This is an optimization exercise on Yosys and OpenROAD, whose aim is small area, not a production implementation.
The RTL was checked by simulation tests, not by an equivalence proof against the original design.
Some runs may be left out. An edit can pass the tests and still lose a function that they never use.
Power is estimated from default activity; no workload was simulated.

## config.mk

```make
export PLATFORM = sky130hd
export DESIGN_NAME = b14
export DESIGN_NICKNAME = b14
export VERILOG_FILES = /design/flow/design.v
export SDC_FILE = /design/flow/constraint.sdc
export NUM_CORES = 4
export LEC_CHECK = 0
export CAP_MARGIN = 20
export CORE_MARGIN = 2
export CORE_UTILIZATION = 40
export SLEW_MARGIN = 20
```

## constraint.sdc

```tcl
create_clock -name core_clock -period 11.0 [get_ports {clock}]
set_input_delay 2.2000 -clock core_clock [delete_from_list [all_inputs] [get_ports {clock}]]
set_output_delay 2.2000 -clock core_clock [all_outputs]
set_load 0.01 [all_outputs]
```

## design.v

```verilog
`timescale 1 ns / 1 ns  
module b14 (
   clock,
   reset,
   addr,
   datai,
   datao,
   rd,
   wr);
input   clock; 
input   reset; 
output   [31:0] addr; 
input   [31:0] datai; 
output   [31:0] datao; 
output   rd; 
output   wr; 
reg     [31:0] addr; 
reg     [31:0] datao; 
reg     rd; 
reg     wr; 
parameter FETCH = 0; 
parameter EXEC = 1; 
integer  reg0; 
integer  reg1; 
integer  reg2; 
integer  reg3; 
reg      B; 
reg     [31:0]  MAR; 
integer  MBR; 
reg     [1:0]  mf; 
reg     [2:0]  df; 
reg      cf; 
reg     [3:0]  ff; 
reg     [31:0]  tail; 
integer  IR; 
reg      state; 
integer  r; 
integer  m; 
integer  t; 
integer  d; 
integer  temp; 
reg     [1:0]  s; 
always @ (posedge clock)
   begin : process_1
   if (reset == 1'b 1)
      begin
      MAR = 0;   
      MBR = 0;   
      IR = 0;   
      d = 0;   
      r = 0;   
      m = 0;   
      s = 0;   
      temp = 0;   
      mf = 0;   
      df = 0;   
      ff = 0;   
      cf = 0;   
      tail = 0;   
      B = 1'b 0;   
      reg0 = 0;   
      reg1 = 0;   
      reg2 = 0;   
      reg3 = 0;   
      addr <= 0;   
      rd <= 1'b0;   
      wr <= 1'b0;   
      datao <= 0;   
      state = FETCH;   
      end
   else
      begin
      rd <= 1'b0;   
      wr <= 1'b0;   
      case (state)
      FETCH:
         begin
         MAR = reg3 %    2**20;   
         addr <= MAR;   
         rd <= 1'b1;   
         MBR = datai;   
         IR = MBR;   
         state = EXEC;   
         end
      EXEC:
         begin
         if (IR < 0)
            begin
            IR = -IR;   
            end
		/*verilator lint_off WIDTH*/
         mf = IR / (2**27) % 4;   
         df = IR / (2**24) % (2**3);
         ff = IR / (2**19) % (2**4);   
         cf = IR / (2**23) % 2;   
         tail = IR % 2**20;   
         reg3 = reg3 % (2**29) + 8;   
         s = IR / (2**29) % 4;   
		 /*verilator lint_off WIDTH*/
         case (s)
         0:
            begin
            r = reg0;   
            end
         1:
            begin
            r = reg1;   
            end
         2:
            begin
            r = reg2;   
            end
         3:
            begin
            r = reg3;   
            end
         endcase
         case (cf)
         1:
            begin
            case (mf)
            0:
               begin
               m = tail;   
               end
            1:
               begin
               m = datai;   
               addr <= tail;   
               rd <= 1'b1;   
               end
            2:
               begin
               addr <= (tail + reg1) % 2**20;   
               rd <= 1'b1;   
               m = datai;   
               end
            3:
               begin
               addr <= (tail + reg2) % 2**20;   
               rd <= 1'b1;   
               m = datai;   
               end
            endcase
            case (ff)
            0:
               begin
               if (r < m)
                  begin
                  B = 1'b 1;   
                  end
               else
                  begin
                  B = 1'b 0;   
                  end
               end
            1:
               begin
               if (~(r < m))
                  begin
                  B = 1'b 1;   
                  end
               else
                  begin
                  B = 1'b 0;   
                  end
               end
            2:
               begin
               if (r === m)
                  begin
                  B = 1'b 1;   
                  end
               else
                  begin
                  B = 1'b 0;   
                  end
               end
            3:
               begin
               if (~(r === m))
                  begin
                  B = 1'b 1;   
                  end
               else
                  begin
                  B = 1'b 0;   
                  end
               end
            4:
               begin
               if (~(r > m))
                  begin
                  B = 1'b 1;   
                  end
               else
                  begin
                  B = 1'b 0;   
                  end
               end
            5:
               begin
               if (r > m)
                  begin
                  B = 1'b 1;   
                  end
               else
                  begin
                  B = 1'b 0;   
                  end
               end
            6:
               begin
               if (r > (2**30) - 1)
                  begin
                  r = r - (2**30);   
                  end
               if (r < m)
                  begin
                  B = 1'b 1;   
                  end
               else
                  begin
                  B = 1'b 0;   
                  end
               end
            7:
               begin
               if (r > (2**30) - 1)
                  begin
                  r = r - (2**30);   
                  end
               if (~(r < m))
                  begin
                  B = 1'b 1;   
                  end
               else
                  begin
                  B = 1'b 0;   
                  end
               end
            8:
               begin
               if (r < m | B === 1'b 1)
                  begin
                  B = 1'b 1;   
                  end
               else
                  begin
                  B = 1'b 0;   
                  end
               end
            9:
               begin
               if (~(r < m) | B === 1'b 1)
                  begin
                  B = 1'b 1;   
                  end
               else
                  begin
                  B = 1'b 0;   
                  end
               end
            10:
               begin
               if (r === m | B === 1'b 1)
                  begin
                  B = 1'b 1;   
                  end
               else
                  begin
                  B = 1'b 0;   
                  end
               end
            11:
               begin
               if (~(r === m) | B === 1'b 1)
                  begin
                  B = 1'b 1;   
                  end
               else
                  begin
                  B = 1'b 0;   
                  end
               end
            12:
               begin
               if (~(r > m) | B === 1'b 1)
                  begin
                  B = 1'b 1;   
                  end
               else
                  begin
                  B = 1'b 0;   
                  end
               end
            13:
               begin
               if (r > m | B === 1'b 1)
                  begin
                  B = 1'b 1;   
                  end
               else
                  begin
                  B = 1'b 0;   
                  end
               end
            14:
               begin
               if (r > (2**30) - 1)
                  begin
                  r = r - (2**30);   
                  end
               if (r < m | B === 1'b 1)
                  begin
                  B = 1'b 1;   
                  end
               else
                  begin
                  B = 1'b 0;   
                  end
               end
            15:
               begin
               if (r > (2**30) - 1)
                  begin
                  r = r - (2**30);   
                  end
               if (~(r < m) | B === 1'b 1)
                  begin
                  B = 1'b 1;   
                  end
               else
                  begin
                  B = 1'b 0;   
                  end
               end
            endcase
            end
         0:
            begin
            if (~(df === 7))
               begin
               if (df === 5)
                  begin
                  if (~B === 1'b 1)
                     begin
                     d = 3;   
                     end
                  end
               else if (df === 4 )
                  begin
                  if (B === 1'b 1)
                     begin
                     d = 3;   
                     end
                  end
               else if (df === 3 )
                  begin
                  d = 3;   
                  end
               else if (df === 2 )
                  begin
                  d = 2;   
                  end
               else if (df === 1 )
                  begin
                  d = 1;   
                  end
               else if (df === 0 )
                  begin
                  d = 0;   
                  end
               case (ff)
               0:
                  begin
                  case (mf)
                  0:
                     begin
                     m = tail;   
                     end
                  1:
                     begin
                     m = datai;   
                     addr <= tail;   
                     rd <= 1'b 1;   
                     end
                  2:
                     begin
                     addr <= (tail + reg1) % 2**20;   
                     rd <= 1'b 1;   
                     m = datai;   
                     end
                  3:
                     begin
                     addr <= (tail + reg2) %  2**20;   
                     rd <= 1'b 1;   
                     m = datai;   
                     end
                  endcase
                  t = 0;   
                  case (d)
                  0:
                     begin
                     reg0 = t - m;   
                     end
                  1:
                     begin
                     reg1 = t - m;   
                     end
                  2:
                     begin
                     reg2 = t - m;   
                     end
                  3:
                     begin
                     reg3 = t - m;   
                     end
                  default:
                     ;
                  endcase
                  end
               1:
                  begin
                  case (mf)
                  0:
                     begin
                     m = tail;   
                     end
                  1:
                     begin
                     m = datai;   
                     addr <= tail;   
                     rd <= 1'b 1;   
                     end
                  2:
                     begin
                     addr <= (tail + reg1) %  2**20;   
                     rd <= 1'b 1;   
                     m = datai;   
                     end
                  3:
                     begin
                     addr <= (tail + reg2) %  2**20;   
                     rd <= 1'b 1;   
                     m = datai;   
                     end
                  endcase
                  reg2 = reg3;   
                  reg3 = m;   
                  end
               2:
                  begin
                  case (mf)
                  0:
                     begin
                     m = tail;   
                     end
                  1:
                     begin
                     m = datai;   
                     addr <= tail;   
                     rd <= 1'b 1;   
                     end
                  2:
                     begin
                     addr <= (tail + reg1) % 2**20;   
                     rd <= 1'b 1;   
                     m = datai;   
                     end
                  3:
                     begin
                     addr <= (tail + reg2) % 2**20;   
                     rd <= 1'b 1;   
                     m = datai;   
                     end
                  endcase
                  case (d)
                  0:
                     begin
                     reg0 = m;   
                     end
                  1:
                     begin
                     reg1 = m;   
                     end
                  2:
                     begin
                     reg2 = m;   
                     end
                  3:
                     begin
                     reg3 = m;   
                     end
                  default:
                     ;
                  endcase
                  end
               3:
                  begin
                  case (mf)
                  0:
                     begin
                     m = tail;   
                     end
                  1:
                     begin
                     m = datai;   
                     addr <= tail;   
                     rd <= 1'b 1;   
                     end
                  2:
                     begin
                     addr <= (tail + reg1) % 2**20;   
                     rd <= 1'b 1;   
                     m = datai;   
                     end
                  3:
                     begin
                     addr <= (tail + reg2) % 2**20;   
                     rd <= 1'b 1;   
                     m = datai;   
                     end
                  endcase
                  case (d)
                  0:
                     begin
                     reg0 = m;   
                     end
                  1:
                     begin
                     reg1 = m;   
                     end
                  2:
                     begin
                     reg2 = m;   
                     end
                  3:
                     begin
                     reg3 = m;   
                     end
                  default:
                     ;
                  endcase
                  end
               4:
                  begin
                  case (mf)
                  0:
                     begin
                     m = tail;   
                     end
                  1:
                     begin
                     m = datai;   
                     addr <= tail;   
                     rd <= 1'b 1;   
                     end
                  2:
                     begin
                     addr <= (tail + reg1) % 2**20;   
                     rd <= 1'b 1;   
                     m = datai;   
                     end
                  3:
                     begin
                     addr <= (tail + reg2) % 2**20;   
                     rd <= 1'b 1;   
                     m = datai;   
                     end
                  endcase
                  case (d)
                  0:
                     begin
                     reg0 = (r + m) % (2**30);   
                     end
                  1:
                     begin
                     reg1 = (r + m) % (2**30);   
                     end
                  2:
                     begin
                     reg2 = (r + m) % (2**30);   
                     end
                  3:
                     begin
                     reg3 = (r + m) % (2**30);   
                     end
                  default:
                     ;
                  endcase
                  end
               5:
                  begin
                  case (mf)
                  0:
                     begin
                     m = tail;   
                     end
                  1:
                     begin
                     m = datai;   
                     addr <= tail;   
                     rd <= 1'b 1;   
                     end
                  2:
                     begin
                     addr <= (tail + reg1) % 2**20;   
                     rd <= 1'b 1;   
                     m = datai;   
                     end
                  3:
                     begin
                     addr <= (tail + reg2) % 2**20;   
                     rd <= 1'b 1;   
                     m = datai;   
                     end
                  endcase
                  case (d)
                  0:
                     begin
                     reg0 = (r + m) % (2**30);   
                     end
                  1:
                     begin
                     reg1 = (r + m) % (2**30);   
                     end
                  2:
                     begin
                     reg2 = (r + m) %    (2**30);   
                     end
                  3:
                     begin
                     reg3 = (r + m) %    (2**30);   
                     end
                  default:
                     ;
                  endcase
                  end
               6:
                  begin
                  case (mf)
                  0:
                     begin
                     m = tail;   
                     end
                  1:
                     begin
                     m = datai;   
                     addr <= tail;   
                     rd <= 1'b 1;   
                     end
                  2:
                     begin
                     addr <= (tail + reg1) %    2**20;   
                     rd <= 1'b 1;   
                     m = datai;   
                     end
                  3:
                     begin
                     addr <= (tail + reg2) %    2**20;   
                     rd <= 1'b 1;   
                     m = datai;   
                     end
                  endcase
                  case (d)
                  0:
                     begin
                     reg0 = (r - m) %    (2**30);   
                     end
                  1:
                     begin
                     reg1 = (r - m) %    (2**30);   
                     end
                  2:
                     begin
                     reg2 = (r - m) %    (2**30);   
                     end
                  3:
                     begin
                     reg3 = (r - m) %    (2**30);   
                     end
                  default:
                     ;
                  endcase
                  end
               7:
                  begin
                  case (mf)
                  0:
                     begin
                     m = tail;   
                     end
                  1:
                     begin
                     m = datai;   
                     addr <= tail;   
                     rd <= 1'b 1;   
                     end
                  2:
                     begin
                     addr <= (tail + reg1) %    2**20;   
                     rd <= 1'b 1;   
                     m = datai;   
                     end
                  3:
                     begin
                     addr <= (tail + reg2) %    2**20;   
                     rd <= 1'b 1;   
                     m = datai;   
                     end
                  endcase
                  case (d)
                  0:
                     begin
                     reg0 = (r - m) %    (2**30);   
                     end
                  1:
                     begin
                     reg1 = (r - m) %    (2**30);   
                     end
                  2:
                     begin
                     reg2 = (r - m) %    (2**30);   
                     end
                  3:
                     begin
                     reg3 = (r - m) %    (2**30);   
                     end
                  default:
                     ;
                  endcase
                  end
               8:
                  begin
                  case (mf)
                  0:
                     begin
                     m = tail;   
                     end
                  1:
                     begin
                     m = datai;   
                     addr <= tail;   
                     rd <= 1'b 1;   
                     end
                  2:
                     begin
                     addr <= (tail + reg1) %    2**20;   
                     rd <= 1'b 1;   
                     m = datai;   
                     end
                  3:
                     begin
                     addr <= (tail + reg2) %    2**20;   
                     rd <= 1'b 1;   
                     m = datai;   
                     end
                  endcase
                  case (d)
                  0:
                     begin
                     reg0 = (r + m) %    (2**30);   
                     end
                  1:
                     begin
                     reg1 = (r + m) %    (2**30);   
                     end
                  2:
                     begin
                     reg2 = (r + m) %    (2**30);   
                     end
                  3:
                     begin
                     reg3 = (r + m) %    (2**30);   
                     end
                  default:
                     ;
                  endcase
                  end
               9:
                  begin
                  case (mf)
                  0:
                     begin
                     m = tail;   
                     end
                  1:
                     begin
                     m = datai;   
                     addr <= tail;   
                     rd <= 1'b 1;   
                     end
                  2:
                     begin
                     addr <= (tail + reg1) %    2**20;   
                     rd <= 1'b 1;   
                     m = datai;   
                     end
                  3:
                     begin
                     addr <= (tail + reg2) %    2**20;   
                     rd <= 1'b 1;   
                     m = datai;   
                     end
                  endcase
                  case (d)
                  0:
                     begin
                     reg0 = (r - m) %    (2**30);   
                     end
                  1:
                     begin
                     reg1 = (r - m) %    (2**30);   
                     end
                  2:
                     begin
                     reg2 = (r - m) %    (2**30);   
                     end
                  3:
                     begin
                     reg3 = (r - m) %    (2**30);   
                     end
                  default:
                     ;
                  endcase
                  end
               10:
                  begin
                  case (mf)
                  0:
                     begin
                     m = tail;   
                     end
                  1:
                     begin
                     m = datai;   
                     addr <= tail;   
                     rd <= 1'b 1;   
                     end
                  2:
                     begin
                     addr <= (tail + reg1) %    2**20;   
                     rd <= 1'b 1;   
                     m = datai;   
                     end
                  3:
                     begin
                     addr <= (tail + reg2) %    2**20;   
                     rd <= 1'b 1;   
                     m = datai;   
                     end
                  endcase
                  case (d)
                  0:
                     begin
                     reg0 = (r + m) %    (2**30);   
                     end
                  1:
                     begin
                     reg1 = (r + m) %    (2**30);   
                     end
                  2:
                     begin
                     reg2 = (r + m) %    (2**30);   
                     end
                  3:
                     begin
                     reg3 = (r + m) %    (2**30);   
                     end
                  default:
                     ;
                  endcase
                  end
               11:
                  begin
                  case (mf)
                  0:
                     begin
                     m = tail;   
                     end
                  1:
                     begin
                     m = datai;   
                     addr <= tail;   
                     rd <= 1'b 1;   
                     end
                  2:
                     begin
                     addr <= (tail + reg1) %    2**20;   
                     rd <= 1'b 1;   
                     m = datai;   
                     end
                  3:
                     begin
                     addr <= (tail + reg2) %    2**20;   
                     rd <= 1'b 1;   
                     m = datai;   
                     end
                  endcase
                  case (d)
                  0:
                     begin
                     reg0 = (r - m) %    (2**30);   
                     end
                  1:
                     begin
                     reg1 = (r - m) %    (2**30);   
                     end
                  2:
                     begin
                     reg2 = (r - m) %    (2**30);   
                     end
                  3:
                     begin
                     reg3 = (r - m) %    (2**30);   
                     end
                  default:
                     ;
                  endcase
                  end
               12:
                  begin
                  case (mf)
                  0:
                     begin
                     t = r / 2;   
                     end
                  1:
                     begin
                     t = r / 2;   
                     if (B === 1'b 1)
                        begin
                        t = t %    (2**29);   
                        end
                     end
                  2:
                     begin
                     t = r %    (2**29) * 2;   
                     end
                  3:
                     begin
                     t = r %    (2**29) * 2;   
                     if (t >    (2**30) - 1)
                        begin
                        B = 1'b 1;   
                        end
                     else
                        begin
                        B = 1'b 0;   
                        end
                     end
                  default:
                     ;
                  endcase
                  case (d)
                  0:
                     begin
                     reg0 = t;   
                     end
                  1:
                     begin
                     reg1 = t;   
                     end
                  2:
                     begin
                     reg2 = t;   
                     end
                  3:
                     begin
                     reg3 = t;   
                     end
                  default:
                     ;
                  endcase
                  end
               13,
               14,
               15:
                  ;
               endcase
               end
            else if (df === 7 )
               begin
               case (mf)
               0:
                  begin
                  m = tail;   
                  end
               1:
                  begin
                  m = tail;   
                  end
               2:
                  begin
                  m = (reg1 % 2**20) + (tail % 2**20);   
                  end
               3:
                  begin
                  m = (reg2 % 2**20) + (tail % 2**20);   
                  end
               endcase
               addr <= m % 2**20;   
               wr <= 1'b 1;   
               datao <= r;   
               end
            end
         endcase
         state = FETCH;   
         end
      endcase
      end
   end
endmodule  
```

## run.sh

```bash
#!/bin/bash
# synth_recipe.tcl (not shown) runs the flow's synth.tcl, then flattens the netlist and writes it again
# the make line also repeats each setting of config.mk as NAME=value (left out here)
make -C /OpenROAD-flow-scripts/flow DESIGN_CONFIG=/design/flow/config.mk WORK_HOME=/design/flow/orfs CLKGATE_MAP_FILE= SYNTH_SCRIPT=/design/flow/synth_recipe.tcl finish
```

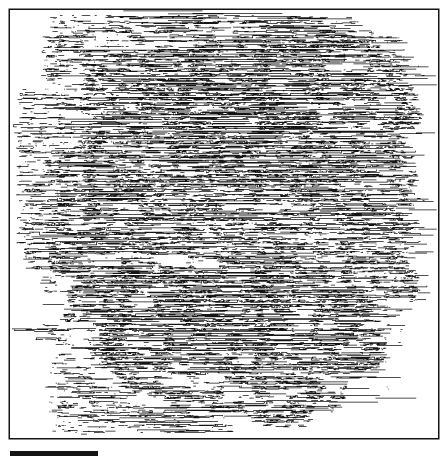
Figure 1: run 1, the metal 1 layer.
The bar under the picture is 50 µm long.
longest straight run: 69.5 µm
wire length on this layer: 45.0 mm
detailed-route wire length: 110700 µm
met1 Use GR: 48.59%
DR vias: 26200

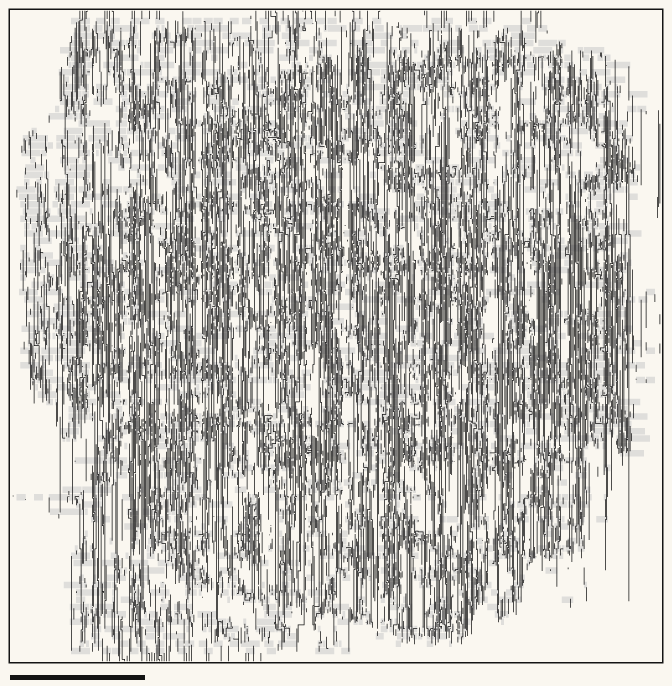
Figure 2: run 1, met2 routing.
The bar under the picture is 50 µm long. Cells faint in the background.
share of all routed wire: 42%
longest straight run: 131 µm

==> flow_summary.yaml, run 1 <==
global_routing:
  grt.overflow.total: 0
  grt_antenna_before_repair: 0
  grt_pass1_vias: 23880
  grt_pass1_wl_um: 160500
  grt_max_degree: 94
  grt_use_total_pct: 36.06
cts:
  numCtsBuffers: 34
  clkSinkCount: 258
  cts_setup_buffers: 0
  htree_levels: 2
  path_clk_slew_ns: 0.06
  root_buffer: "clkbuf_16"
  cts_max_path_buffers: 3
  ctsHoldBuffers: 0
  tritoncts: "yes"
  worstSkewPairLatency_ns: 0.57
power:
  p_leak_nw: 9.695
  ir_worst_vdd_uv: 113.4
  total_power_w: 0.004318
  powerDensity_nw_per_um2: 167.6
outcome:
  outcome: "complete, no violations"
sta:
  finalSetupTns_ns: 0
  fin_crit_sh_pct: 95.39
  finalCriticalPeriod_ns: 10.49
  timing.final.ws_setup_ns: 0.5068
  hold_slack_ns: 0.4540
  slew_violations: 0
  clock.fmax_mhz: 95.30
  worstMarginPinSlew_ns: 1.210
  setup_violations: 0
  final_hold_viol_count: 0
  slew_headroom_pct: 19.30
  final.setup_skew_ns: 0.03602
  grt_setup_unrepaired: "no"
logic_synthesis:
  syn_nets: 3284
  async_flop_share_pct: 0
  syn_inst: 3150
  synth.distinct_cells: 103
  syn_area_um2: 22680
  synth_ff_type: "dfxtp_1"
  synth.most_common_cell: "nor2_1"
  yosys_warnings: 1
  avgSynthCellArea_um2: 7.199
  synth_commonest_cells: "392 x nor2_1, 319 x nand2_1, 258 x dfxtp_1"
  synth_top_area_share_pct: 22.78
  ys_ff_latch: 258
  yosysSeqAreaShare_pct: 22.78
  yosysTopAreaCell: "dfxtp_1"
  synth_area_leaders: "dfxtp_1 23%, nor2_1 6.5%, ha_1 5.4%"
  synth-edff-count: 0
worst_hold_path:
  hold_class: "flip-flop to flip-flop"
worst_setup_path:
  critPathKind: "flip-flop to flip-flop"
  worstSetupEndpointType: "flip-flop"
  reg2reg_slack_ns: 0.51
  max_stage_delay_ns: 0.70
  arrival_ns: 10.88
  required_ns: 11.39
  cp_max_fo: 21
  cp_common_cell: "or4_1"
  crit_path_start_kind: "flip-flop"
  slowest_stage: "or4_1"
die:
  die_y_um: 242.1
  die_area_um2: 58610
  die_w_um: 242.1
  io_pins: 100
  start_util_pct: 40.37
  rows: 87
  core_um2: 56170
placement:
  portBuffers: 99
  place_ws_ns: 0.4389
  routabilityCongestion: 1.031
  dp_hpwl_um: 84290
drt:
  viasPerCell: 6.630
  drc: 0
  ant_nets: 0
  dr.first_iter.drc_count: 3931
  wl_per_cell_um: 28.03
  first_pass_iters: 7
layout:
  multi_input_area_um2: 16150
  fill_cells: 5731
  final_core_util_pct: 45.88
  drive_gt1_share_pct: 9.077
  syn2layout_area_growth_pct: 13.63
  num_antenna_cells: 0
  fin_nets: 3305
  seq_area_um2: 5166
job:
  cap_violations: 0
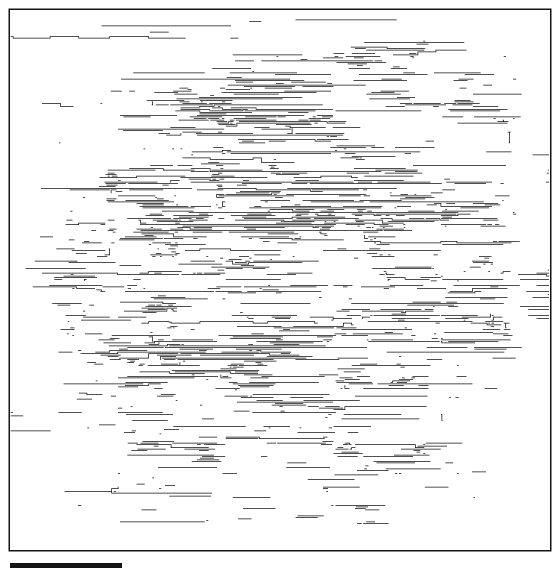
Figure 3: run 1, metal 3.
The bar under the picture is 50 µm long.
share of all routed wire: 11%
wire length on this layer: 12200 µm
main direction: horizontal
nets with wire on the layer: 538
longest straight run: 121 µm
met3 usage: 7.766%

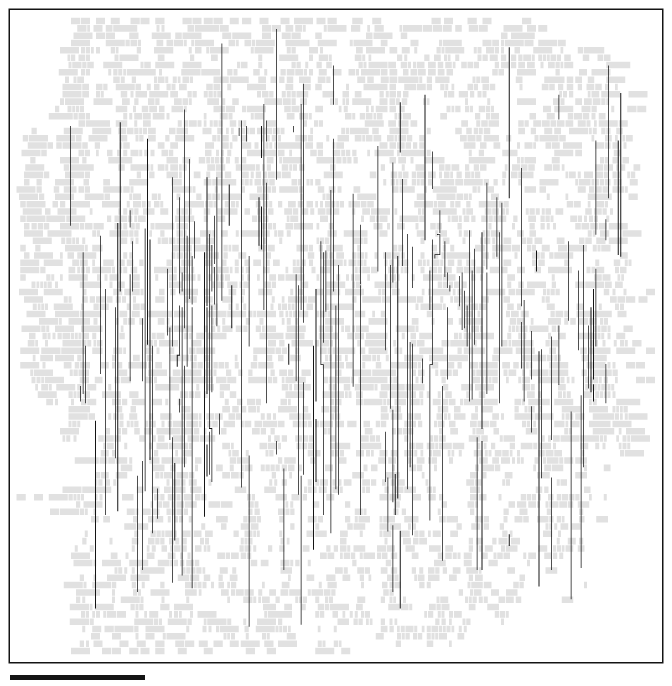
Figure 4: run 1, the metal 4 layer.
The bar under the picture is 50 µm long. Cells faint in the background.
wire length on this layer: 6750 µm
main direction: vertical
longest straight run: 136 µm

## run 1: routing by layer
layer / vias up / track usage (%) / share of wire, %
met5: - / 0 / 0.015
met4: 2 / 18.55 / 6.1
met3: 349 / 7.766 / 11
met2: 1807 / 54.02 / 42
met1: 12530 / 48.59 / 41
li1: 11510 / - / -
## run 1: power breakdown
part / internal (W) / switching (W)
Sequential: 0.000999 / 0.0000732
Combinational: 0.000650 / 0.00139
Clock: 0.000715 / 0.000485
## run 1: final timing paths
check        cells after the start                    from                     end
max                             29       IR[18]$_SDFF_PP0_   reg1[31]$_SDFFE_PP0P_
min                              2  datao[15]$_SDFFE_PP0P_  datao[15]$_SDFFE_PP0P_
max reg2reg                     29       IR[18]$_SDFF_PP0_   reg1[31]$_SDFFE_PP0P_
min reg2reg                      2  datao[15]$_SDFFE_PP0P_  datao[15]$_SDFFE_PP0P_
## run 1: critical path: cells and delay by family (launching register included)
kind            cells  cell delay, ns
compound gates     13            3.99
simple gates       11            4.00
fa+ha+maj           2            0.91
flops               1            0.39
buf+inv             1            0.08
mux                 2            0.92
## run 1: logic make-up after synthesis
family / count (synthesis) / share of synthesized area, %
AND/OR/NAND/NOR: 1240 / 26.28
AO/OA/AOI/OAI: 937 / 27.30
flip-flops: 258 / 22.78
buffers and inverters: 364 / 6.378
XOR/XNOR: 161 / 6.218
multiplexers: 90 / 5.429
adder cells (fa/ha/maj): 100 / 5.617
## run 1: cell type report
class / instances / share of cell area [%]
multi-input combinational: 2528 / 62.66
sequential: 258 / 20.05
timing repair buffer: 210 / 7.075
clock buffer: 46 / 3.753
tap: 756 / 3.671
inverter: 139 / 2.025
clock inverter: 14 / 0.7672
## run 1: registers in the layout, summed over array words and instances (netlist names)
name and count:
state 1, IR 32, wr 1, reg2 32
reg1 32, rd 1, addr 32, B 1
reg0 32, datao 32, d 32, reg3 30
## run 1: through the flow
step	instances	instance area, µm²
floorplan	3150	22680
global placement	3890	24570
detailed placement	3890	24570
CTS	3950	25740
global route	3951	25770
finish	3951	25770
## run 1: cells in the final DEF, fill, tap and decap left out, types with 15 or more instances in the layout
cell type / Yosys / final
nand2_1: 319 / 317
a22oi_1: 24 / 24
xnor2_1: 111 / 110
and2_1: 44 / 44
nor2b_1: 25 / 25
clkbuf_16: 0 / 35
mux2_2: 24 / 24
o211ai_1: 26 / 26
a31oi_1: 31 / 31
or3_1: 22 / 22
o221ai_1: 16 / 16
dfxtp_1: 258 / 257
mux4_2: 24 / 24
a21o_1: 20 / 20
inv_1: 132 / 132
nor4_1: 41 / 41
nor2_1: 392 / 385
o22ai_1: 34 / 34
a221oi_1: 23 / 23
a311oi_1: 17 / 17
clkdlybuf4s50_1: 0 / 98
or2_2: 15 / 15
a21oi_1: 238 / 238
xor2_1: 50 / 48
a211oi_1: 89 / 89
nor3_1: 124 / 123
nand4_1: 41 / 41
ha_1: 97 / 96
buf_4: 3 / 110
mux2i_1: 42 / 41
o21ai_1: 19 / 19
o21ai_0: 175 / 175
nand2b_1: 24 / 24
o21a_1: 28 / 28
or4_1: 16 / 16
and3_1: 37 / 37
o31ai_1: 27 / 27
nand3_1: 85 / 85
## run 1: timing repair
action,4_1_cts,5_1_grt
endpoints found under the setup margin,0,27
gates resized for setup,0,4
hold endpoints to repair,0,0
==> run 2: changes to the inputs <==
==> design.v (replaced) <==
module b14 (clock, reset, addr, datai, datao, rd, wr);
input         clock;
input         reset;
output [31:0] addr;
input  [31:0] datai;
output [31:0] datao;
output        rd;
output        wr;
reg  [31:0] datao;
reg         rd;
reg         wr;
reg  [31:0] reg0, reg1, reg2, reg3;
reg         B;
reg  [1:0]  d;
reg         state;           
reg  [30:0] ir;              
reg  [19:0] addr_lo;
reg         addr_hi;         
assign addr = {{12{addr_hi}}, addr_lo};
wire [1:0]  s    = ir[30:29];
wire [1:0]  mf   = ir[28:27];
wire [2:0]  df   = ir[26:24];
wire        cf   = ir[23];
wire [3:0]  ff   = ir[22:19];
wire [19:0] tail = ir[19:0];
wire fetch = ~state;
wire exec  = state;
wire [30:0] absd = datai[31] ? (~datai[30:0] + 31'd1) : datai[30:0];
wire [1:0]  rsel = s | {2{fetch}};
reg  [31:0] r;
always @* begin
  case (rsel)
    2'd0: r = reg0;
    2'd1: r = reg1;
    2'd2: r = reg2;
    default: r = reg3;
  endcase
end
wire [31:0] m = (mf == 2'd0) ? {12'd0, tail} : datai;
wire alu_w   = ~cf & (df != 3'd7);            
wire st      = ~cf & (df == 3'd7);            
wire ff12    = (ff == 4'd12);
wire alu     = exec & alu_w;
wire f_neg   = alu & (ff == 4'd0);
wire f_mov   = alu & (ff[3:2] == 2'b00) & (ff[1:0] != 2'b00);    
wire f_arith = alu & ((ff[3:2] == 2'b01) | (ff[3:2] == 2'b10));  
wire f_sub   = ff[3] ? ff[0] : ff[1];
wire f_shr   = alu & ff12 & ~mf[1];
wire f_shl   = alu & ff12 & mf[1];
wire adj     = exec & cf & (ff[2:1] == 2'b11);   
wire        mask29 = fetch | f_shl;
wire        nz29   = |r[28:0];
wire        sx29   = r[31] & nz29;
wire [31:0] a_r;
assign a_r[28:0]  = r[28:0];
assign a_r[29]    = mask29 ? sx29 : r[29];
assign a_r[30]    = mask29 ? sx29 : (r[30] & ~(adj & ~r[31]));
assign a_r[31]    = mask29 ? sx29 : r[31];
wire        zero_a = exec & (f_neg | f_mov);
wire [31:0] a      = zero_a ? 32'd0 : a_r;
wire        use_m  = exec & ~(f_shr | f_shl);
wire        inv_b  = (exec & cf) | f_neg | (f_arith & f_sub);
wire [31:0] b      = ({32{use_m}} & m) ^ {32{inv_b}} | {28'd0, fetch, 3'd0};
wire        cin    = inv_b | (f_shr & r[31]);
wire [32:0] sum    = {a[31], a} + {b[31], b} + {32'd0, cin};
wire lt = sum[32];
wire eq = (sum[31:0] == 32'd0);
wire cmp = (ff[2:1] == 2'b01) ? eq : (ff[2:1] == 2'b10) ? (lt | eq) : lt;
wire b_cmp = (cmp ^ ff[0]) | (ff[3] & B);
wire [31:0] sh_r = {sum[31], sum[31:1]};
wire        sx29t = sh_r[31] & (|sh_r[28:0]);
wire [31:0] t_r  = (mf[0] & B) ? {{3{sx29t}}, sh_r[28:0]} : sh_r;
wire        sx30 = sum[31] & (|sum[29:0]);
reg  [31:0] w;
always @* begin
  if (f_shl)        w = {sum[30:0], 1'b0};
  else if (f_shr)   w = t_r;
  else if (f_arith) w = {{2{sx30}}, sum[29:0]};
  else              w = sum[31:0];
end
reg [1:0] dn;
always @* begin
  dn = d;
  if (alu) begin
    case (df)
      3'd4: if (B)  dn = 2'd3;
      3'd5: if (~B) dn = 2'd3;
      3'd6: ;
      default: dn = df[1:0];
    endcase
  end
end
wire wr_d   = alu & ~(ff == 4'd1) & ~(ff[3:2] == 2'b11 & ff[1:0] != 2'b00);
wire mv23   = alu & (ff == 4'd1);
wire we0 = wr_d & (dn == 2'd0);
wire we1 = wr_d & (dn == 2'd1);
wire we2 = wr_d & (dn == 2'd2);
wire we3 = (wr_d & (dn == 2'd3)) | mv23 | fetch;
wire memop = cf | (alu_w & ~(ff[3:2] == 2'b11));
wire ld    = memop & (mf != 2'd0);
wire [19:0] xoff = mf[1] ? (mf[0] ? reg2[19:0] : reg1[19:0]) : 20'd0;
wire [19:0] ea   = tail + xoff;
always @(posedge clock) begin
  if (reset) begin
    reg0 <= 32'd0; reg1 <= 32'd0; reg2 <= 32'd0; reg3 <= 32'd0;
    B <= 1'b0; d <= 2'd0; state <= 1'b0;
    addr_lo <= 20'd0; addr_hi <= 1'b0;
    datao <= 32'd0; rd <= 1'b0; wr <= 1'b0;
  end else begin
    state <= ~state;
    d <= dn;
    if (we0) reg0 <= w;
    if (we1) reg1 <= w;
    if (mv23) reg2 <= reg3;
    else if (we2) reg2 <= w;
    if (we3) reg3 <= w;
    if (exec & cf) B <= b_cmp;
    else if (f_shl & mf[0]) B <= 1'b0;
    if (fetch) begin
      addr_lo <= reg3[19:0];
      addr_hi <= reg3[31] & (|reg3[19:0]);
    end else if (ld | st) begin
      addr_lo <= ea;
      addr_hi <= 1'b0;
    end
    if (exec & st) datao <= r;
    rd <= fetch | (exec & ld);
    wr <= exec & st;
  end
end
always @(posedge clock) ir <= absd;
endmodule
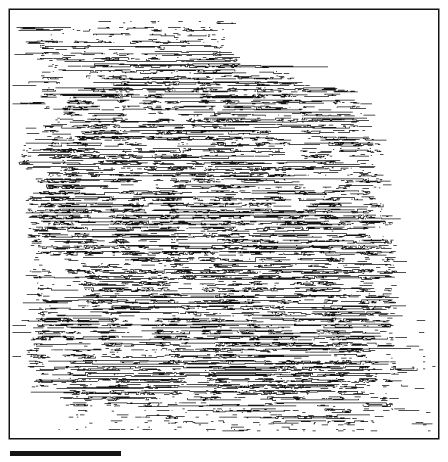
Figure 5: run 2, the metal 1 layer.
The bar under the picture is 50 µm long.
met1 Use GR: 38.47%
detailed-route wire length: 52630 µm
DR vias: 14300

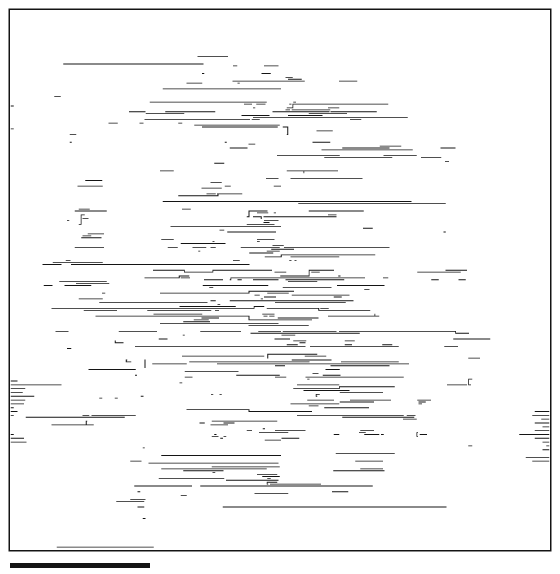
Figure 6: run 2, metal 3.
The bar under the picture is 50 µm long.
nets with wire on the layer: 195
share of all routed wire: 7.7%
wire length on this layer: 4040 µm
longest straight run: 88.3 µm
main direction: horizontal

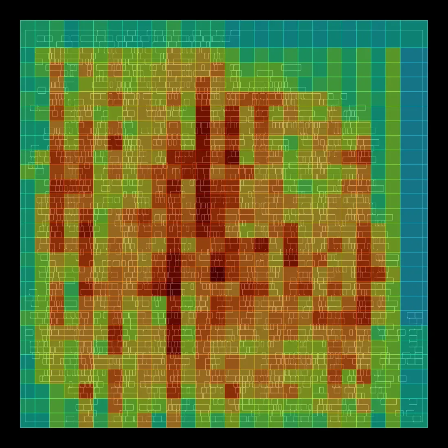
Figure 7: run 2, routing congestion.
M2 GR Usage: 42.87%
met3 usage: 3.655%
Total GRT Usage: 28.08%
final core occ: 46.83%
DR WL/cell: 21.85 µm

==> run 2 against run 1 <==
Largest cell class unchanged. Area after synthesis is 37% lower. First-iteration DRC count is 65% lower. Total power fell by 26%. Synthesized cell count fell by 39%. Die area shrank 37%. Non-clock buffer count fell by 77.
==> flow_summary.yaml, run 2 <==
outcome:
  outcome: "complete, no violations"
logic_synthesis:
  syn_area_um2: 14180
  yosysSeqAreaShare_pct: 30.78
  synth_ff_type: "dfxtp_1"
  yosysTopAreaCell: "dfxtp_1"
  synth.distinct_cells: 76
  syn_inst: 1918
  ys_ff_latch: 218
  synth-edff-count: 0
  avgSynthCellArea_um2: 7.393
  synth_commonest_cells: "312 x nand2_1, 237 x a21oi_1, 227 x nor2_1"
  yosys_warnings: 1
  synth_area_leaders: "dfxtp_1 31%, a21oi_1 8.4%, nand2_1 8.3%"
  synth_top_area_share_pct: 30.78
  syn_nets: 2008
  synth.most_common_cell: "nand2_1"
  async_flop_share_pct: 0
sta:
  grt_setup_unrepaired: "no"
  finalSetupTns_ns: 0
  slew_headroom_pct: 13.41
  final_hold_viol_count: 0
  finalCriticalPeriod_ns: 6.725
  hold_slack_ns: 0.4532
  fin_crit_sh_pct: 61.13
  worstMarginPinSlew_ns: 1.285
  final.setup_skew_ns: 0.02866
  setup_violations: 0
  clock.fmax_mhz: 148.7
  timing.final.ws_setup_ns: 4.275
  slew_violations: 0
global_routing:
  grt_pass1_vias: 13300
  grt_antenna_before_repair: 1
  grt_max_degree: 98
  grt_pass1_wl_um: 79110
  grt.overflow.total: 0
die:
  die_y_um: 192.3
  io_pins: 100
  die_w_um: 192.3
  core_um2: 34710
  start_util_pct: 40.85
  die_area_um2: 36970
  rows: 68
worst_setup_path:
  max_stage_delay_ns: 0.67
  r2r_start: "state$_SDFF_PP0_"
  cp_max_fo: 29
  cp_num_cells: 19
  endpoint: "reg2[30]$_SDFFE_PP0P_"
  critPathKind: "flip-flop to flip-flop"
  worstSetupEndpointType: "flip-flop"
  path_delay_family: "simple AND/OR/NAND/NOR gates"
  reg2reg_slack_ns: 4.28
  required_ns: 11.38
  crit_path_start_kind: "flip-flop"
  crit_path_start: "state$_SDFF_PP0_"
  worstPathCellList: "nand2b_1 > nor2b_1 > nand2_1 > o211ai_1 > buf_4 > xor2_1 > fa_1 > fa_1 > a21o_1 > a21oi_1 > xnor2_1 > or4_1 > nor3_1 > nor4bb_1 > nand4_1 > nor4b_4 > nand2_1 > o211ai_2 > o22ai_1"
  arrival_ns: 7.10
  slowest_stage: "dfxtp_2"
  reg2reg_depth: 19
  cp.buffers_inverters: 1
  reg2reg_to: "reg2[30]$_SDFFE_PP0P_"
placement:
  dp_hpwl_um: 36900
  routabilityCongestion: 0.9619
  place_ws_ns: 4.005
  portBuffers: 99
layout:
  drive_gt1_share_pct: 7.015
  layout_common_cells: "312 x nand2_1, 236 x a21oi_1, 226 x nor2_1"
  fin_nets: 2026
  layout_commonest_cell: "nand2_1"
  seq_area_um2: 4365
  fill_cells: 3539
  syn2layout_area_growth_pct: 14.64
  multi_input_area_um2: 9119
drt:
  viasPerCell: 5.936
  drc: 0
  first_pass_iters: 6
  dr.first_iter.drc_count: 1372
  ant_nets: 0
cts:
  ctsHoldBuffers: 0
  cts_setup_buffers: 0
  root_buffer: "clkbuf_16"
  numCtsBuffers: 26
  clkSinkCount: 218
  cts_max_path_buffers: 3
  htree_levels: 1
  path_clk_slew_ns: 0.06
  cts_resized: 0
  tritoncts: "yes"
  worstSkewPairLatency_ns: 0.55
power:
  p_leak_nw: 6.246
  powerDensity_nw_per_um2: 197.8
  total_power_w: 0.003216
  ir_worst_vdd_uv: 116.5
worst_hold_path:
  hold_class: "flip-flop to flip-flop"
job:
  cap_violations: 0
-- run 2: changes by cell type in the layout (fill, tap and decap cells not counted), moves of 50 or more --
cell / delta
nand3_1: -50
buf_4: -76
o21ai_0: -112
nor2_1: -159
inv_1: -99
nor3_1: -98
-- run 2: routing by layer --
metal	part of all wire, %	global-route usage (%)	up-vias
li1	-	-	6809
met1	43	38.47	6753
met2	43	42.87	604
met3	7.7	3.655	134
met4	5.9	15.03	0
met5	0	0	-
-- run 2: kinds of logic (layout without fill, tap and decap cells) --
family	after synthesis	in the layout	synth area share [%]
buf+inv	177	212	5.091
simple gates	726	726	22.36
other cells	0	1	0
compound gates	564	564	24.74
fa+ha+maj	56	56	5.100
mux	79	79	5.877
xor+xnor	98	98	6.053
flops	218	218	30.78
-- run 2: report_power, final --
group	switching [W]	internal, W
Combinational	0.000927	0.000472
Sequential	0.0000982	0.000871
Clock	0.000351	0.000497
Total	0.00138	0.00184
-- run 2: through the flow --
| step | cells | instance area, µm² | utilization, % |
|---|---|---|---|
| CTS | 2408 | 16250 | 46.82 |
| floorplan | 1918 | 14180 | - |
| detailed placement | 2363 | 15430 | 44.45 |
| global route | 2408 | 16250 | 46.82 |
| global placement | 2363 | 15430 | 44.45 |
| finish | 2409 | 16260 | 46.83 |
-- run 2: how the worst min path moves through the flow --
stage                          startpoint                    end  slack, ns  depth (start not counted)
global route        reg0[10]$_SDFFE_PP0P_  reg0[10]$_SDFFE_PP0P_       0.47                          2
detailed placement  reg0[28]$_SDFFE_PP0P_  reg0[28]$_SDFFE_PP0P_       0.45                          2
CTS                 reg0[28]$_SDFFE_PP0P_  reg0[28]$_SDFFE_PP0P_       0.45                          2
finish              reg0[23]$_SDFFE_PP0P_  reg0[23]$_SDFFE_PP0P_       0.45                          2
global placement     reg0[6]$_SDFFE_PP0P_   reg0[6]$_SDFFE_PP0P_       0.44                          2
floorplan           reg0[10]$_SDFFE_PP0P_  reg0[10]$_SDFFE_PP0P_       0.43                          2
-- run 2: area by class of cell --
class	instances	share of cell area, %
antenna	1	0.01539
clock buffer	37	4.634
clock inverter	8	0.4387
inverter	34	0.7851
multi-input combinational	1523	56.10
sequential	218	26.85
tap	455	3.502
timing repair buffer	133	7.674
-- run 2: tightest hold or removal path, cell delays in order (launching register included) --
cell,delay [ns]
dfxtp_1,0.30
nand2_1,0.05
a21oi_1,0.05
==> run 3: changes to the inputs <==
==> flow/run.sh (new file) <==
#!/bin/bash
set -euo pipefail
bash standard.sh BUFFER_PORTS_ARGS="-buffer_cell sky130_fd_sc_hd__buf_1" finish > flow_make.log 2>&1
==> standard.sh (new file) <==
#!/bin/bash
# synth_recipe.tcl (not shown) runs the flow's synth.tcl, then flattens the netlist and writes it again
# the make line also repeats each setting of config.mk as NAME=value (left out here)
make -C /OpenROAD-flow-scripts/flow DESIGN_CONFIG=/design/flow/config.mk WORK_HOME=/design/flow/orfs CLKGATE_MAP_FILE= SYNTH_SCRIPT=/design/flow/synth_recipe.tcl "${@:-finish}"
--- a/config.mk
+++ b/config.mk
@@ -8,4 +8,5 @@
 export CAP_MARGIN = 20
 export CORE_MARGIN = 2
 export CORE_UTILIZATION = 40
+export CTS_BUF_LIST = sky130_fd_sc_hd__clkbuf_2 sky130_fd_sc_hd__clkbuf_4
 export SLEW_MARGIN = 20
removed: run.sh
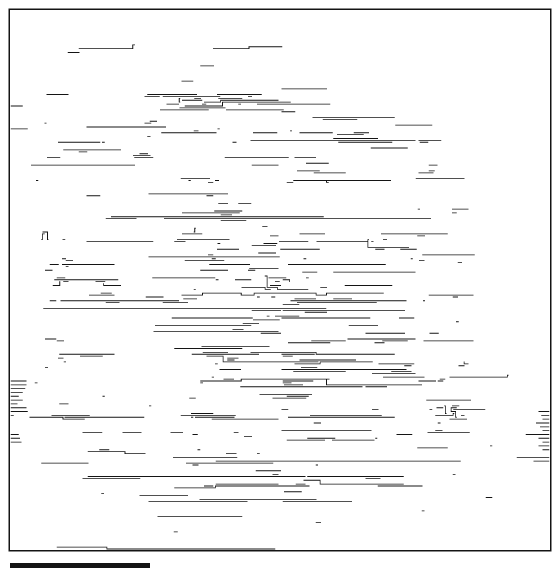
Figure 8: run 3, metal 3.
The bar under the picture is 50 µm long.
nets with wire on the layer: 211
wire length on this layer: 4180 µm
longest straight run: 101 µm
main direction: horizontal
share of all routed wire: 7.9%

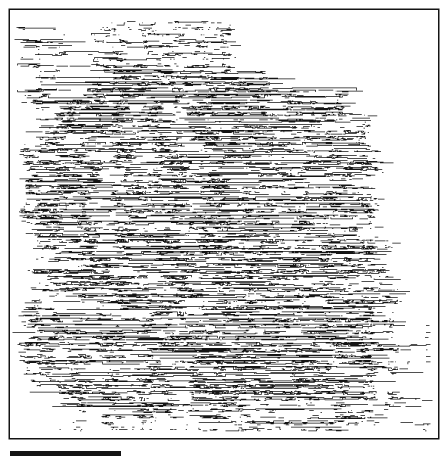
Figure 9: run 3, the metal 1 layer.
The bar under the picture is 50 µm long.
share of all routed wire: 44%
main direction: horizontal
wire length on this layer: 23.2 mm
nets with wire on the layer: 1926
longest straight run: 72.2 µm
detailed-route wire length: 52990 µm
DR vias: 14590
met1 Use GR: 38.82%

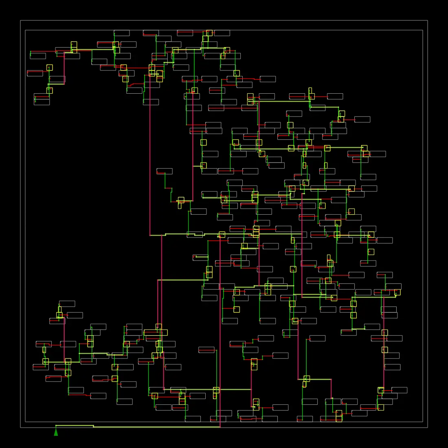
Figure 10: run 3, the clock network.
clk latency of the worst-skew pair: 0.79 ns
Num Clock Sinks: 218
sequential cell count: 218

==> run 3 against run 2 <==
Still clean. Total power shrank 3.7%. Clock power is 11% lower. Area after synthesis stayed put. Combinational power about the same. Design area fell by 4.1%. Non-clock buffer count is 1 lower. Global-route usage rose by 0.21 points. Final cell count rose by 2.5%. Core utilization shrank 1.9 points. First-iteration DRC count up 9.0%. Synthesized cell count stayed put. Critical endpoint is now reg1[28]$_SDFFE_PP0P_. Largest power group unchanged.
==> flow_summary.yaml, run 3 <==
logic_synthesis:
  avgSynthCellArea_um2: 7.393
  syn_inst: 1918
  yosysSeqAreaShare_pct: 30.78
  synth_top_area_share_pct: 30.78
  synth.most_common_cell: "nand2_1"
  ys_ff_latch: 218
  synth-edff-count: 0
  synth.distinct_cells: 76
  syn_area_um2: 14180
  synth_commonest_cells: "312 x nand2_1, 237 x a21oi_1, 227 x nor2_1"
  synth_area_leaders: "dfxtp_1 31%, a21oi_1 8.4%, nand2_1 8.3%"
  syn_nets: 2008
  synth_ff_type: "dfxtp_1"
  yosysTopAreaCell: "dfxtp_1"
  async_flop_share_pct: 0
  yosys_warnings: 1
worst_setup_path:
  cp.buffers_inverters: 2
  required_ns: 11.67
  crit_path_start_kind: "flip-flop"
  cp_max_fo: 32
  cp_common_cell: "nand2_1"
  worstSetupEndpointType: "flip-flop"
  worstPathCellList: "buf_4 > nand2b_1 > nor2b_1 > and2_1 > nand2_1 > o211ai_1 > buf_4 > xor2_1 > ha_1 > a211oi_1 > o21ai_1 > a31o_2 > o21ai_0 > nand2_1 > a311o_1 > xor2_1 > mux2i_1 > o21ai_0 > nand2_1 > a21oi_1"
  path_delay_family: "compound AO/OA/AOI/OAI gates"
  arrival_ns: 7.32
  critPathKind: "flip-flop to flip-flop"
  slowest_stage: "and2_1"
  max_stage_delay_ns: 0.79
global_routing:
  grt_max_degree: 92
  grt_antenna_before_repair: 2
  grt_pass1_vias: 13220
  grt_pass1_wl_um: 79270
  grt.overflow.total: 0
  grt_use_total_pct: 28.30
cts:
  cts_max_path_buffers: 3
  tritoncts: "yes"
  cts_resized: 0
  cts_setup_buffers: 0
  numCtsBuffers: 60
  htree_levels: 2
  root_buffer: "clkbuf_4"
  ctsHoldBuffers: 0
  path_clk_slew_ns: 0.06
sta:
  worstMarginPinSlew_ns: 1.288
  fin_crit_sh_pct: 60.38
  setup_violations: 0
  clock.fmax_mhz: 150.6
  finalSetupTns_ns: 0
  grt_setup_unrepaired: "no"
  final_hold_viol_count: 0
  final.setup_skew_ns: 0.06683
  slew_violations: 0
  slew_headroom_pct: 13.23
  finalCriticalPeriod_ns: 6.642
layout:
  fin_nets: 2059
  fill_cells: 3615
  layout_common_cells: "311 x nand2_1, 236 x a21oi_1, 226 x nor2_1"
  seq_area_um2: 4365
  drive_gt1_share_pct: 9.633
  layout_commonest_cell: "nand2_1"
  multi_input_area_um2: 9121
  syn2layout_area_growth_pct: 9.926
  final_core_util_pct: 44.90
outcome:
  outcome: "complete, no violations"
drt:
  dr.first_iter.drc_count: 1496
  first_pass_iters: 5
  drc: 0
  viasPerCell: 5.908
  ant_nets: 0
  wl_per_cell_um: 21.45
die:
  io_pins: 100
  die_area_um2: 36970
  die_w_um: 192.3
  start_util_pct: 40.85
  core_um2: 34710
  rows: 68
  die_y_um: 192.3
job:
  cap_violations: 0
placement:
  dp_hpwl_um: 36960
  portBuffers: 99
  routabilityCongestion: 0.9659
power:
  ir_worst_vdd_uv: 84.85
  powerDensity_nw_per_um2: 198.7
  p_leak_nw: 6.058
worst_hold_path:
  hold_class: "flip-flop to flip-flop"
==> run 3: cell counts after synthesis <==
Identical to the previous run, type by type.
==> run 3: per-stage QoR <==
stage	cells	hold WS (ns)	instance area, µm²	setup slack (ns)	total power, W
2_1_floorplan	1918	0.4338	14180	5.155	0.001859
3_3_place_gp	2362	0.4426	14810	4.439	0.002299
3_5_place_dp	2362	0.4466	14810	4.375	0.002304
5_1_grt	2470	0.4736	15590	3.805	0.003264
6_report	2470	0.4543	15590	4.358	0.003097
4_1_cts	2469	0.4551	15580	4.500	0.003066
==> run 3: worst min-delay path, stage by stage (launching register included) <==
cell and delay (ns):
dfxtp_1 0.31, nand2_1 0.05, a21oi_1 0.05
==> run 3: layout make-up <==
cell class	instances	share of cell area (%)
diodes	1	0.01605
flip-flops and latches	218	28.01
well taps	455	3.652
inverters	34	0.8188
clock inverters	15	0.5619
repair buffers	132	3.997
multi-input cells	1523	58.52
clock buffers	92	4.431
==> run 3: path summary, 6_finish.rpt <==
path                              from               endpoint  slack, ns  depth (start not counted)
setup / recovery      state$_SDFF_PP0_  reg1[28]$_SDFFE_PP0P_       4.36                         20
hold / removal    reg0[5]$_SDFFE_PP0P_   reg0[5]$_SDFFE_PP0P_       0.45                          2
setup reg to reg      state$_SDFF_PP0_  reg1[28]$_SDFFE_PP0P_       4.36                         20
hold reg to reg   reg0[5]$_SDFFE_PP0P_   reg0[5]$_SDFFE_PP0P_       0.45                          2
==> run 3: logic make-up (layout without fill, tap and decap cells) <==
logic type | count (synthesis) | count (layout) | synth area share (%)
muxes | 79 | 79 | 5.877
and+or+nand+nor | 726 | 726 | 22.36
other | 0 | 1 | 0
xor gates and xnor gates | 98 | 98 | 6.053
adders and majority gates | 56 | 56 | 5.100
AOI/OAI and AO/OA | 564 | 564 | 24.74
buffers and inverters | 177 | 273 | 5.091
DFF | 218 | 218 | 30.78
==> run 3: power by group <==
part           switching [W]  internal, W  total [W]  leakage, nW
logic               0.000935     0.000439    0.00137         3.81
registers          0.0000938     0.000871   0.000965         1.78
clock network       0.000358     0.000400   0.000758        0.463
total                0.00139      0.00171    0.00310         6.06
==> run 3: routing by layer <==
layer,wire (µm),GRT usage (%)
met4,2916,16.03
met5,0,0
met2,22660,41.99
met3,4177,4.619
met1,23240,38.82
==> run 4: a larger rewrite; changed files in full <==
==> design.v <==
module b14 (clock, reset, addr, datai, datao, rd, wr);
input         clock;
input         reset;
output [31:0] addr;
input  [31:0] datai;
output [31:0] datao;
output        rd;
output        wr;
reg  [31:0] datao;
reg         rd;
reg         wr;
reg  [31:0] reg0, reg1, reg2, reg3;
reg  [3:0]  vld;
reg         swp;
reg         B;
reg  [1:0]  d;
reg         state;           
reg  [30:0] ir;              
reg  [19:0] addr_lo;
reg         addr_hi;         
assign addr = {{12{addr_hi}}, addr_lo};
wire [1:0]  s    = ir[30:29];
wire [1:0]  mf   = ir[28:27];
wire [2:0]  df   = ir[26:24];
wire        cf   = ir[23];
wire [3:0]  ff   = ir[22:19];
wire [19:0] tail = ir[19:0];
wire fetch = ~state;
wire exec  = state;
wire [30:0] absd;
wire [31:0] lo_nz;                           
assign lo_nz[0] = 1'b0;
genvar gi;
generate for (gi = 0; gi < 31; gi = gi + 1) begin : g_abs
  assign lo_nz[gi+1] = lo_nz[gi] | datai[gi];
  assign absd[gi]    = datai[gi] ^ (datai[31] & lo_nz[gi]);
end endgenerate
wire [1:0]  rsel = s | {2{fetch}};
wire [1:0]  psel = {rsel[1], rsel[0] ^ (rsel[1] & swp)};
wire [3:0]  rs   = {psel == 2'd3, psel == 2'd2, psel == 2'd1, psel == 2'd0} & vld & {4{~reset}};
wire [31:0] r    = ({32{rs[0]}} & reg0) | ({32{rs[1]}} & reg1)
                 | ({32{rs[2]}} & reg2) | ({32{rs[3]}} & reg3);
wire [2:0]  xs   = {mf[1] & mf[0] & swp, mf[1] & mf[0] & ~swp, mf[1] & ~mf[0]} & vld[3:1];
wire [19:0] xoff = ({20{xs[0]}} & reg1[19:0]) | ({20{xs[1]}} & reg2[19:0])
                 | ({20{xs[2]}} & reg3[19:0]);
wire [31:0] m = (mf == 2'd0) ? {12'd0, tail} : datai;
wire alu_w   = ~cf & (df != 3'd7);            
wire st      = ~cf & (df == 3'd7);            
wire ff12    = (ff == 4'd12);
wire alu     = exec & alu_w;
wire cmpop   = exec & cf;
wire f_neg   = alu & (ff == 4'd0);
wire f_mov   = alu & (ff[3:2] == 2'b00) & (ff[1:0] != 2'b00);    
wire f_arith = alu & ((ff[3:2] == 2'b01) | (ff[3:2] == 2'b10));  
wire f_sub   = ff[3] ? ff[0] : ff[1];
wire f_shr   = alu & ff12 & ~mf[1];
wire f_shl   = alu & ff12 & mf[1];
wire adj     = cmpop & (ff[2:1] == 2'b11);    
wire        sx29   = r[31] & (|r[28:0]);     
wire [31:0] r29    = {{3{sx29}}, r[28:0]};    
wire [31:0] radj   = {r[31], r[30] & ~(adj & ~r[31]), r[29:0]};
wire        sel_r   = (exec & ~(f_neg | f_mov | f_shr | f_shl));
wire [31:0] a = ({32{sel_r}} & radj)
              | ({32{fetch}} & r29)
              | ({32{f_shr}} & {r[31], r[31:1]})
              | ({32{f_shl}} & {r29[30:0], 1'b0});
wire        use_m  = exec & ~(f_shr | f_shl);
wire        inv_b  = cmpop | f_neg | (f_arith & f_sub);
wire [31:0] b      = (({32{use_m}} & m) ^ {32{inv_b}}) | {28'd0, fetch, 3'd0};
wire        cin    = inv_b | (f_shr & r[31] & r[0]);
wire [31:0] sum;
wire        c32;
rca #(32) u_add (.a(a), .b(b), .ci(cin), .s(sum), .co(c32));
wire lt  = a[31] ^ b[31] ^ c32;
wire eq  = (sum == 32'd0);
wire cmp = (ff[2:1] == 2'b01) ? eq : (ff[2:1] == 2'b10) ? (lt | eq) : lt;
wire b_cmp = (cmp ^ ff[0]) | (ff[3] & B);
wire        sx30 = sum[31] & (|sum[29:0]);
wire        sx29t = sum[31] & (|sum[28:0]);
wire        t29  = f_shr & mf[0] & B;         
wire [31:0] w;
assign w[28:0] = sum[28:0];
assign w[29]   = t29 ? sx29t : sum[29];
assign w[31:30] = t29 ? {2{sx29t}} : f_arith ? {2{sx30}} : sum[31:30];
reg [1:0] dn;
always @* begin
  dn = d;
  if (alu) begin
    case (df)
      3'd4: if (B)  dn = 2'd3;
      3'd5: if (~B) dn = 2'd3;
      3'd6: ;
      default: dn = df[1:0];
    endcase
  end
end
wire wr_d   = alu & ~(ff == 4'd1) & ~(ff[3:2] == 2'b11 & ff[1:0] != 2'b00);
wire mv23   = alu & (ff == 4'd1);
wire [1:0] ldst = fetch ? 2'd3 : mv23 ? 2'd2 : dn;
wire [1:0] pdst = {ldst[1], ldst[0] ^ (ldst[1] & swp)};
wire       wany = wr_d | mv23 | fetch;
wire we0 = wany & (pdst == 2'd0);
wire we1 = wany & (pdst == 2'd1);
wire we2 = wany & (pdst == 2'd2);
wire we3 = wany & (pdst == 2'd3);
wire memop = cf | (alu_w & ~(ff[3:2] == 2'b11));
wire ld    = memop & (mf != 2'd0);
wire [19:0] ea;
wire        ea_co;
rca #(20) u_ea (.a(tail), .b(xoff), .ci(1'b0), .s(ea), .co(ea_co));
always @(posedge clock) begin
  if (we0) reg0 <= w;
  if (we1) reg1 <= w;
  if (we2) reg2 <= w;
  if (we3) reg3 <= w;
  ir <= absd;
  if (reset | (exec & st)) datao <= r;
end
always @(posedge clock) begin
  if (reset) begin
    vld <= 4'd0;
    swp <= 1'b0;
    B <= 1'b0; d <= 2'd0; state <= 1'b0;
    addr_lo <= 20'd0; addr_hi <= 1'b0;
    rd <= 1'b0; wr <= 1'b0;
  end else begin
    state <= ~state;
    d <= dn;
    if (we0) vld[0] <= 1'b1;
    if (we1) vld[1] <= 1'b1;
    if (we2) vld[2] <= 1'b1;
    if (mv23) swp <= ~swp;
    if (we3) vld[3] <= 1'b1;
    if (cmpop) B <= b_cmp;
    else if (f_shl & mf[0]) B <= 1'b0;
    if (fetch) begin
      addr_lo <= r[19:0];
      addr_hi <= r[31] & (|r[19:0]);
    end else if (ld | st) begin
      addr_lo <= ea;
      addr_hi <= 1'b0;
    end
    rd <= fetch | (exec & ld);
    wr <= exec & st;
  end
end
endmodule
module rca #(parameter W = 32) (a, b, ci, s, co);
input  [W-1:0] a, b;
input          ci;
output [W-1:0] s;
output         co;
wire [W:0] c;
assign c[0] = ci;
genvar i;
generate for (i = 0; i < W; i = i + 1) begin : g
  assign s[i]   = a[i] ^ b[i] ^ c[i];
  assign c[i+1] = (a[i] & b[i]) | (a[i] & c[i]) | (b[i] & c[i]);
end endgenerate
assign co = c[W];
endmodule
==> flow/run.sh <==
#!/bin/bash
# The standard layout (standard.sh), with two changes to what it inserts:
#  - port buffers are buf_1 instead of the default delay cells;
#  - a smaller clock tree: clkbuf_4 only, sinks clustered 10 at a time, no dummy loads.
set -euo pipefail
bash standard.sh \
  BUFFER_PORTS_ARGS="-buffer_cell sky130_fd_sc_hd__buf_1" \
  CTS_ARGS="-sink_clustering_enable -repair_clock_nets -buf_list sky130_fd_sc_hd__clkbuf_4 -sink_clustering_size 10 -sink_clustering_max_diameter 50 -dont_use_dummy_load" \
  finish > flow_make.log 2>&1
==> config.mk <==
export PLATFORM = sky130hd
export DESIGN_NAME = b14
export DESIGN_NICKNAME = b14
export VERILOG_FILES = /design/flow/design.v
export SDC_FILE = /design/flow/constraint.sdc
export NUM_CORES = 4
export LEC_CHECK = 0
export CAP_MARGIN = 20
export CORE_MARGIN = 2
export CORE_UTILIZATION = 40
export SLEW_MARGIN = 20
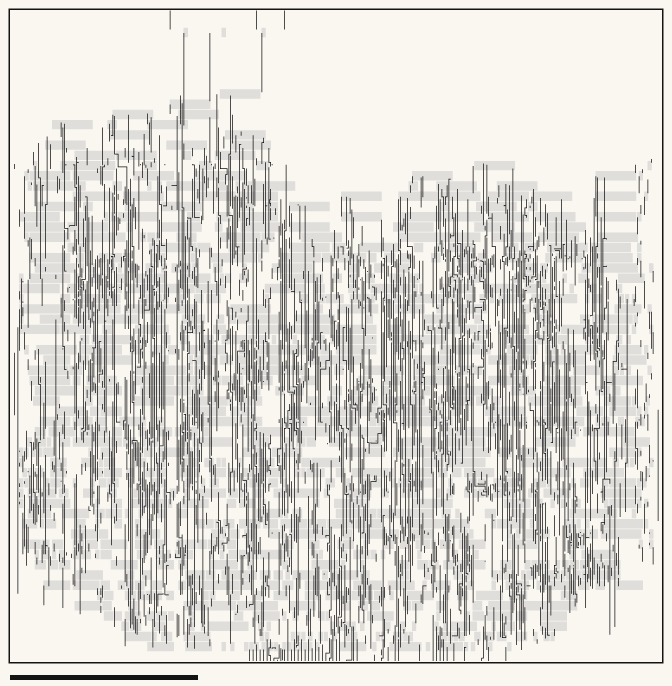
Figure 11: run 4, met2 routing.
The bar under the picture is 50 µm long. Cells faint in the background.
wire length on this layer: 15900 µm
longest straight run: 70.7 µm
main direction: vertical
nets with wire on the layer: 1111

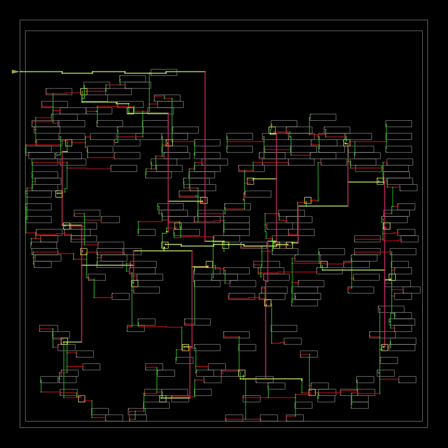
Figure 12: run 4, the clock network.
TritonCTS Buffers: 31
sequential cell count: 223

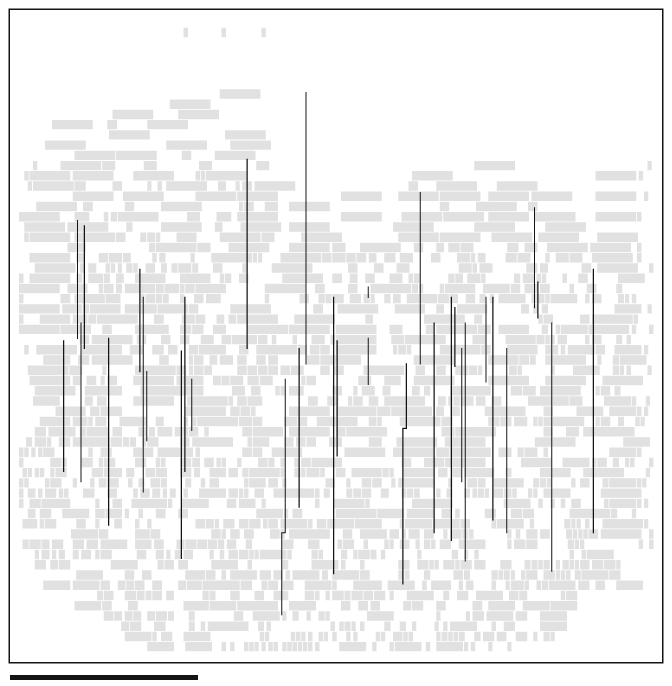
Figure 13: run 4, the metal 4 layer.
The bar under the picture is 50 µm long. Cells faint in the background.
nets with wire on the layer: 24
main direction: vertical
wire length on this layer: 1390 µm

==> run 4 against run 3 <==
The layout now fails its checks (negative setup slack). First-iteration DRC count is 25% lower. Largest cell class is now flip-flops and latches. Die area is 19% lower. Largest power group is now sequential cells. Design area decreased by 13%.
==> flow_summary.yaml, run 4 <==
outcome:
  outcome: "finished with violations"
  violations: "negative setup slack"
cts:
  worstSkewPairLatency_ns: 0.72
  clkSinkCount: 223
  tritoncts: "yes"
  root_buffer: "clkbuf_4"
  htree_levels: 1
  ctsHoldBuffers: 0
  cts_max_path_buffers: 3
  path_clk_slew_ns: 0.11
worst_setup_path:
  required_ns: 11.66
  arrival_ns: 13.96
  cp_common_cell: "fa_2"
  crit_path_start_kind: "input port"
  reg2reg_depth: 49
  max_stage_delay_ns: 0.44
  slowest_stage: "fa_1"
  critPathKind: "input port to flip-flop"
  cp_max_fo: 4
  path_delay_family: "adder cells"
  cp.buffers_inverters: 6
  worstSetupEndpointType: "flip-flop"
  cp_num_cells: 49
sta:
  final.setup_skew_ns: 0.06655
  finalCriticalPeriod_ns: 13.29
  slew_violations: 0
  finalSetupTns_ns: -44.83
  grt_setup_unrepaired: "yes"
  final_hold_viol_count: 0
  fin_crit_sh_pct: 120.9
  setup_violations: 41
  timing.final.ws_setup_ns: -2.295
  slew_headroom_pct: 49.91
  clock.fmax_mhz: 75.22
logic_synthesis:
  synth_mux_area_share_pct: 0.8952
  synth-edff-count: 160
  yosysSeqAreaShare_pct: 52.93
  synth.most_common_cell: "nand2_1"
  avgSynthCellArea_um2: 11.15
  yosys_warnings: 1
  synth_top_family_by_area: "compound AO/OA/AOI/OAI gates"
  synth_compound_area_share_pct: 15.00
  synthSimpleGateAreaFrac_pct: 12.15
  synth.distinct_cells: 69
  syn_inst: 1028
  async_flop_share_pct: 0
  synth_ff_type: "edfxtp_1"
  synthXorXnorAreaFrac_pct: 5.273
  syn_nets: 1115
  synth_area_leaders: "edfxtp_1 42%, dfxtp_1 11%, fa_1 8.7%"
  synthAdderAreaFrac_pct: 9.061
  ys_ff_latch: 223
  synth_commonest_cells: "174 x nand2_1, 160 x edfxtp_1, 72 x a21oi_1"
  yosysTopAreaCell: "edfxtp_1"
  synth_top_area_share_pct: 41.92
  syn_area_um2: 11460
worst_hold_path:
  hold_depth: 2
  hold_class: "flip-flop to flip-flop"
placement:
  dpl-instance-area_um2: 13110
  portBuffers: 99
  routabilityCongestion: 0.9128
  dp_hpwl_um: 24030
die:
  core_um2: 28010
  die_w_um: 173.3
  die_area_um2: 30020
  rows: 61
  start_util_pct: 40.92
  io_pins: 100
drt:
  routed_wl_um: 33830
  wl_per_cell_um: 21.17
  ant_nets: 0
  drc: 0
  viasPerCell: 5.617
  dr.first_iter.drc_count: 1123
  first_pass_iters: 8
  vias: 8976
global_routing:
  grt_use_total_pct: 22.15
  grt_antenna_before_repair: 1
  grt_pass1_vias: 8860
  grt.overflow.total: 0
  grt_max_degree: 52
  grt_pass1_wl_um: 51670
power:
  ir_worst_vdd_uv: 85.17
  powerDensity_nw_per_um2: 147.6
  total_power_w: 0.002002
  p_leak_nw: 5.014
layout:
  stdcell_area_um2: 13560
  final_core_util_pct: 48.42
  fin_nets: 1308
  layout_common_cells: "174 x nand2_1, 160 x edfxtp_1, 127 x buf_4"
  drive_gt1_share_pct: 21.00
job:
  cap_violations: 0
run 4: worst min-delay path, cell delays in order (launching register included):
cell,delay (ns)
dfxtp_1,0.31
nand2_1,0.05
a21oi_1,0.05
run 4: layout make-up:
class                   instances  area [µm²]
multi-input cells             676        5085
fillers                      2638       14450
inverters                      51       209.0
clock buffers                  31       232.7
diodes                          1       2.502
well taps                     378       473.0
repair buffers                238        1491
flip-flops and latches        223        6068
run 4: stage by stage:
stage / hold slack (ns) / std cells / setup slack [ns]
3_3_place_gp: 0.4394 / 1560 / -3.010
3_5_place_dp: 0.4426 / 1560 / -3.227
6_report: 0.4491 / 1598 / -2.295
5_1_grt: 0.4601 / 1598 / -2.671
2_1_floorplan: 0.4510 / 1028 / -2.747
4_1_cts: 0.4526 / 1596 / -2.305
run 4: final timing paths:
path | end | slack [ns] | start
worst min register to register | addr_lo[16]$_SDFFE_PP0P_ | 0.45 | addr_lo[16]$_SDFFE_PP0P_
worst min-delay path | addr_lo[16]$_SDFFE_PP0P_ | 0.45 | addr_lo[16]$_SDFFE_PP0P_
worst max-delay path | B$_SDFFE_PP0P_ | -2.29 | reset
worst max register to register | B$_SDFFE_PP0P_ | -1.31 | state$_SDFF_PP0_
run 4: per-layer routing:
layer | global-route usage, % | up-vias | routed length, µm
met2 | 36.53 | 405 | 15910
met1 | 29.53 | 4366 | 14070
li1 | - | 4125 | -
met5 | 0 | - | 0
met4 | 8.722 | 0 | 1391
met3 | 3.268 | 80 | 2452
run 4: logic make-up after synthesis:
logic type,count (synthesis)
buf+inv,129
fa+ha+maj,53
mux,10
simple gates,297
flops,223
xor+xnor,69
compound gates,247
run 4: power breakdown:
group	switching, W	internal [W]
Sequential	0.0000508	0.00104
Clock	0.000270	0.000128
Combinational	0.000308	0.000206
Total	0.000629	0.00137
run 4: repair_timing:
| item | in CTS | in global routing |
|---|---|---|
| endpoints found under the hold margin | 0 | 0 |
| pin swaps | 2 | 1 |
| resized for setup | 26 | 12 |
| setup buffers | 6 | 4 |
| setup endpoints to repair | 45 | 46 |
## Run 5: files that changed since run 4, shown whole
==> design.v <==
module b14 (clock, reset, addr, datai, datao, rd, wr);
input         clock;
input         reset;
output [31:0] addr;
input  [31:0] datai;
output [31:0] datao;
output        rd;
output        wr;
reg  [31:0] datao;
reg         rd;
reg         wr;
reg  [31:0] reg0, reg1, reg2, reg3;    
reg  [3:0]  vld;
reg         swp;                       
reg         B;
reg  [1:0]  d;
reg         state;                     
reg  [11:0] irf;                       
reg  [19:0] ea;                        
reg  [19:0] addr_lo;
reg         addr_hi;                   
assign addr = {{12{addr_hi}}, addr_lo};
wire fetch = ~state;
wire exec  = state;
wire        neg = datai[31];
wire [31:0] lo_nz;                     
assign lo_nz[0] = 1'b0;
genvar gi;
generate for (gi = 0; gi < 31; gi = gi + 1) begin : g_nz
  assign lo_nz[gi+1] = lo_nz[gi] | datai[gi];
end endgenerate
wire [11:0] absf;
generate for (gi = 19; gi < 31; gi = gi + 1) begin : g_abs
  assign absf[gi-19] = datai[gi] ^ (neg & lo_nz[gi]);
end endgenerate
wire [1:0]  mf_f = absf[9:8];          
wire [2:0]  xs   = {mf_f[1] & mf_f[0] & swp, mf_f[1] & mf_f[0] & ~swp, mf_f[1] & ~mf_f[0]}
                 & vld[3:1];
wire [19:0] xoff = ({20{xs[0]}} & reg1[19:0]) | ({20{xs[1]}} & reg2[19:0])
                 | ({20{xs[2]}} & reg3[19:0]);
wire [19:0] ea_n;
wire        ea_co;
rca #(20) u_ea (.a(datai[19:0] ^ {20{neg}}), .b(xoff), .ci(neg), .s(ea_n), .co(ea_co));
wire [1:0]  s    = irf[11:10];
wire [1:0]  mf   = irf[9:8];
wire [2:0]  df   = irf[7:5];
wire        cf   = irf[4];
wire [3:0]  ff   = irf[3:0];
wire [1:0]  rsel = s | {2{fetch}};
wire [1:0]  psel = {rsel[1], rsel[0] ^ (rsel[1] & swp)};
wire [3:0]  rs   = {psel == 2'd3, psel == 2'd2, psel == 2'd1, psel == 2'd0} & vld & {4{~reset}};
wire [31:0] r    = ({32{rs[0]}} & reg0) | ({32{rs[1]}} & reg1)
                 | ({32{rs[2]}} & reg2) | ({32{rs[3]}} & reg3);
wire [31:0] m = (mf == 2'd0) ? {12'd0, ea} : datai;
wire alu_w   = ~cf & (df != 3'd7);            
wire st      = ~cf & (df == 3'd7);            
wire ff12    = (ff == 4'd12);
wire alu     = exec & alu_w;
wire cmpop   = exec & cf;
wire f_neg   = alu & (ff == 4'd0);
wire f_mov   = alu & (ff[3:2] == 2'b00) & (ff[1:0] != 2'b00);    
wire f_arith = alu & ((ff[3:2] == 2'b01) | (ff[3:2] == 2'b10));  
wire f_sub   = ff[3] ? ff[0] : ff[1];
wire f_shr   = alu & ff12 & ~mf[1];
wire f_shl   = alu & ff12 & mf[1];
wire adj     = cmpop & (ff[2:1] == 2'b11);    
wire        sx29   = r[31] & (|r[28:0]);     
wire [31:0] r29    = {{3{sx29}}, r[28:0]};    
wire [31:0] radj   = {r[31], r[30] & ~(adj & ~r[31]), r[29:0]};
wire        sel_r  = exec & ~(f_neg | f_mov | f_shr | f_shl);
wire [31:0] a = ({32{sel_r}} & radj)
              | ({32{fetch}} & r29)
              | ({32{f_shr}} & {r[31], r[31:1]})
              | ({32{f_shl}} & {r29[30:0], 1'b0});
wire        use_m  = exec & ~(f_shr | f_shl);
wire        inv_b  = cmpop | f_neg | (f_arith & f_sub);
wire [31:0] b      = (({32{use_m}} & m) ^ {32{inv_b}}) | {28'd0, fetch, 3'd0};
wire        cin    = inv_b | (f_shr & r[31] & r[0]);
wire [31:0] sum;
wire        c32;
add_ci #(32, 12) u_add (.a(a), .b(b), .ci(cin), .s(sum), .co(c32));
wire lt  = a[31] ^ b[31] ^ c32;
wire eq  = (sum == 32'd0);
wire cmp = (ff[2:1] == 2'b01) ? eq : (ff[2:1] == 2'b10) ? (lt | eq) : lt;
wire b_cmp = (cmp ^ ff[0]) | (ff[3] & B);
wire        sx30  = sum[31] & (|sum[29:0]);
wire        sx29t = sum[31] & (|sum[28:0]);
wire        t29   = f_shr & mf[0] & B;        
wire [31:0] w;
assign w[28:0]  = sum[28:0];
assign w[29]    = t29 ? sx29t : sum[29];
assign w[31:30] = t29 ? {2{sx29t}} : f_arith ? {2{sx30}} : sum[31:30];
reg [1:0] dn;
always @* begin
  dn = d;
  if (alu) begin
    case (df)
      3'd4: if (B)  dn = 2'd3;
      3'd5: if (~B) dn = 2'd3;
      3'd6: ;
      default: dn = df[1:0];
    endcase
  end
end
wire wr_d = alu & ~(ff == 4'd1) & ~(ff[3:2] == 2'b11 & ff[1:0] != 2'b00);
wire mv23 = alu & (ff == 4'd1);
wire [1:0] ldst = fetch ? 2'd3 : mv23 ? 2'd2 : dn;
wire [1:0] pdst = {ldst[1], ldst[0] ^ (ldst[1] & swp)};
wire       wany = wr_d | mv23 | fetch;
wire we0 = wany & (pdst == 2'd0);
wire we1 = wany & (pdst == 2'd1);
wire we2 = wany & (pdst == 2'd2);
wire we3 = wany & (pdst == 2'd3);
wire memop = cf | (alu_w & ~(ff[3:2] == 2'b11));
wire ld    = memop & (mf != 2'd0);
always @(posedge clock) begin
  if (we0) reg0 <= w;
  if (we1) reg1 <= w;
  if (we2) reg2 <= w;
  if (we3) reg3 <= w;
  irf <= absf;
  ea  <= ea_n;
  if (reset | (exec & st)) datao <= r;
end
always @(posedge clock) begin
  if (reset) begin
    vld <= 4'd0;
    swp <= 1'b0;
    B <= 1'b0; d <= 2'd0; state <= 1'b0;
    addr_lo <= 20'd0; addr_hi <= 1'b0;
    rd <= 1'b0; wr <= 1'b0;
  end else begin
    state <= ~state;
    d <= dn;
    if (we0) vld[0] <= 1'b1;
    if (we1) vld[1] <= 1'b1;
    if (we2) vld[2] <= 1'b1;
    if (we3) vld[3] <= 1'b1;
    if (mv23) swp <= ~swp;
    if (cmpop) B <= b_cmp;
    else if (f_shl & mf[0]) B <= 1'b0;
    if (fetch) begin
      addr_lo <= r[19:0];
      addr_hi <= r[31] & (|r[19:0]);
    end else if (ld | st) begin
      addr_lo <= ea;
      addr_hi <= 1'b0;
    end
    rd <= fetch | (exec & ld);
    wr <= exec & st;
  end
end
endmodule
module rca #(parameter W = 32) (a, b, ci, s, co);
input  [W-1:0] a, b;
input          ci;
output [W-1:0] s;
output         co;
wire [W:0] c;
assign c[0] = ci;
genvar i;
generate for (i = 0; i < W; i = i + 1) begin : g
  assign s[i]   = a[i] ^ b[i] ^ c[i];
  assign c[i+1] = (a[i] & b[i]) | (a[i] & c[i]) | (b[i] & c[i]);
end endgenerate
assign co = c[W];
endmodule
module add_ci #(parameter W = 32, parameter K = 12) (a, b, ci, s, co);
input  [W-1:0] a, b;
input          ci;
output [W-1:0] s;
output         co;
wire         c_lo, c_hi;
wire [K-1:0] s_hi;
rca #(W-K) u_lo (.a(a[W-K-1:0]), .b(b[W-K-1:0]), .ci(ci), .s(s[W-K-1:0]), .co(c_lo));
rca #(K) u_hi (.a(a[W-1:W-K]), .b(b[W-1:W-K]), .ci(1'b0), .s(s_hi), .co(c_hi));
wire [K:0] p;                           
assign p[0] = 1'b1;
genvar i;
generate for (i = 0; i < K; i = i + 1) begin : g
  assign p[i+1]     = p[i] & s_hi[i];
  assign s[W-K+i]   = s_hi[i] ^ (c_lo & p[i]);
end endgenerate
assign co = c_hi | (c_lo & p[K]);
endmodule
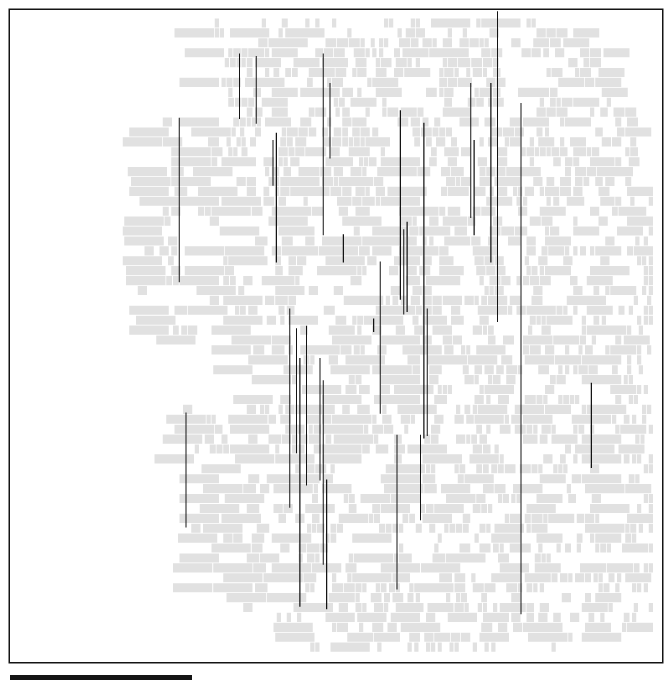
Figure 14: run 5, the metal 4 layer.
The bar under the picture is 50 µm long. Cells faint in the background.
share of all routed wire: 3.4%
nets with wire on the layer: 23
DR vias: 9660
detailed-route wire length: 37030 µm

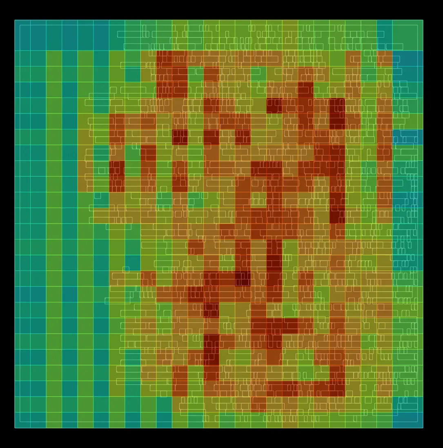
Figure 15: run 5, routing congestion.
M2 GR Usage: 35.72%
met3 usage: 5.110%
DR WL/cell: 21.49 µm
Total GRT Usage: 23.14%

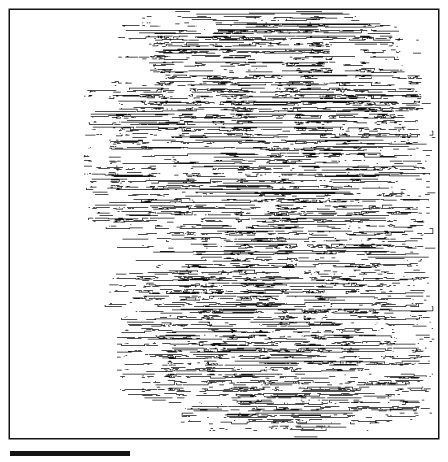
Figure 16: run 5, the metal 1 layer.
The bar under the picture is 50 µm long.
met1 Use GR: 32.28%

==> run 5 against run 4 <==
The layout still fails its checks (negative setup slack). Critical endpoint is now reg3[31]$_DFFE_PP_. Largest cell class unchanged. First-iteration DRC count decreased by 4.7%. Design area increased by 6.0%. Count of clock-buffer cells in the layout down 2.
==> flow_summary.yaml, run 5 <==
layout:
  layout_common_cells: "171 x nand2_1, 160 x edfxtp_1, 143 x buf_4"
  fill_cells: 2764
  drive_gt1_share_pct: 20.97
  stdcell_area_um2: 14370
  syn2layout_area_growth_pct: 17.30
  layout_commonest_cell: "nand2_1"
  fin_cells: 1723
  fin_nets: 1416
placement:
  place_inst: 1686
  dp_hpwl_um: 27270
  place_ws_ns: -1.540
  dpl-instance-area_um2: 13950
  portBuffers: 99
  routabilityCongestion: 0.9106
worst_setup_path:
  cp_common_cell: "fa_2"
  arrival_ns: 12.00
  max_stage_delay_ns: 0.40
  cp_max_fo: 4
  slowest_stage: "a2111oi_4"
  reg2reg_slack_ns: 0.27
  crit_path_start: "reset"
  worstSetupEndpointType: "flip-flop"
  reg2reg_to: "reg3[31]$_DFFE_PP_"
  required_ns: 11.43
  reg2reg_depth: 36
  r2r_start: "irf[10]$_DFF_P_"
  crit_path_start_kind: "input port"
  critPathKind: "input port to flip-flop"
die:
  rows: 64
  die_y_um: 179.0
  start_util_pct: 40.37
  die_area_um2: 32040
  io_pins: 100
  core_um2: 30350
  die_w_um: 179.0
cts:
  path_clk_slew_ns: 0.10
  cts_max_path_buffers: 3
  tritoncts: "yes"
  clkSinkCount: 224
  htree_levels: 1
  numCtsBuffers: 29
  worstSkewPairLatency_ns: 0.71
  root_buffer: "clkbuf_4"
sta:
  clock.fmax_mhz: 86.42
  timing.final.ws_setup_ns: -0.5715
  slew_headroom_pct: 27.93
  fin_crit_sh_pct: 105.2
  final.setup_skew_ns: 0.09176
  slew_violations: 0
  finalSetupTns_ns: -5.534
  worstMarginPinSlew_ns: 1.081
  setup_violations: 14
  grt_setup_unrepaired: "yes"
  finalCriticalPeriod_ns: 11.57
  final_hold_viol_count: 0
power:
  powerDensity_nw_per_um2: 142.0
  pwr-share-comb_pct: 27.1
  p_leak_nw: 5.465
  clkPwrFrac_pct: 18.7
  p_sw_share_pct: 32.49
  internal_power_w: 0.001378
  total_power_w: 0.002041
  switching_power_w: 0.0006630
  ir_worst_vdd_uv: 75.35
  share_seq_of_total_power_pct: 54.2
logic_synthesis:
  async_flop_share_pct: 0
  synth-edff-count: 160
  yosysSeqAreaShare_pct: 49.68
  synth_commonest_cells: "173 x nand2_1, 160 x edfxtp_1, 81 x a21oi_1"
  yosys_warnings: 1
  synth_ff_type: "edfxtp_1"
  synth_top_area_share_pct: 39.22
  avgSynthCellArea_um2: 10.78
  ys_ff_latch: 224
  synth.most_common_cell: "nand2_1"
  synth_area_leaders: "edfxtp_1 39%, dfxtp_1 10%, fa_1 8.0%"
  syn_inst: 1136
  syn_area_um2: 12250
  yosysTopAreaCell: "edfxtp_1"
  synth.distinct_cells: 85
  syn_nets: 1224
worst_hold_path:
  hold_path_end: "addr_lo[7]$_SDFFE_PP0P_"
  hold_class: "flip-flop to flip-flop"
  min_from: "addr_lo[7]$_SDFFE_PP0P_"
  hold_depth: 2
global_routing:
  grt_pass1_wl_um: 55570
  grt_antenna_before_repair: 3
  grt.overflow.total: 0
  grt_pass1_vias: 9161
  grt_max_degree: 42
job:
  cap_violations: 0
drt:
  dr.first_iter.drc_count: 1070
  ant_nets: 0
  drc: 0
  first_pass_iters: 8
  viasPerCell: 5.607
outcome:
  violations: "negative setup slack"
  outcome: "finished with violations"
[run 5: per-stage QoR]
stage	util, %	hold WS, ns
after floorplan	-	0.4410
after global placement	45.86	0.4385
after detailed placement	45.96	0.4451
after CTS	46.97	0.4585
after global routing	47.35	0.4754
final	47.35	0.4562
[run 5: final cells by class]
type	instances	area (µm²)	area share, %
Antenna cell	1	2.502	0.01741
Multi-Input combinational cell	774	5826	40.54
Tap cell	396	495.5	3.448
Sequential cell	224	6087	42.36
Inverter	52	195.2	1.358
Timing Repair Buffer	247	1546	10.76
Clock buffer	29	217.7	1.515
[run 5: kinds of logic after synthesis]
logic type / count (synthesis) / share of synthesized area, %
simple gates: 359 / 14.28
mux: 3 / 0.2451
compound gates: 278 / 16.25
xor+xnor: 80 / 5.720
flops: 224 / 49.68
buf+inv: 138 / 5.311
fa+ha+maj: 54 / 8.518
[run 5: worst max-delay path, delay by kind of cell]
family	cells	cell delay [ns]
AO/OA/AOI/OAI	6	1.65
AND/OR/NAND/NOR	4	0.46
buffers and inverters	5	0.39
adder cells (fa/ha/maj)	21	7.12
XOR/XNOR	1	0.18
[run 5: power by group through the flow]
stage	logic [W]	registers [W]	clock network [W]
final	0.000554	0.00111	0.000381
after global routing	0.000604	0.00112	0.000425
after CTS	0.000540	0.00110	0.000396
after detailed placement	0.000533	0.00112	0
after global placement	0.000526	0.00112	0
after floorplan	0.000318	0.00111	0
[run 5: worst max path at each step]
stage	end	slack, ns	depth (start not counted)
floorplan	reg0[31]$_DFFE_PP_	-1.33	40
global placement	reg2[31]$_DFFE_PP_	-1.38	38
detailed placement	reg3[31]$_DFFE_PP_	-1.54	38
CTS	reg3[31]$_DFFE_PP_	-0.52	37
global route	reg3[31]$_DFFE_PP_	-0.82	37
finish	reg3[31]$_DFFE_PP_	-0.57	37
[run 5: what timing repair did]
action                                 CTS  global route
buffers inserted                         5             2
endpoints found under the hold margin    0             0
gates resized for setup                 11            17
setup endpoints to repair               14            16
pin swaps                               11             7
hold buffers                             0             0
[run 5: routing by layer]
metal	share of wire, %	routed length [µm]	global-route usage (%)
met4	3.4	1246	7.588
met5	0.049	18	0
met2	44	16390	35.72
met3	8.9	3290	5.110
met1	43	16090	32.28
==> run 6: changes to the inputs <==
--- a/design.v
+++ b/design.v
@@ -48,7 +48,7 @@
 wire [3:0]  ff   = irf[3:0];
 wire [1:0]  rsel = s | {2{fetch}};
 wire [1:0]  psel = {rsel[1], rsel[0] ^ (rsel[1] & swp)};
-wire [3:0]  rs   = {psel == 2'd3, psel == 2'd2, psel == 2'd1, psel == 2'd0} & vld & {4{~reset}};
+wire [3:0]  rs   = {psel == 2'd3, psel == 2'd2, psel == 2'd1, psel == 2'd0} & vld;
 wire [31:0] r    = ({32{rs[0]}} & reg0) | ({32{rs[1]}} & reg1)
                  | ({32{rs[2]}} & reg2) | ({32{rs[3]}} & reg3);
 wire [31:0] m = (mf == 2'd0) ? {12'd0, ea} : datai;
@@ -78,7 +78,7 @@
 wire        cin    = inv_b | (f_shr & r[31] & r[0]);
 wire [31:0] sum;
 wire        c32;
-add_ci #(32, 12) u_add (.a(a), .b(b), .ci(cin), .s(sum), .co(c32));
+add_ci #(32, 14) u_add (.a(a), .b(b), .ci(cin), .s(sum), .co(c32));
 wire lt  = a[31] ^ b[31] ^ c32;
 wire eq  = (sum == 32'd0);
 wire cmp = (ff[2:1] == 2'b01) ? eq : (ff[2:1] == 2'b10) ? (lt | eq) : lt;
@@ -120,7 +120,6 @@
   if (we3) reg3 <= w;
   irf <= absf;
   ea  <= ea_n;
-  if (reset | (exec & st)) datao <= r;
 end
 always @(posedge clock) begin
   if (reset) begin
@@ -129,6 +128,7 @@
     B <= 1'b0; d <= 2'd0; state <= 1'b0;
     addr_lo <= 20'd0; addr_hi <= 1'b0;
     rd <= 1'b0; wr <= 1'b0;
+    datao <= 32'd0;
   end else begin
     state <= ~state;
     d <= dn;
@@ -146,6 +146,7 @@
       addr_lo <= ea;
       addr_hi <= 1'b0;
     end
+    if (exec & st) datao <= r;
     rd <= fetch | (exec & ld);
     wr <= exec & st;
   end
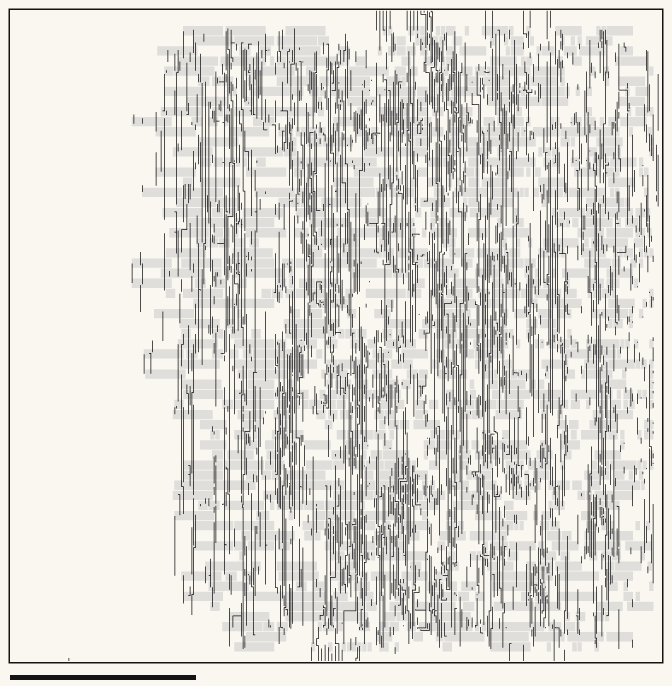
Figure 17: run 6, met2 routing.
The bar under the picture is 50 µm long. Cells faint in the background.
wire length on this layer: 14300 µm
main direction: vertical
share of all routed wire: 43%
longest straight run: 68.0 µm

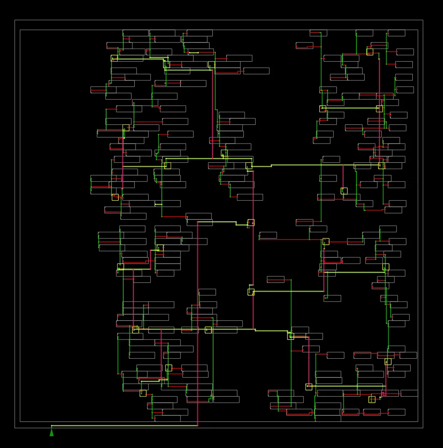
Figure 18: run 6, the clock network.
sequential cell count: 224
Num Clock Sinks: 224
TritonCTS Buffers: 27
Power Clock: 0.000365 W

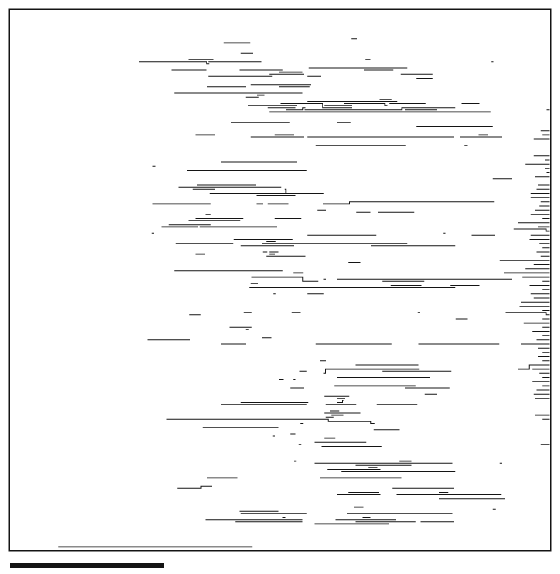
Figure 19: run 6, metal 3.
The bar under the picture is 50 µm long.
share of all routed wire: 8.4%
wire length on this layer: 2840 µm
nets with wire on the layer: 181
detailed-route wire length: 33670 µm
met3 usage: 2.987%
DR vias: 9108

==> run 6 against run 5 <==
Now clean on timing, DRC and antenna. Final cell count shrank 5.5%. Combinational power grew 14%. Sequential power is essentially flat. Flip-flop and latch count did not move. Design area fell by 5.8%. Sequential share of layout area is 0.24 points higher. Setup slack better by 0.80 ns. Non-clock buffer count down 34.
==> flow_summary.yaml, run 6 <==
outcome:
  outcome: "complete, no violations"
power:
  ir_worst_vdd_uv: 65.37
  p_leak_nw: 5.062
  total_power_w: 0.002091
  powerDensity_nw_per_um2: 154.5
logic_synthesis:
  synth_top_family_by_area: "compound AO/OA/AOI/OAI gates"
  synth_mux_area_share_pct: 3.952
  synth_ff_type: "edfxtp_1"
  synth.distinct_cells: 69
  ys_ff_latch: 224
  async_flop_share_pct: 0
  avgSynthCellArea_um2: 10.84
  syn_area_um2: 11780
  synth.most_common_cell: "nand2_1"
  synth_area_leaders: "edfxtp_1 33%, dfxtp_1 16%, fa_1 8.3%"
  synth_top_area_share_pct: 32.64
  synthXorXnorAreaFrac_pct: 6.098
  yosys_warnings: 1
  synthSimpleGateAreaFrac_pct: 12.73
  syn_nets: 1174
  synth-edff-count: 128
  syn_inst: 1086
drt:
  maxUsedRoutingLayer: "met4"
  wl_per_cell_um: 20.68
  wl_met3_um: 2837
  drt-met1-wl_um: 15600
  dr.first_iter.drc_count: 751
  first_pass_iters: 5
layout:
  fin_nets: 1333
  syn2layout_area_growth_pct: 14.94
  layout_commonest_cell: "nand2_1"
  final_core_util_pct: 46.91
  drive_gt1_share_pct: 17.70
die:
  io_pins: 100
  die_area_um2: 30830
  die_y_um: 175.6
  core_um2: 28860
  die_w_um: 175.6
  start_util_pct: 40.81
  rows: 62
sta:
  clock.fmax_mhz: 92.80
  finalSetupTns_ns: 0
  timing.final.ws_setup_ns: 0.2239
  setup_violations: 0
  final_hold_viol_count: 0
  final.setup_skew_ns: 0.03605
  fin_crit_sh_pct: 97.96
  worstMarginPinSlew_ns: 1.063
  finalCriticalPeriod_ns: 10.78
  grt_setup_unrepaired: "no"
  hold_slack_ns: 0.4760
cts:
  tritoncts: "yes"
  worstSkewPairLatency_ns: 0.68
  path_clk_slew_ns: 0.11
  htree_levels: 1
worst_hold_path:
  hold_class: "flip-flop to flip-flop"
placement:
  place_ws_ns: -0.7731
  dp_hpwl_um: 24420
  routabilityCongestion: 0.9629
worst_setup_path:
  cp_common_cell: "fa_1"
  arrival_ns: 11.34
  max_stage_delay_ns: 0.42
  slowest_stage: "fa_1"
  crit_path_start_kind: "input port"
  critPathKind: "input port to flip-flop"
global_routing:
  grt_max_degree: 66
  grt_pass1_wl_um: 51900
  grt_use_total_pct: 21.84
-- run 6: cell type report --
| class | count | area (µm²) |
|---|---|---|
| clock buffers | 27 | 202.7 |
| multi-input cells | 768 | 5789 |
| flip-flops and latches | 224 | 5767 |
| diodes | 1 | 2.502 |
| repair buffers | 213 | 1254 |
| fillers | 2696 | 15320 |
| inverters | 11 | 41.29 |
| well taps | 384 | 480.5 |
-- run 6: where the power goes --
group / switching, W / leakage (nW) / internal [W]
Combinational: 0.000380 / 2.94 / 0.000250
Clock: 0.000253 / 0.124 / 0.000112
Sequential: 0.0000500 / 2.00 / 0.00105
Total: 0.000683 / 5.06 / 0.00141
-- run 6: through the flow --
step                std cells  cell area (µm²)
floorplan                1086            11830
global placement         1598            13240
finish                   1628            13540
global route             1628            13540
detailed placement       1598            13240
CTS                      1625            13440
-- run 6: routing by layer --
| layer | global-route usage (%) | vias up |
|---|---|---|
| li1 | - | 4276 |
| met1 | 33.14 | 4381 |
| met2 | 32.46 | 397 |
| met3 | 2.987 | 54 |
| met4 | 6.474 | 0 |
| met5 | 0 | - |
-- run 6: final timing paths --
check	start	end	slack, ns	cells after the start
setup / recovery	datai[17]	ea[19]$_DFF_P_	0.22	30
hold / removal	vld[0]$_SDFFE_PP0P_	vld[0]$_SDFFE_PP0P_	0.48	2
setup reg to reg	state$_SDFF_PP0_	B$_SDFFE_PP0P_	0.37	34
hold reg to reg	vld[0]$_SDFFE_PP0P_	vld[0]$_SDFFE_PP0P_	0.48	2
-- run 6: worst max-delay path, delay by kind of cell --
family | cells | cell delay, ns
adder cells (fa/ha/maj) | 18 | 7.05
buffers and inverters | 2 | 0.26
AND/OR/NAND/NOR | 2 | 0.46
XOR/XNOR | 3 | 0.39
AO/OA/AOI/OAI | 5 | 0.95
-- run 6: kinds of logic (layout without fill, tap and decap cells) --
| kind of cell | Yosys count | count (layout) |
|---|---|---|
| buf+inv | 94 | 251 |
| flops | 224 | 224 |
| compound gates | 261 | 261 |
| simple gates | 327 | 327 |
| mux | 44 | 44 |
| fa+ha+maj | 54 | 54 |
| other cells | 0 | 1 |
| xor+xnor | 82 | 82 |
-- run 6: repair_timing --
item,CTS,global route
pin swaps,1,17
setup endpoints to repair,1,11
cloned,0,0
resized for setup,1,16
buffers inserted,0,1
==> run 7: changes to the inputs <==
--- a/flow/run.sh
+++ b/flow/run.sh
@@ -5,5 +5,5 @@
 set -euo pipefail
 bash standard.sh \
   BUFFER_PORTS_ARGS="-buffer_cell sky130_fd_sc_hd__buf_1" \
-  CTS_ARGS="-sink_clustering_enable -repair_clock_nets -buf_list sky130_fd_sc_hd__clkbuf_4 -sink_clustering_size 10 -sink_clustering_max_diameter 50 -dont_use_dummy_load" \
+  CTS_ARGS="-sink_clustering_enable -repair_clock_nets -buf_list sky130_fd_sc_hd__clkbuf_4 -sink_clustering_size 8 -sink_clustering_max_diameter 40 -dont_use_dummy_load" \
   finish > flow_make.log 2>&1
--- a/config.mk
+++ b/config.mk
@@ -8,4 +8,5 @@
 export CAP_MARGIN = 20
 export CORE_MARGIN = 2
 export CORE_UTILIZATION = 40
+export GPL_TIMING_DRIVEN = 0
 export SLEW_MARGIN = 20
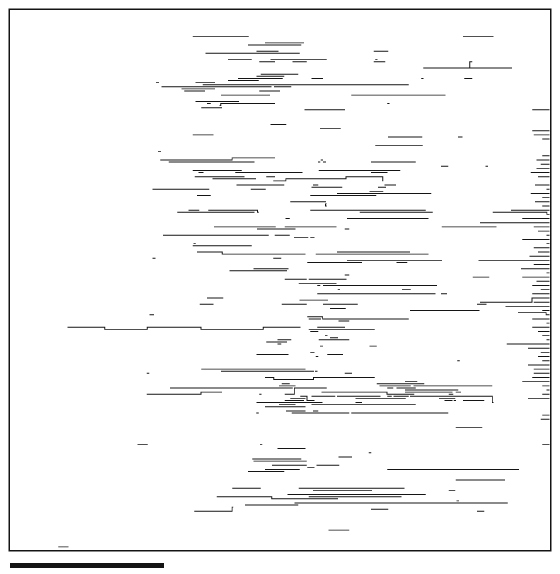
Figure 20: run 7, metal 3.
The bar under the picture is 50 µm long.
longest straight run: 69.0 µm
wire length on this layer: 3040 µm
main direction: horizontal
DR vias: 9468
met3 usage: 4.134%
detailed-route wire length: 36820 µm

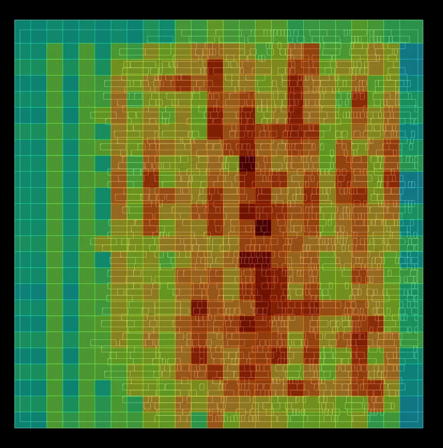
Figure 21: run 7, routing congestion.
Total GRT Usage: 23.88%
met1 Use GR: 32.87%
GRT busiest layer: met2
M2 GR Usage: 37.48%

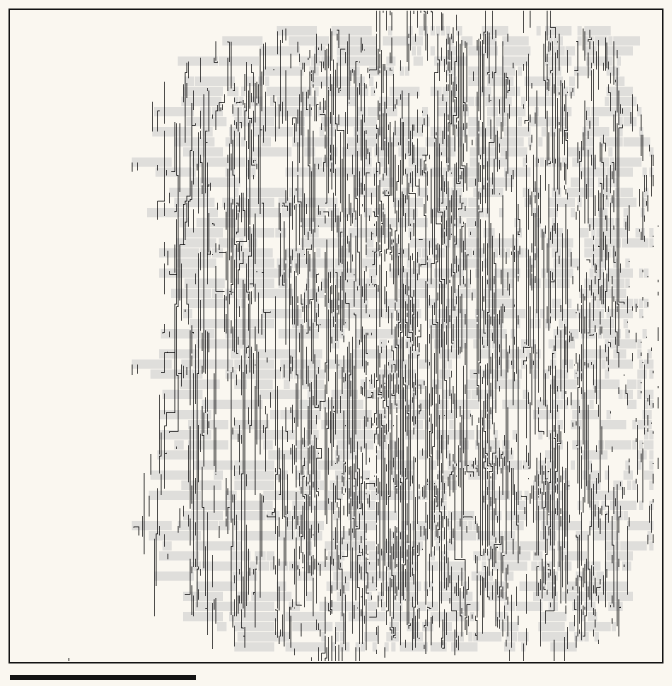
Figure 22: run 7, met2 routing.
The bar under the picture is 50 µm long. Cells faint in the background.
longest straight run: 89.8 µm
share of all routed wire: 45%

==> run 7 against run 6 <==
Area after synthesis stayed put. Non-clock buffer count is 9 lower. Highest routed layer unchanged. Register-to-register slack worse by 0.07 ns. Setup slack worse by 0.029 ns. Sequential power hardly changed. Synthesized cell count stayed put.
==> flow_summary.yaml, run 7 <==
outcome:
  outcome: "complete, no violations"
worst_setup_path:
  arrival_ns: 11.15
  reg2reg_depth: 35
  cp_common_cell: "fa_2"
  cp_max_fo: 5
  critPathKind: "input port to flip-flop"
  path_delay_family: "adder cells"
  cp.buffers_inverters: 3
  reg2reg_to: "reg3[30]$_DFFE_PP_"
  slowest_stage: "or4_4"
  r2r_start: "swp$_SDFFE_PP0P_"
  worstSetupEndpointType: "flip-flop"
  crit_path_start_kind: "input port"
  required_ns: 11.35
  reg2reg_slack_ns: 0.30
  cp_num_cells: 32
  max_stage_delay_ns: 0.46
drt:
  drc: 0
  first_pass_iters: 5
  dr.first_iter.drc_count: 875
  wl_per_cell_um: 22.59
  viasPerCell: 5.809
  ant_nets: 0
placement:
  place_ws_ns: -1.436
  dp_hpwl_um: 28130
  place_inst: 1578
  dpl-instance-area_um2: 12890
  routabilityCongestion: 0.9289
  portBuffers: 95
logic_synthesis:
  ys_ff_latch: 224
  synth.distinct_cells: 69
  synth_ff_type: "edfxtp_1"
  syn_area_um2: 11780
  avgSynthCellArea_um2: 10.84
  yosysTopAreaCell: "edfxtp_1"
  syn_nets: 1174
  synth-edff-count: 128
  synth.most_common_cell: "nand2_1"
  syn_inst: 1086
  synth_area_leaders: "edfxtp_1 33%, dfxtp_1 16%, fa_1 8.3%"
  synth_top_area_share_pct: 32.64
  yosysSeqAreaShare_pct: 48.95
  yosys_warnings: 1
  async_flop_share_pct: 0
  synth_commonest_cells: "153 x nand2_1, 128 x edfxtp_1, 96 x dfxtp_1"
layout:
  fill_cells: 2728
  stdcell_area_um2: 13580
  fin_cells: 1630
  fin_nets: 1335
  layout_commonest_cell: "nand2_1"
  layout_common_cells: "153 x nand2_1, 128 x edfxtp_1, 99 x buf_1"
  syn2layout_area_growth_pct: 15.27
  drive_gt1_share_pct: 15.98
sta:
  fin_crit_sh_pct: 98.22
  clock.fmax_mhz: 92.55
  slew_headroom_pct: 18.96
  finalCriticalPeriod_ns: 10.80
  slew_violations: 0
  worstMarginPinSlew_ns: 1.216
  timing.final.ws_setup_ns: 0.1954
  final_hold_viol_count: 0
  finalSetupTns_ns: 0
  grt_setup_unrepaired: "no"
  final.setup_skew_ns: 0.1083
  setup_violations: 0
die:
  die_area_um2: 30830
  start_util_pct: 40.81
  die_w_um: 175.6
  core_um2: 28860
  die_y_um: 175.6
  io_pins: 100
  rows: 62
power:
  p_leak_nw: 4.947
  clkPwrFrac_pct: 20.2
  switching_power_w: 0.0007258
  ir_worst_vdd_uv: 44.34
  internal_power_w: 0.001441
  powerDensity_nw_per_um2: 159.6
  p_sw_share_pct: 33.50
  share_seq_of_total_power_pct: 50.8
  pwr-share-comb_pct: 29.1
  total_power_w: 0.002167
cts:
  clkSinkCount: 224
  numCtsBuffers: 38
  cts_max_path_buffers: 3
  path_clk_slew_ns: 0.08
  htree_levels: 2
  tritoncts: "yes"
  root_buffer: "clkbuf_4"
  worstSkewPairLatency_ns: 0.67
global_routing:
  grt_max_degree: 20
  grt_antenna_before_repair: 1
  grt.overflow.total: 0
  grt_pass1_vias: 9175
  grt_pass1_wl_um: 55810
worst_hold_path:
  hold_path_end: "vld[0]$_SDFFE_PP0P_"
  hold_depth: 2
  hold_class: "flip-flop to flip-flop"
  min_from: "vld[0]$_SDFFE_PP0P_"
job:
  cap_violations: 0
## run 7: worst max path at each step
stage                    start            endpoint  slack (ns)
2_1_floorplan         datai[0]      B$_SDFFE_PP0P_        0.02
3_3_place_gp   irf[10]$_DFF_P_      B$_SDFFE_PP0P_       -1.85
3_5_place_dp   irf[10]$_DFF_P_      B$_SDFFE_PP0P_       -1.44
4_1_cts               datai[0]      B$_SDFFE_PP0P_        0.01
5_1_grt               datai[0]      B$_SDFFE_PP0P_        0.02
6_report              datai[0]  reg3[30]$_DFFE_PP_        0.20
## run 7: what timing repair did
action	in CTS	in global routing
gates resized for setup	53	24
buffers inserted	9	3
hold buffers	0	0
setup endpoints to repair	23	14
pin swaps	18	15
## run 7: layer usage
layer | part of all wire [%] | up-vias | routed length, µm | global-route usage (%)
li1 | - | 4283 | - | -
met3 | 8.3 | 84 | 3041 | 4.134
met2 | 45 | 456 | 16690 | 37.48
met4 | 3.5 | 0 | 1306 | 9.711
met1 | 43 | 4645 | 15790 | 32.87
met5 | 0 | - | 0 | 0
## run 7: cell type report
cell class | instances | area [µm²] | share of cell area (%)
multi-input combinational | 768 | 5923 | 43.63
clock buffer | 38 | 285.3 | 2.101
tap | 384 | 480.5 | 3.539
sequential | 224 | 5771 | 42.51
antenna | 1 | 2.502 | 0.01843
buffer | 77 | 407.9 | 3.005
inverter | 11 | 41.29 | 0.3041
timing repair buffer | 127 | 664.4 | 4.894
## run 7: cells by family after synthesis
logic type / share of synthesized area [%]
buffers and inverters: 3.580
XOR/XNOR: 6.098
multiplexers: 3.952
adder cells (fa/ha/maj): 8.860
AO/OA/AOI/OAI: 15.83
flip-flops: 48.95
AND/OR/NAND/NOR: 12.73
## run 7: power by group through the flow
stage               sequential (W)  combinational (W)  clock [W]
global placement           0.00111           0.000562          0
finish                     0.00110           0.000629   0.000437
CTS                        0.00110           0.000610   0.000450
global route               0.00111           0.000679   0.000481
detailed placement         0.00111           0.000580          0
floorplan                  0.00111           0.000376          0
## run 7: worst min-delay path, delay by kind of cell, from the launching register on
kind | cells | cell delay [ns]
DFF | 1 | 0.32
and+or+nand+nor | 2 | 0.12
## run 7: metrics by stage
stage                     hold slack, ns  utilization [%]
final                             0.4756            47.04
after floorplan                   0.4321                -
after global routing              0.5133            47.04
after global placement            0.4532            43.90
after detailed placement          0.4601            44.67
after CTS                         0.4765            46.59
==> run 8: changes to the inputs <==
==> flow/run.sh (replaced) <==
#!/bin/bash
# The standard layout (standard.sh) with these changes:
#  - synthesis maps logic with an area-oriented ABC script (flow/area.abc);
#    registers, flattening and renaming are as in the standard flow's synthesis;
#  - port buffers are buf_1 instead of the default delay cells;
#  - a smaller clock tree: clkbuf_4 only, sinks clustered 10 at a time,
#    no dummy loads.
set -euo pipefail
W=$PWD
export FLOW_WORK=$W
export AREA_ABC_SCRIPT=$W/flow/area.abc
bash standard.sh \
  SYNTH_SCRIPT=$W/flow/area_synth.tcl \
  BUFFER_PORTS_ARGS="-buffer_cell sky130_fd_sc_hd__buf_1" \
  CTS_ARGS="-sink_clustering_enable -repair_clock_nets -buf_list sky130_fd_sc_hd__clkbuf_4 -sink_clustering_size 10 -sink_clustering_max_diameter 50 -dont_use_dummy_load" \
  finish > flow_make.log 2>&1
==> flow/area.abc (new file) <==
strash
dc2
&get -n
&deepsyn -T 30
&put
dch -f
amap
topo
==> flow/area_synth.tcl (new file) <==
# The standard flow's synthesis (synth_recipe.tcl in the run's folder), with one change:
# ABC maps the logic with the area-oriented script flow/area.abc.
proc abc {args} {
  set i [lsearch -exact $args -script]
  if {$i >= 0} {
    set args [lreplace $args [expr {$i + 1}] [expr {$i + 1}] $::env(AREA_ABC_SCRIPT)]
  }
  yosys abc {*}$args
}
source $::env(FLOW_WORK)/synth_recipe.tcl
--- a/config.mk
+++ b/config.mk
@@ -8,5 +8,4 @@
 export CAP_MARGIN = 20
 export CORE_MARGIN = 2
 export CORE_UTILIZATION = 40
-export GPL_TIMING_DRIVEN = 0
 export SLEW_MARGIN = 20
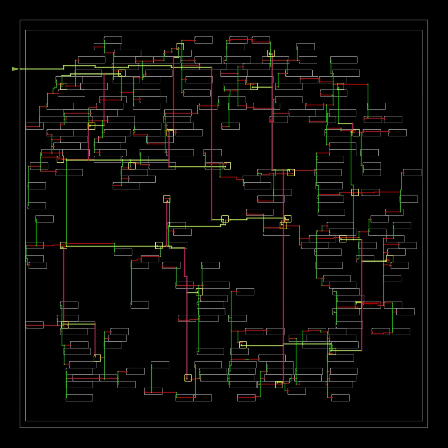
Figure 23: run 8, the clock network.
clkbuf count: 30
Power Clock: 0.000389 W
clk latency of the worst-skew pair: 0.73 ns

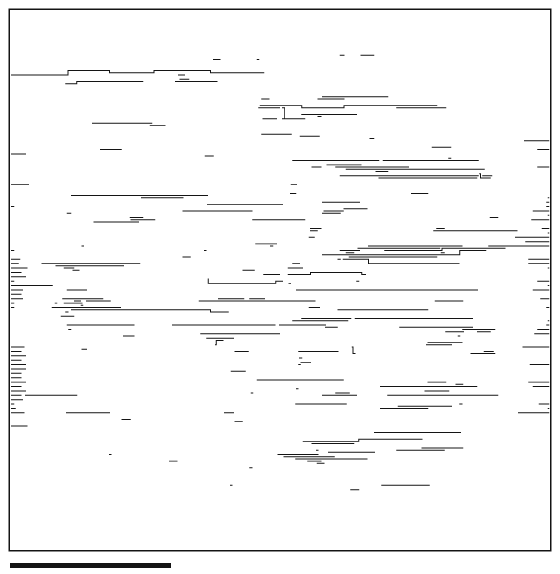
Figure 24: run 8, metal 3.
The bar under the picture is 50 µm long.
share of all routed wire: 6.5%
longest straight run: 56.1 µm
wire length on this layer: 2290 µm
DR vias: 9295
met3 usage: 3.923%
detailed-route wire length: 35290 µm

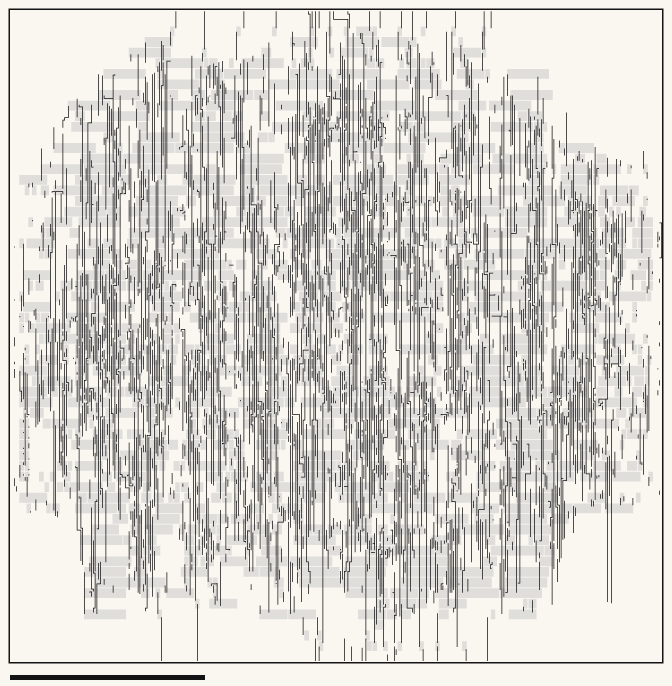
Figure 25: run 8, met2 routing.
The bar under the picture is 50 µm long. Cells faint in the background.
longest straight run: 61.9 µm
main direction: vertical
wire length on this layer: 17200 µm
share of all routed wire: 49%
nets with wire on the layer: 1183

==> run 8 against run 7 <==
The layout now fails its checks (negative setup slack). Flip-flop and latch count is the same. Clock power is 11% lower. Count of clock-buffer cells in the layout shrank 8. Via count decreased by 1.8%. Die area fell by 9.2%. Worst hold slack got worse by 0.013 ns. Critical endpoint is now ea[19]$_DFF_P_.
==> flow_summary.yaml, run 8 <==
outcome:
  outcome: "finished with violations"
  violations: "negative setup slack"
sta:
  grt_setup_unrepaired: "yes"
  hold_slack_ns: 0.4629
  fin_crit_sh_pct: 110.6
  setup_violations: 17
  slew_violations: 0
  clock.fmax_mhz: 82.17
  final.setup_skew_ns: 0.07125
  timing.final.ws_setup_ns: -1.169
  worstMarginPinSlew_ns: 0.9853
  final_hold_viol_count: 0
  slew_headroom_pct: 33.72
  finalCriticalPeriod_ns: 12.17
worst_setup_path:
  reg2reg_to: "B$_SDFFE_PP0P_"
  max_stage_delay_ns: 0.40
  cp_common_cell: "fa_2"
  worstSetupEndpointType: "flip-flop"
  required_ns: 11.58
  reg2reg_depth: 41
  slowest_stage: "fa_2"
  r2r_start: "irf[11]$_DFF_P_"
  critPathKind: "input port to flip-flop"
  crit_path_start_kind: "input port"
  arrival_ns: 12.75
  reg2reg_slack_ns: -0.90
  cp_max_fo: 3
layout:
  fin_nets: 1365
  layout_common_cells: "203 x buf_4, 128 x edfxtp_1, 111 x clkinv_1"
  drive_gt1_share_pct: 28.08
  final_core_util_pct: 52.38
  layout_commonest_cell: "buf_4"
  fill_cells: 2423
  syn2layout_area_growth_pct: 28.27
worst_hold_path:
  hold_path_end: "datao[11]$_SDFFE_PP0P_"
  min_from: "datao[11]$_SDFFE_PP0P_"
  hold_class: "flip-flop to flip-flop"
  hold_depth: 2
job:
  cap_violations: 0
placement:
  portBuffers: 99
  routabilityCongestion: 0.9094
  dp_hpwl_um: 24490
  place_ws_ns: -1.976
cts:
  numCtsBuffers: 30
  path_clk_slew_ns: 0.10
  cts_max_path_buffers: 3
  root_buffer: "clkbuf_4"
  clkSinkCount: 224
  htree_levels: 1
  tritoncts: "yes"
logic_synthesis:
  syn_nets: 1040
  synth.distinct_cells: 39
  synth_top_area_share_pct: 36.02
  syn_area_um2: 10670
  avgSynthCellArea_um2: 11.21
  synth_area_leaders: "edfxtp_1 36%, dfxtp_1 18%, fa_1 9.2%"
  synth-edff-count: 128
  syn_inst: 952
  async_flop_share_pct: 0
  yosys_warnings: 1
  yosysTopAreaCell: "edfxtp_1"
  synth_commonest_cells: "134 x clkinv_1, 128 x edfxtp_1, 96 x dfxtp_1"
  ys_ff_latch: 224
  yosysSeqAreaShare_pct: 54.03
  synth.most_common_cell: "clkinv_1"
  synth_ff_type: "edfxtp_1"
die:
  die_y_um: 167.3
  io_pins: 100
  die_area_um2: 28000
  start_util_pct: 40.84
  rows: 59
  die_w_um: 167.3
  core_um2: 26130
drt:
  dr.first_iter.drc_count: 1023
  drc: 0
  viasPerCell: 5.770
  first_pass_iters: 17
  ant_nets: 0
  wl_per_cell_um: 21.91
global_routing:
  grt.overflow.total: 0
  grt_pass1_wl_um: 53400
  grt_pass1_vias: 9228
  grt_use_total_pct: 24.95
  grt_max_degree: 34
  grt_antenna_before_repair: 1
power:
  powerDensity_nw_per_um2: 149.5
  p_leak_nw: 4.953
  ir_worst_vdd_uv: 74.32
[run 8: cells by family after synthesis]
group                    Yosys count  synth area share (%)
adder cells (fa/ha/maj)           54                 9.778
flip-flops                       224                 54.03
AND/OR/NAND/NOR                  174                 7.398
buffers and inverters            146                 5.558
AO/OA/AOI/OAI                    354                 23.24
[run 8: how the worst max path moves through the flow]
stage / startpoint / endpoint / slack [ns] / cells past startpoint
2_1_floorplan: datai[0] / B$_SDFFE_PP0P_ / -1.08 / 34
5_1_grt: datai[10] / ea[19]$_DFF_P_ / -1.53 / 52
3_3_place_gp: datai[0] / B$_SDFFE_PP0P_ / -1.92 / 35
6_report: datai[10] / ea[19]$_DFF_P_ / -1.17 / 52
3_5_place_dp: datai[0] / B$_SDFFE_PP0P_ / -1.98 / 35
4_1_cts: datai[0] / reg1[30]$_DFFE_PP_ / -1.03 / 33
[run 8: metrics by stage]
step	power, W	TNS, ns	cell area, µm²	std cells
6_report	0.002047	-15.01	13690	1611
5_1_grt	0.002146	-19.01	13690	1611
2_1_floorplan	0.001373	-14.16	10940	952
4_1_cts	0.002039	-14.27	13460	1598
3_5_place_dp	0.001644	-31.92	13090	1561
3_3_place_gp	0.001634	-30.23	13090	1561
[run 8: layout make-up]
cell class | instances | area (µm²) | area share, %
inverters | 134 | 566.8 | 4.141
diodes | 1 | 2.502 | 0.01828
clock buffers | 30 | 225.2 | 1.645
well taps | 335 | 419.2 | 3.062
repair buffers | 305 | 1997 | 14.59
flip-flops and latches | 224 | 5771 | 42.16
multi-input cells | 582 | 4707 | 34.39
[run 8: routing by layer]
metal / GRT usage (%) / vias up / part of all wire (%)
li1: - / 4300 / -
met1: 32.17 / 4544 / 42
met2: 43.32 / 369 / 49
met3: 3.923 / 82 / 6.5
met4: 7.826 / 0 / 3.1
met5: 0 / - / 0
[run 8: power by group]
group / internal (W) / switching [W] / total [W]
combinational: 0.000241 / 0.000343 / 0.000584
clock: 0.000124 / 0.000265 / 0.000389
sequential: 0.00103 / 0.0000441 / 0.00107
[run 8: repair_timing]
action	CTS	global route
pin swaps	20	24
buffers inserted	7	12
resized for setup	28	53
hold buffers	0	0
endpoints found under the setup margin	17	19
[run 8: worst max-delay path: cells and delay by family]
kind	cells	cell delay (ns)
AO/OA/AOI/OAI	12	1.88
adder cells (fa/ha/maj)	18	6.43
buffers and inverters	9	0.69
AND/OR/NAND/NOR	13	1.54
==> run 9: changes to the inputs <==
--- a/design.v
+++ b/design.v
@@ -48,7 +48,7 @@
 wire [3:0]  ff   = irf[3:0];
 wire [1:0]  rsel = s | {2{fetch}};
 wire [1:0]  psel = {rsel[1], rsel[0] ^ (rsel[1] & swp)};
-wire [3:0]  rs   = {psel == 2'd3, psel == 2'd2, psel == 2'd1, psel == 2'd0} & vld;
+wire [3:0]  rs   = {psel == 2'd3, psel == 2'd2, psel == 2'd1, psel == 2'd0} & vld & {4{~reset}};
 wire [31:0] r    = ({32{rs[0]}} & reg0) | ({32{rs[1]}} & reg1)
                  | ({32{rs[2]}} & reg2) | ({32{rs[3]}} & reg3);
 wire [31:0] m = (mf == 2'd0) ? {12'd0, ea} : datai;
@@ -78,7 +78,7 @@
 wire        cin    = inv_b | (f_shr & r[31] & r[0]);
 wire [31:0] sum;
 wire        c32;
-add_ci #(32, 14) u_add (.a(a), .b(b), .ci(cin), .s(sum), .co(c32));
+add_ci #(32, 12) u_add (.a(a), .b(b), .ci(cin), .s(sum), .co(c32));
 wire lt  = a[31] ^ b[31] ^ c32;
 wire eq  = (sum == 32'd0);
 wire cmp = (ff[2:1] == 2'b01) ? eq : (ff[2:1] == 2'b10) ? (lt | eq) : lt;
@@ -120,6 +120,7 @@
   if (we3) reg3 <= w;
   irf <= absf;
   ea  <= ea_n;
+  if (reset | (exec & st)) datao <= r;
 end
 always @(posedge clock) begin
   if (reset) begin
@@ -128,7 +129,6 @@
     B <= 1'b0; d <= 2'd0; state <= 1'b0;
     addr_lo <= 20'd0; addr_hi <= 1'b0;
     rd <= 1'b0; wr <= 1'b0;
-    datao <= 32'd0;
   end else begin
     state <= ~state;
     d <= dn;
@@ -146,7 +146,6 @@
       addr_lo <= ea;
       addr_hi <= 1'b0;
     end
-    if (exec & st) datao <= r;
     rd <= fetch | (exec & ld);
     wr <= exec & st;
   end
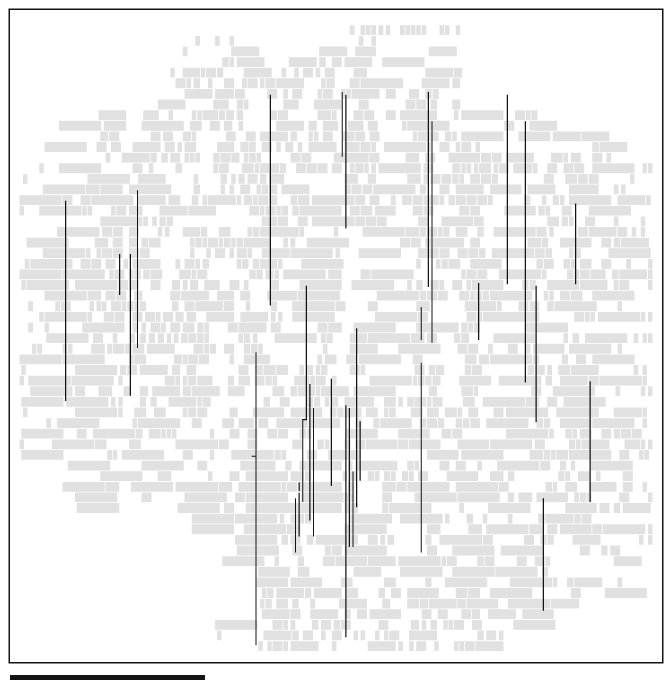
Figure 26: run 9, the metal 4 layer.
The bar under the picture is 50 µm long. Cells faint in the background.
main direction: vertical
nets with wire on the layer: 22
share of all routed wire: 3.2%
wire length on this layer: 1070 µm
longest straight run: 74.8 µm

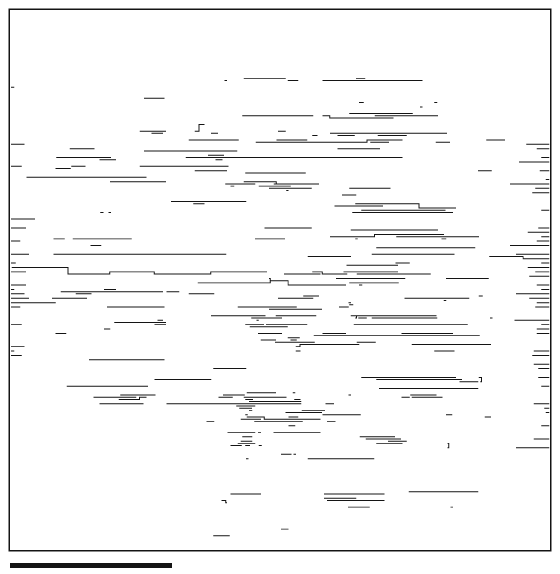
Figure 27: run 9, metal 3.
The bar under the picture is 50 µm long.
longest straight run: 66.7 µm
nets with wire on the layer: 188
share of all routed wire: 8.0%

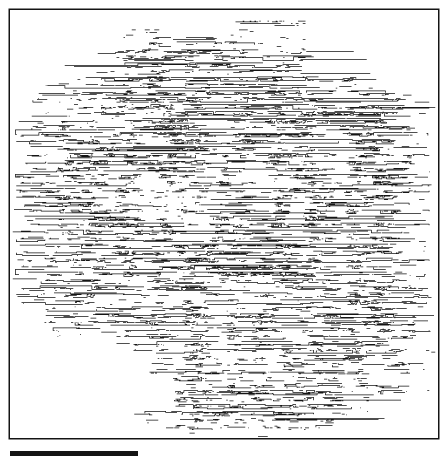
Figure 28: run 9, the metal 1 layer.
The bar under the picture is 50 µm long.
main direction: horizontal
share of all routed wire: 42%
DR vias: 8959
detailed-route wire length: 33500 µm

==> run 9 against run 8 <==
Still fails the layout checks on negative setup slack. Setup slack got worse by 1.1 ns. Register-to-register slack got worse by 0.34 ns. Design area fell by 0.48%. Largest cell class unchanged.
==> flow_summary.yaml, run 9 <==
outcome:
  outcome: "finished with violations"
  violations: "negative setup slack"
drt:
  ant_nets: 0
  wl_per_cell_um: 21.08
  dr.first_iter.drc_count: 838
  first_pass_iters: 7
  drt-met1-wl_um: 14010
layout:
  inverters: 101
  clkbuf_count: 30
  seq_area_um2: 6086
  fill_cells: 2348
  fin_cells: 1589
  buffers: 313
  layout_commonest_cell: "buf_4"
  num_antenna_cells: 1
  syn2layout_area_growth_pct: 28.16
  multi_input_area_share_pct: 33.07
  fin_nets: 1343
  area_dominant_class: "flip-flops and latches"
power:
  internal_power_w: 0.001345
  total_power_w: 0.001928
  p_leak_nw: 4.934
  switching_power_w: 0.0005824
  powerDensity_nw_per_um2: 141.5
  clkPwrFrac_pct: 20.2
logic_synthesis:
  synth_top_area_share_pct: 45.20
  synth-edff-count: 160
  syn_nets: 1010
  synth_ff_type: "edfxtp_1"
  yosys_warnings: 1
  syn_area_um2: 10630
  avgSynthCellArea_um2: 11.53
  synth.most_common_cell: "edfxtp_1"
  async_flop_share_pct: 0
  ys_ff_latch: 224
  syn_inst: 922
sta:
  grt_setup_unrepaired: "yes"
  setup_violations: 33
  hold_slack_ns: 0.4656
  timing.final.ws_setup_ns: -2.239
  final.setup_skew_ns: 0.08114
  final_hold_viol_count: 0
  slew_violations: 0
global_routing:
  grt_util_met3_pct: 3.422
  grt.overflow.total: 0
  grt_use_total_pct: 23.54
  met1_usage_pct: 31.96
  grt_pass1_wl_um: 50340
  grt_max_degree: 34
worst_setup_path:
  required_ns: 11.43
  cp_common_cell: "fa_2"
  critPathKind: "input port to flip-flop"
  path_delay_family: "adder cells"
  slowest_stage: "or4_1"
  crit_path_start_kind: "input port"
  max_stage_delay_ns: 0.48
cts:
  ctsHoldBuffers: 0
  tritoncts: "yes"
  cts_resized: 13
  clkSinkCount: 224
die:
  core_um2: 26060
  die_y_um: 167.0
  tap_cells: 335
placement:
  routabilityCongestion: 0.8762
==> run 9: cell types whose count changed after synthesis, moves of 6 or more <==
cell,change
o22ai_1,-64
edfxtp_1,+32
dfxtp_1,-32
nand2_1,+43
o221ai_1,+19
a22oi_1,+12
o22a_1,-7
clkinv_1,-33
a21boi_0,-30
o21ai_0,+63
a222oi_1,-21
o221a_1,-6
==> run 9: final timing paths <==
path / from / slack, ns / end / cells after the start
min: ea[0]$_DFF_P_ / 0.47 / addr_lo[0]$_SDFFE_PP0P_ / 2
max reg2reg: state$_SDFF_PP0_ / -1.24 / reg0[30]$_DFFE_PP_ / 43
min reg2reg: ea[0]$_DFF_P_ / 0.47 / addr_lo[0]$_SDFFE_PP0P_ / 2
max: reset / -2.24 / reg0[30]$_DFFE_PP_ / 43
==> run 9: kinds of logic (layout without fill, tap and decap cells) <==
family | after synthesis | after routing | share of synthesized area, %
buffers and inverters | 113 | 444 | 4.414
adders and majority gates | 54 | 54 | 9.818
DFF | 224 | 224 | 57.26
AOI/OAI and AO/OA | 325 | 325 | 19.99
other | 0 | 1 | 0
and+or+nand+nor | 206 | 206 | 8.523
==> run 9: metrics by stage <==
| step | utilization, % | instance area (µm²) | worst slack [ns] | setup TNS, ns |
|---|---|---|---|---|
| 2_1_floorplan | - | 10890 | -2.655 | -45.00 |
| 5_1_grt | 52.27 | 13620 | -2.577 | -46.07 |
| 3_3_place_gp | 50.09 | 13050 | -2.828 | -62.58 |
| 3_5_place_dp | 50.09 | 13050 | -3.126 | -72.52 |
| 4_1_cts | 51.75 | 13480 | -2.243 | -33.99 |
| 6_report | 52.27 | 13620 | -2.239 | -34.80 |
==> run 9: power groups by stage <==
stage / Combinational [W] / Clock (W) / Sequential [W]
2_1_floorplan: 0.000220 / 0 / 0.00109
3_3_place_gp: 0.000435 / 0 / 0.00109
3_5_place_dp: 0.000439 / 0 / 0.00109
4_1_cts: 0.000452 / 0.000401 / 0.00107
5_1_grt: 0.000511 / 0.000429 / 0.00108
6_report: 0.000467 / 0.000389 / 0.00107
==> run 9: tightest hold or removal path, cell delays in order (launching register included) <==
cell	delay, ns
dfxtp_1	0.34
a22oi_1	0.06
o21ai_0	0.06

==> screenshots <==
Routing congestion.
shot_01.png
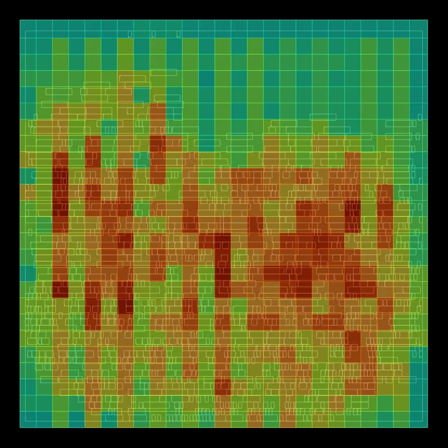
shot_02.png
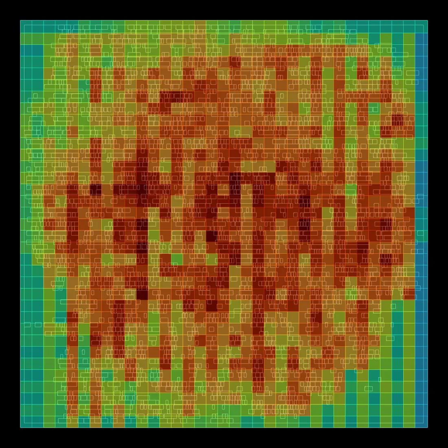
shot_03.png
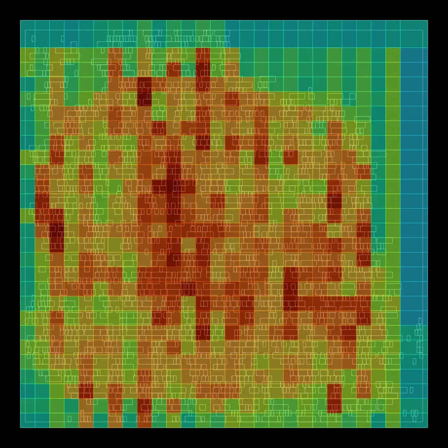
shot_04.png
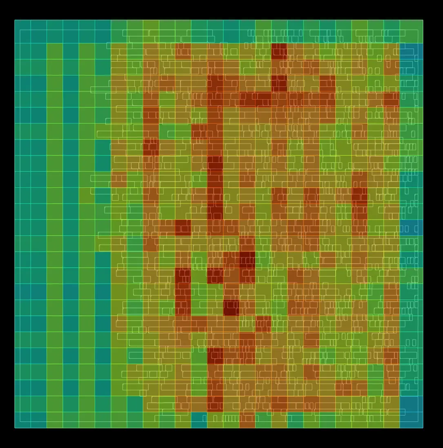
shot_05.png
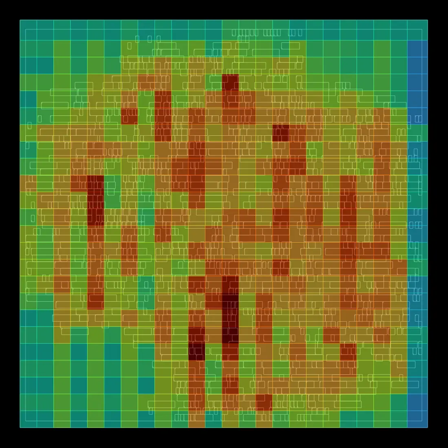
shot_06.png
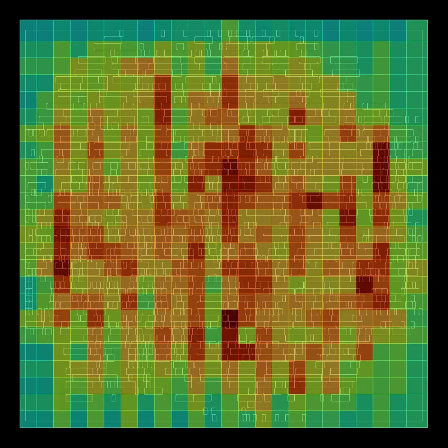
- run 3 = shot_03.png
- run 9 = shot_05.png
- run 4 = shot_01.png
- run 6 = shot_04.png
- run 1 = shot_02.png
- run 8 = shot_06.png
The one with the highest track usage is shot_02.png.
The one with the most wire per cell is shot_02.png.


==> notes/layouts.md <==
Pictures saved along the way, in no particular order.

The metal 4 layer.
The bar under the picture is 50 µm long. Cells faint in the background.
panel A
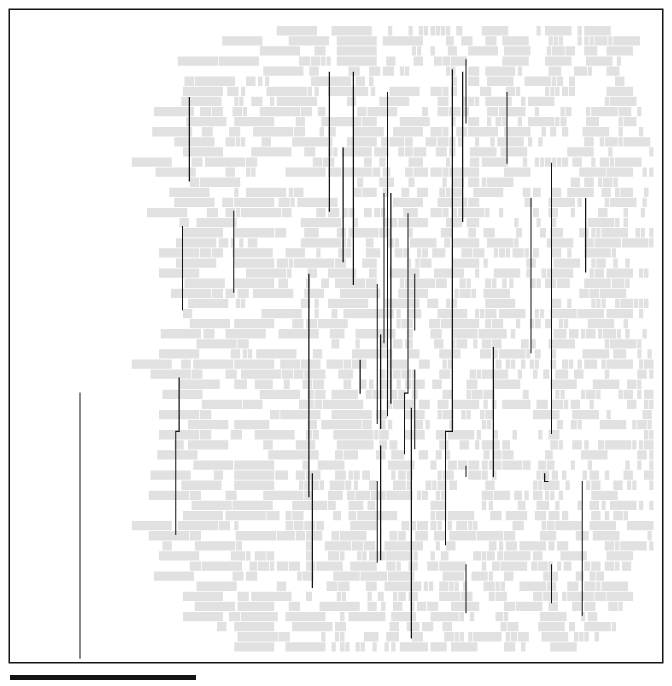
panel B
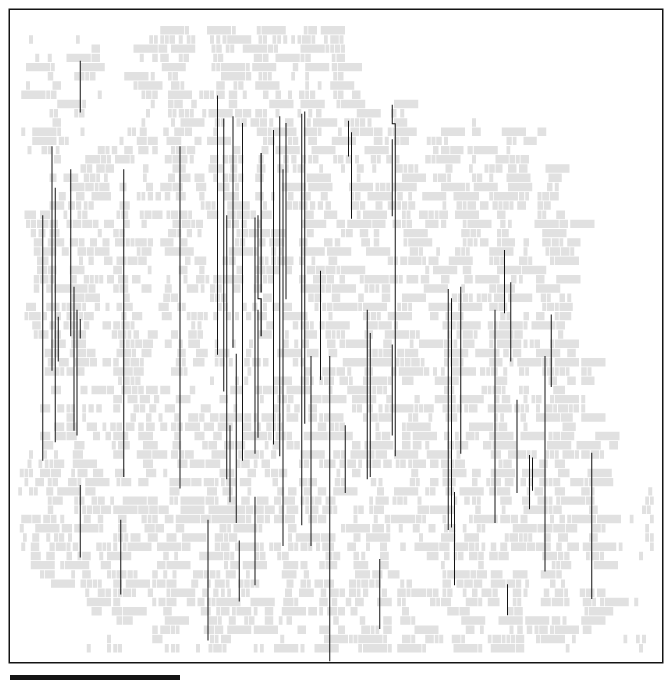
| from | picture |
|---|---|
| run 3 | panel B |
| run 7 | panel A |
- largest die: panel B

Key to panel A:
wire length on this layer: 1310 µm
nets with wire on the layer: 27
share of all routed wire: 3.6%
main direction: vertical
longest straight run: 97.4 µm

separate check: timing with driven ports:
In the flow no input, the clock included, has a driving cell. The finished layouts below were timed again as built, in two steps.
Step 1 sets driving cells, clkbuf_16 on the clock port and buf_2 on the other inputs (assumed; they add their load-dependent delay and slew).
Step 2 also shifts input and output timing later by t, the mid clock arrival at the registers, as if the neighbouring blocks saw the same clock.
Slacks: ideal ports / drivers / drivers and shift; pairs: ideal ports / drivers.
run	t (ns)	setup slack, ns	cell pins on the clock port's net
run 1	0.617	0.507 / 0.507 / 0.507	1
run 2	0.587	4.275 / 4.275 / 3.948	1
run 3	0.805	4.358 / 4.358 / 4.287	1
run 4	0.730	-2.295 / -2.346 / -3.076	1
run 5	0.709	-0.572 / -0.581 / -1.290	1
run 6	0.710	0.224 / 0.229 / -0.481	1
run 7	0.661	0.195 / 0.207 / -0.454	1
run 8	0.740	-1.169 / -1.161 / -1.900	1
run 9	0.713	-2.239 / -2.242 / -2.955	1
With both steps, setup timing fails in run 6 and run 7, where it was met with ideal ports. For run 4, which loses most, drivers alone change the setup slack by -0.051 ns; drivers and shift together by -0.781 ns.
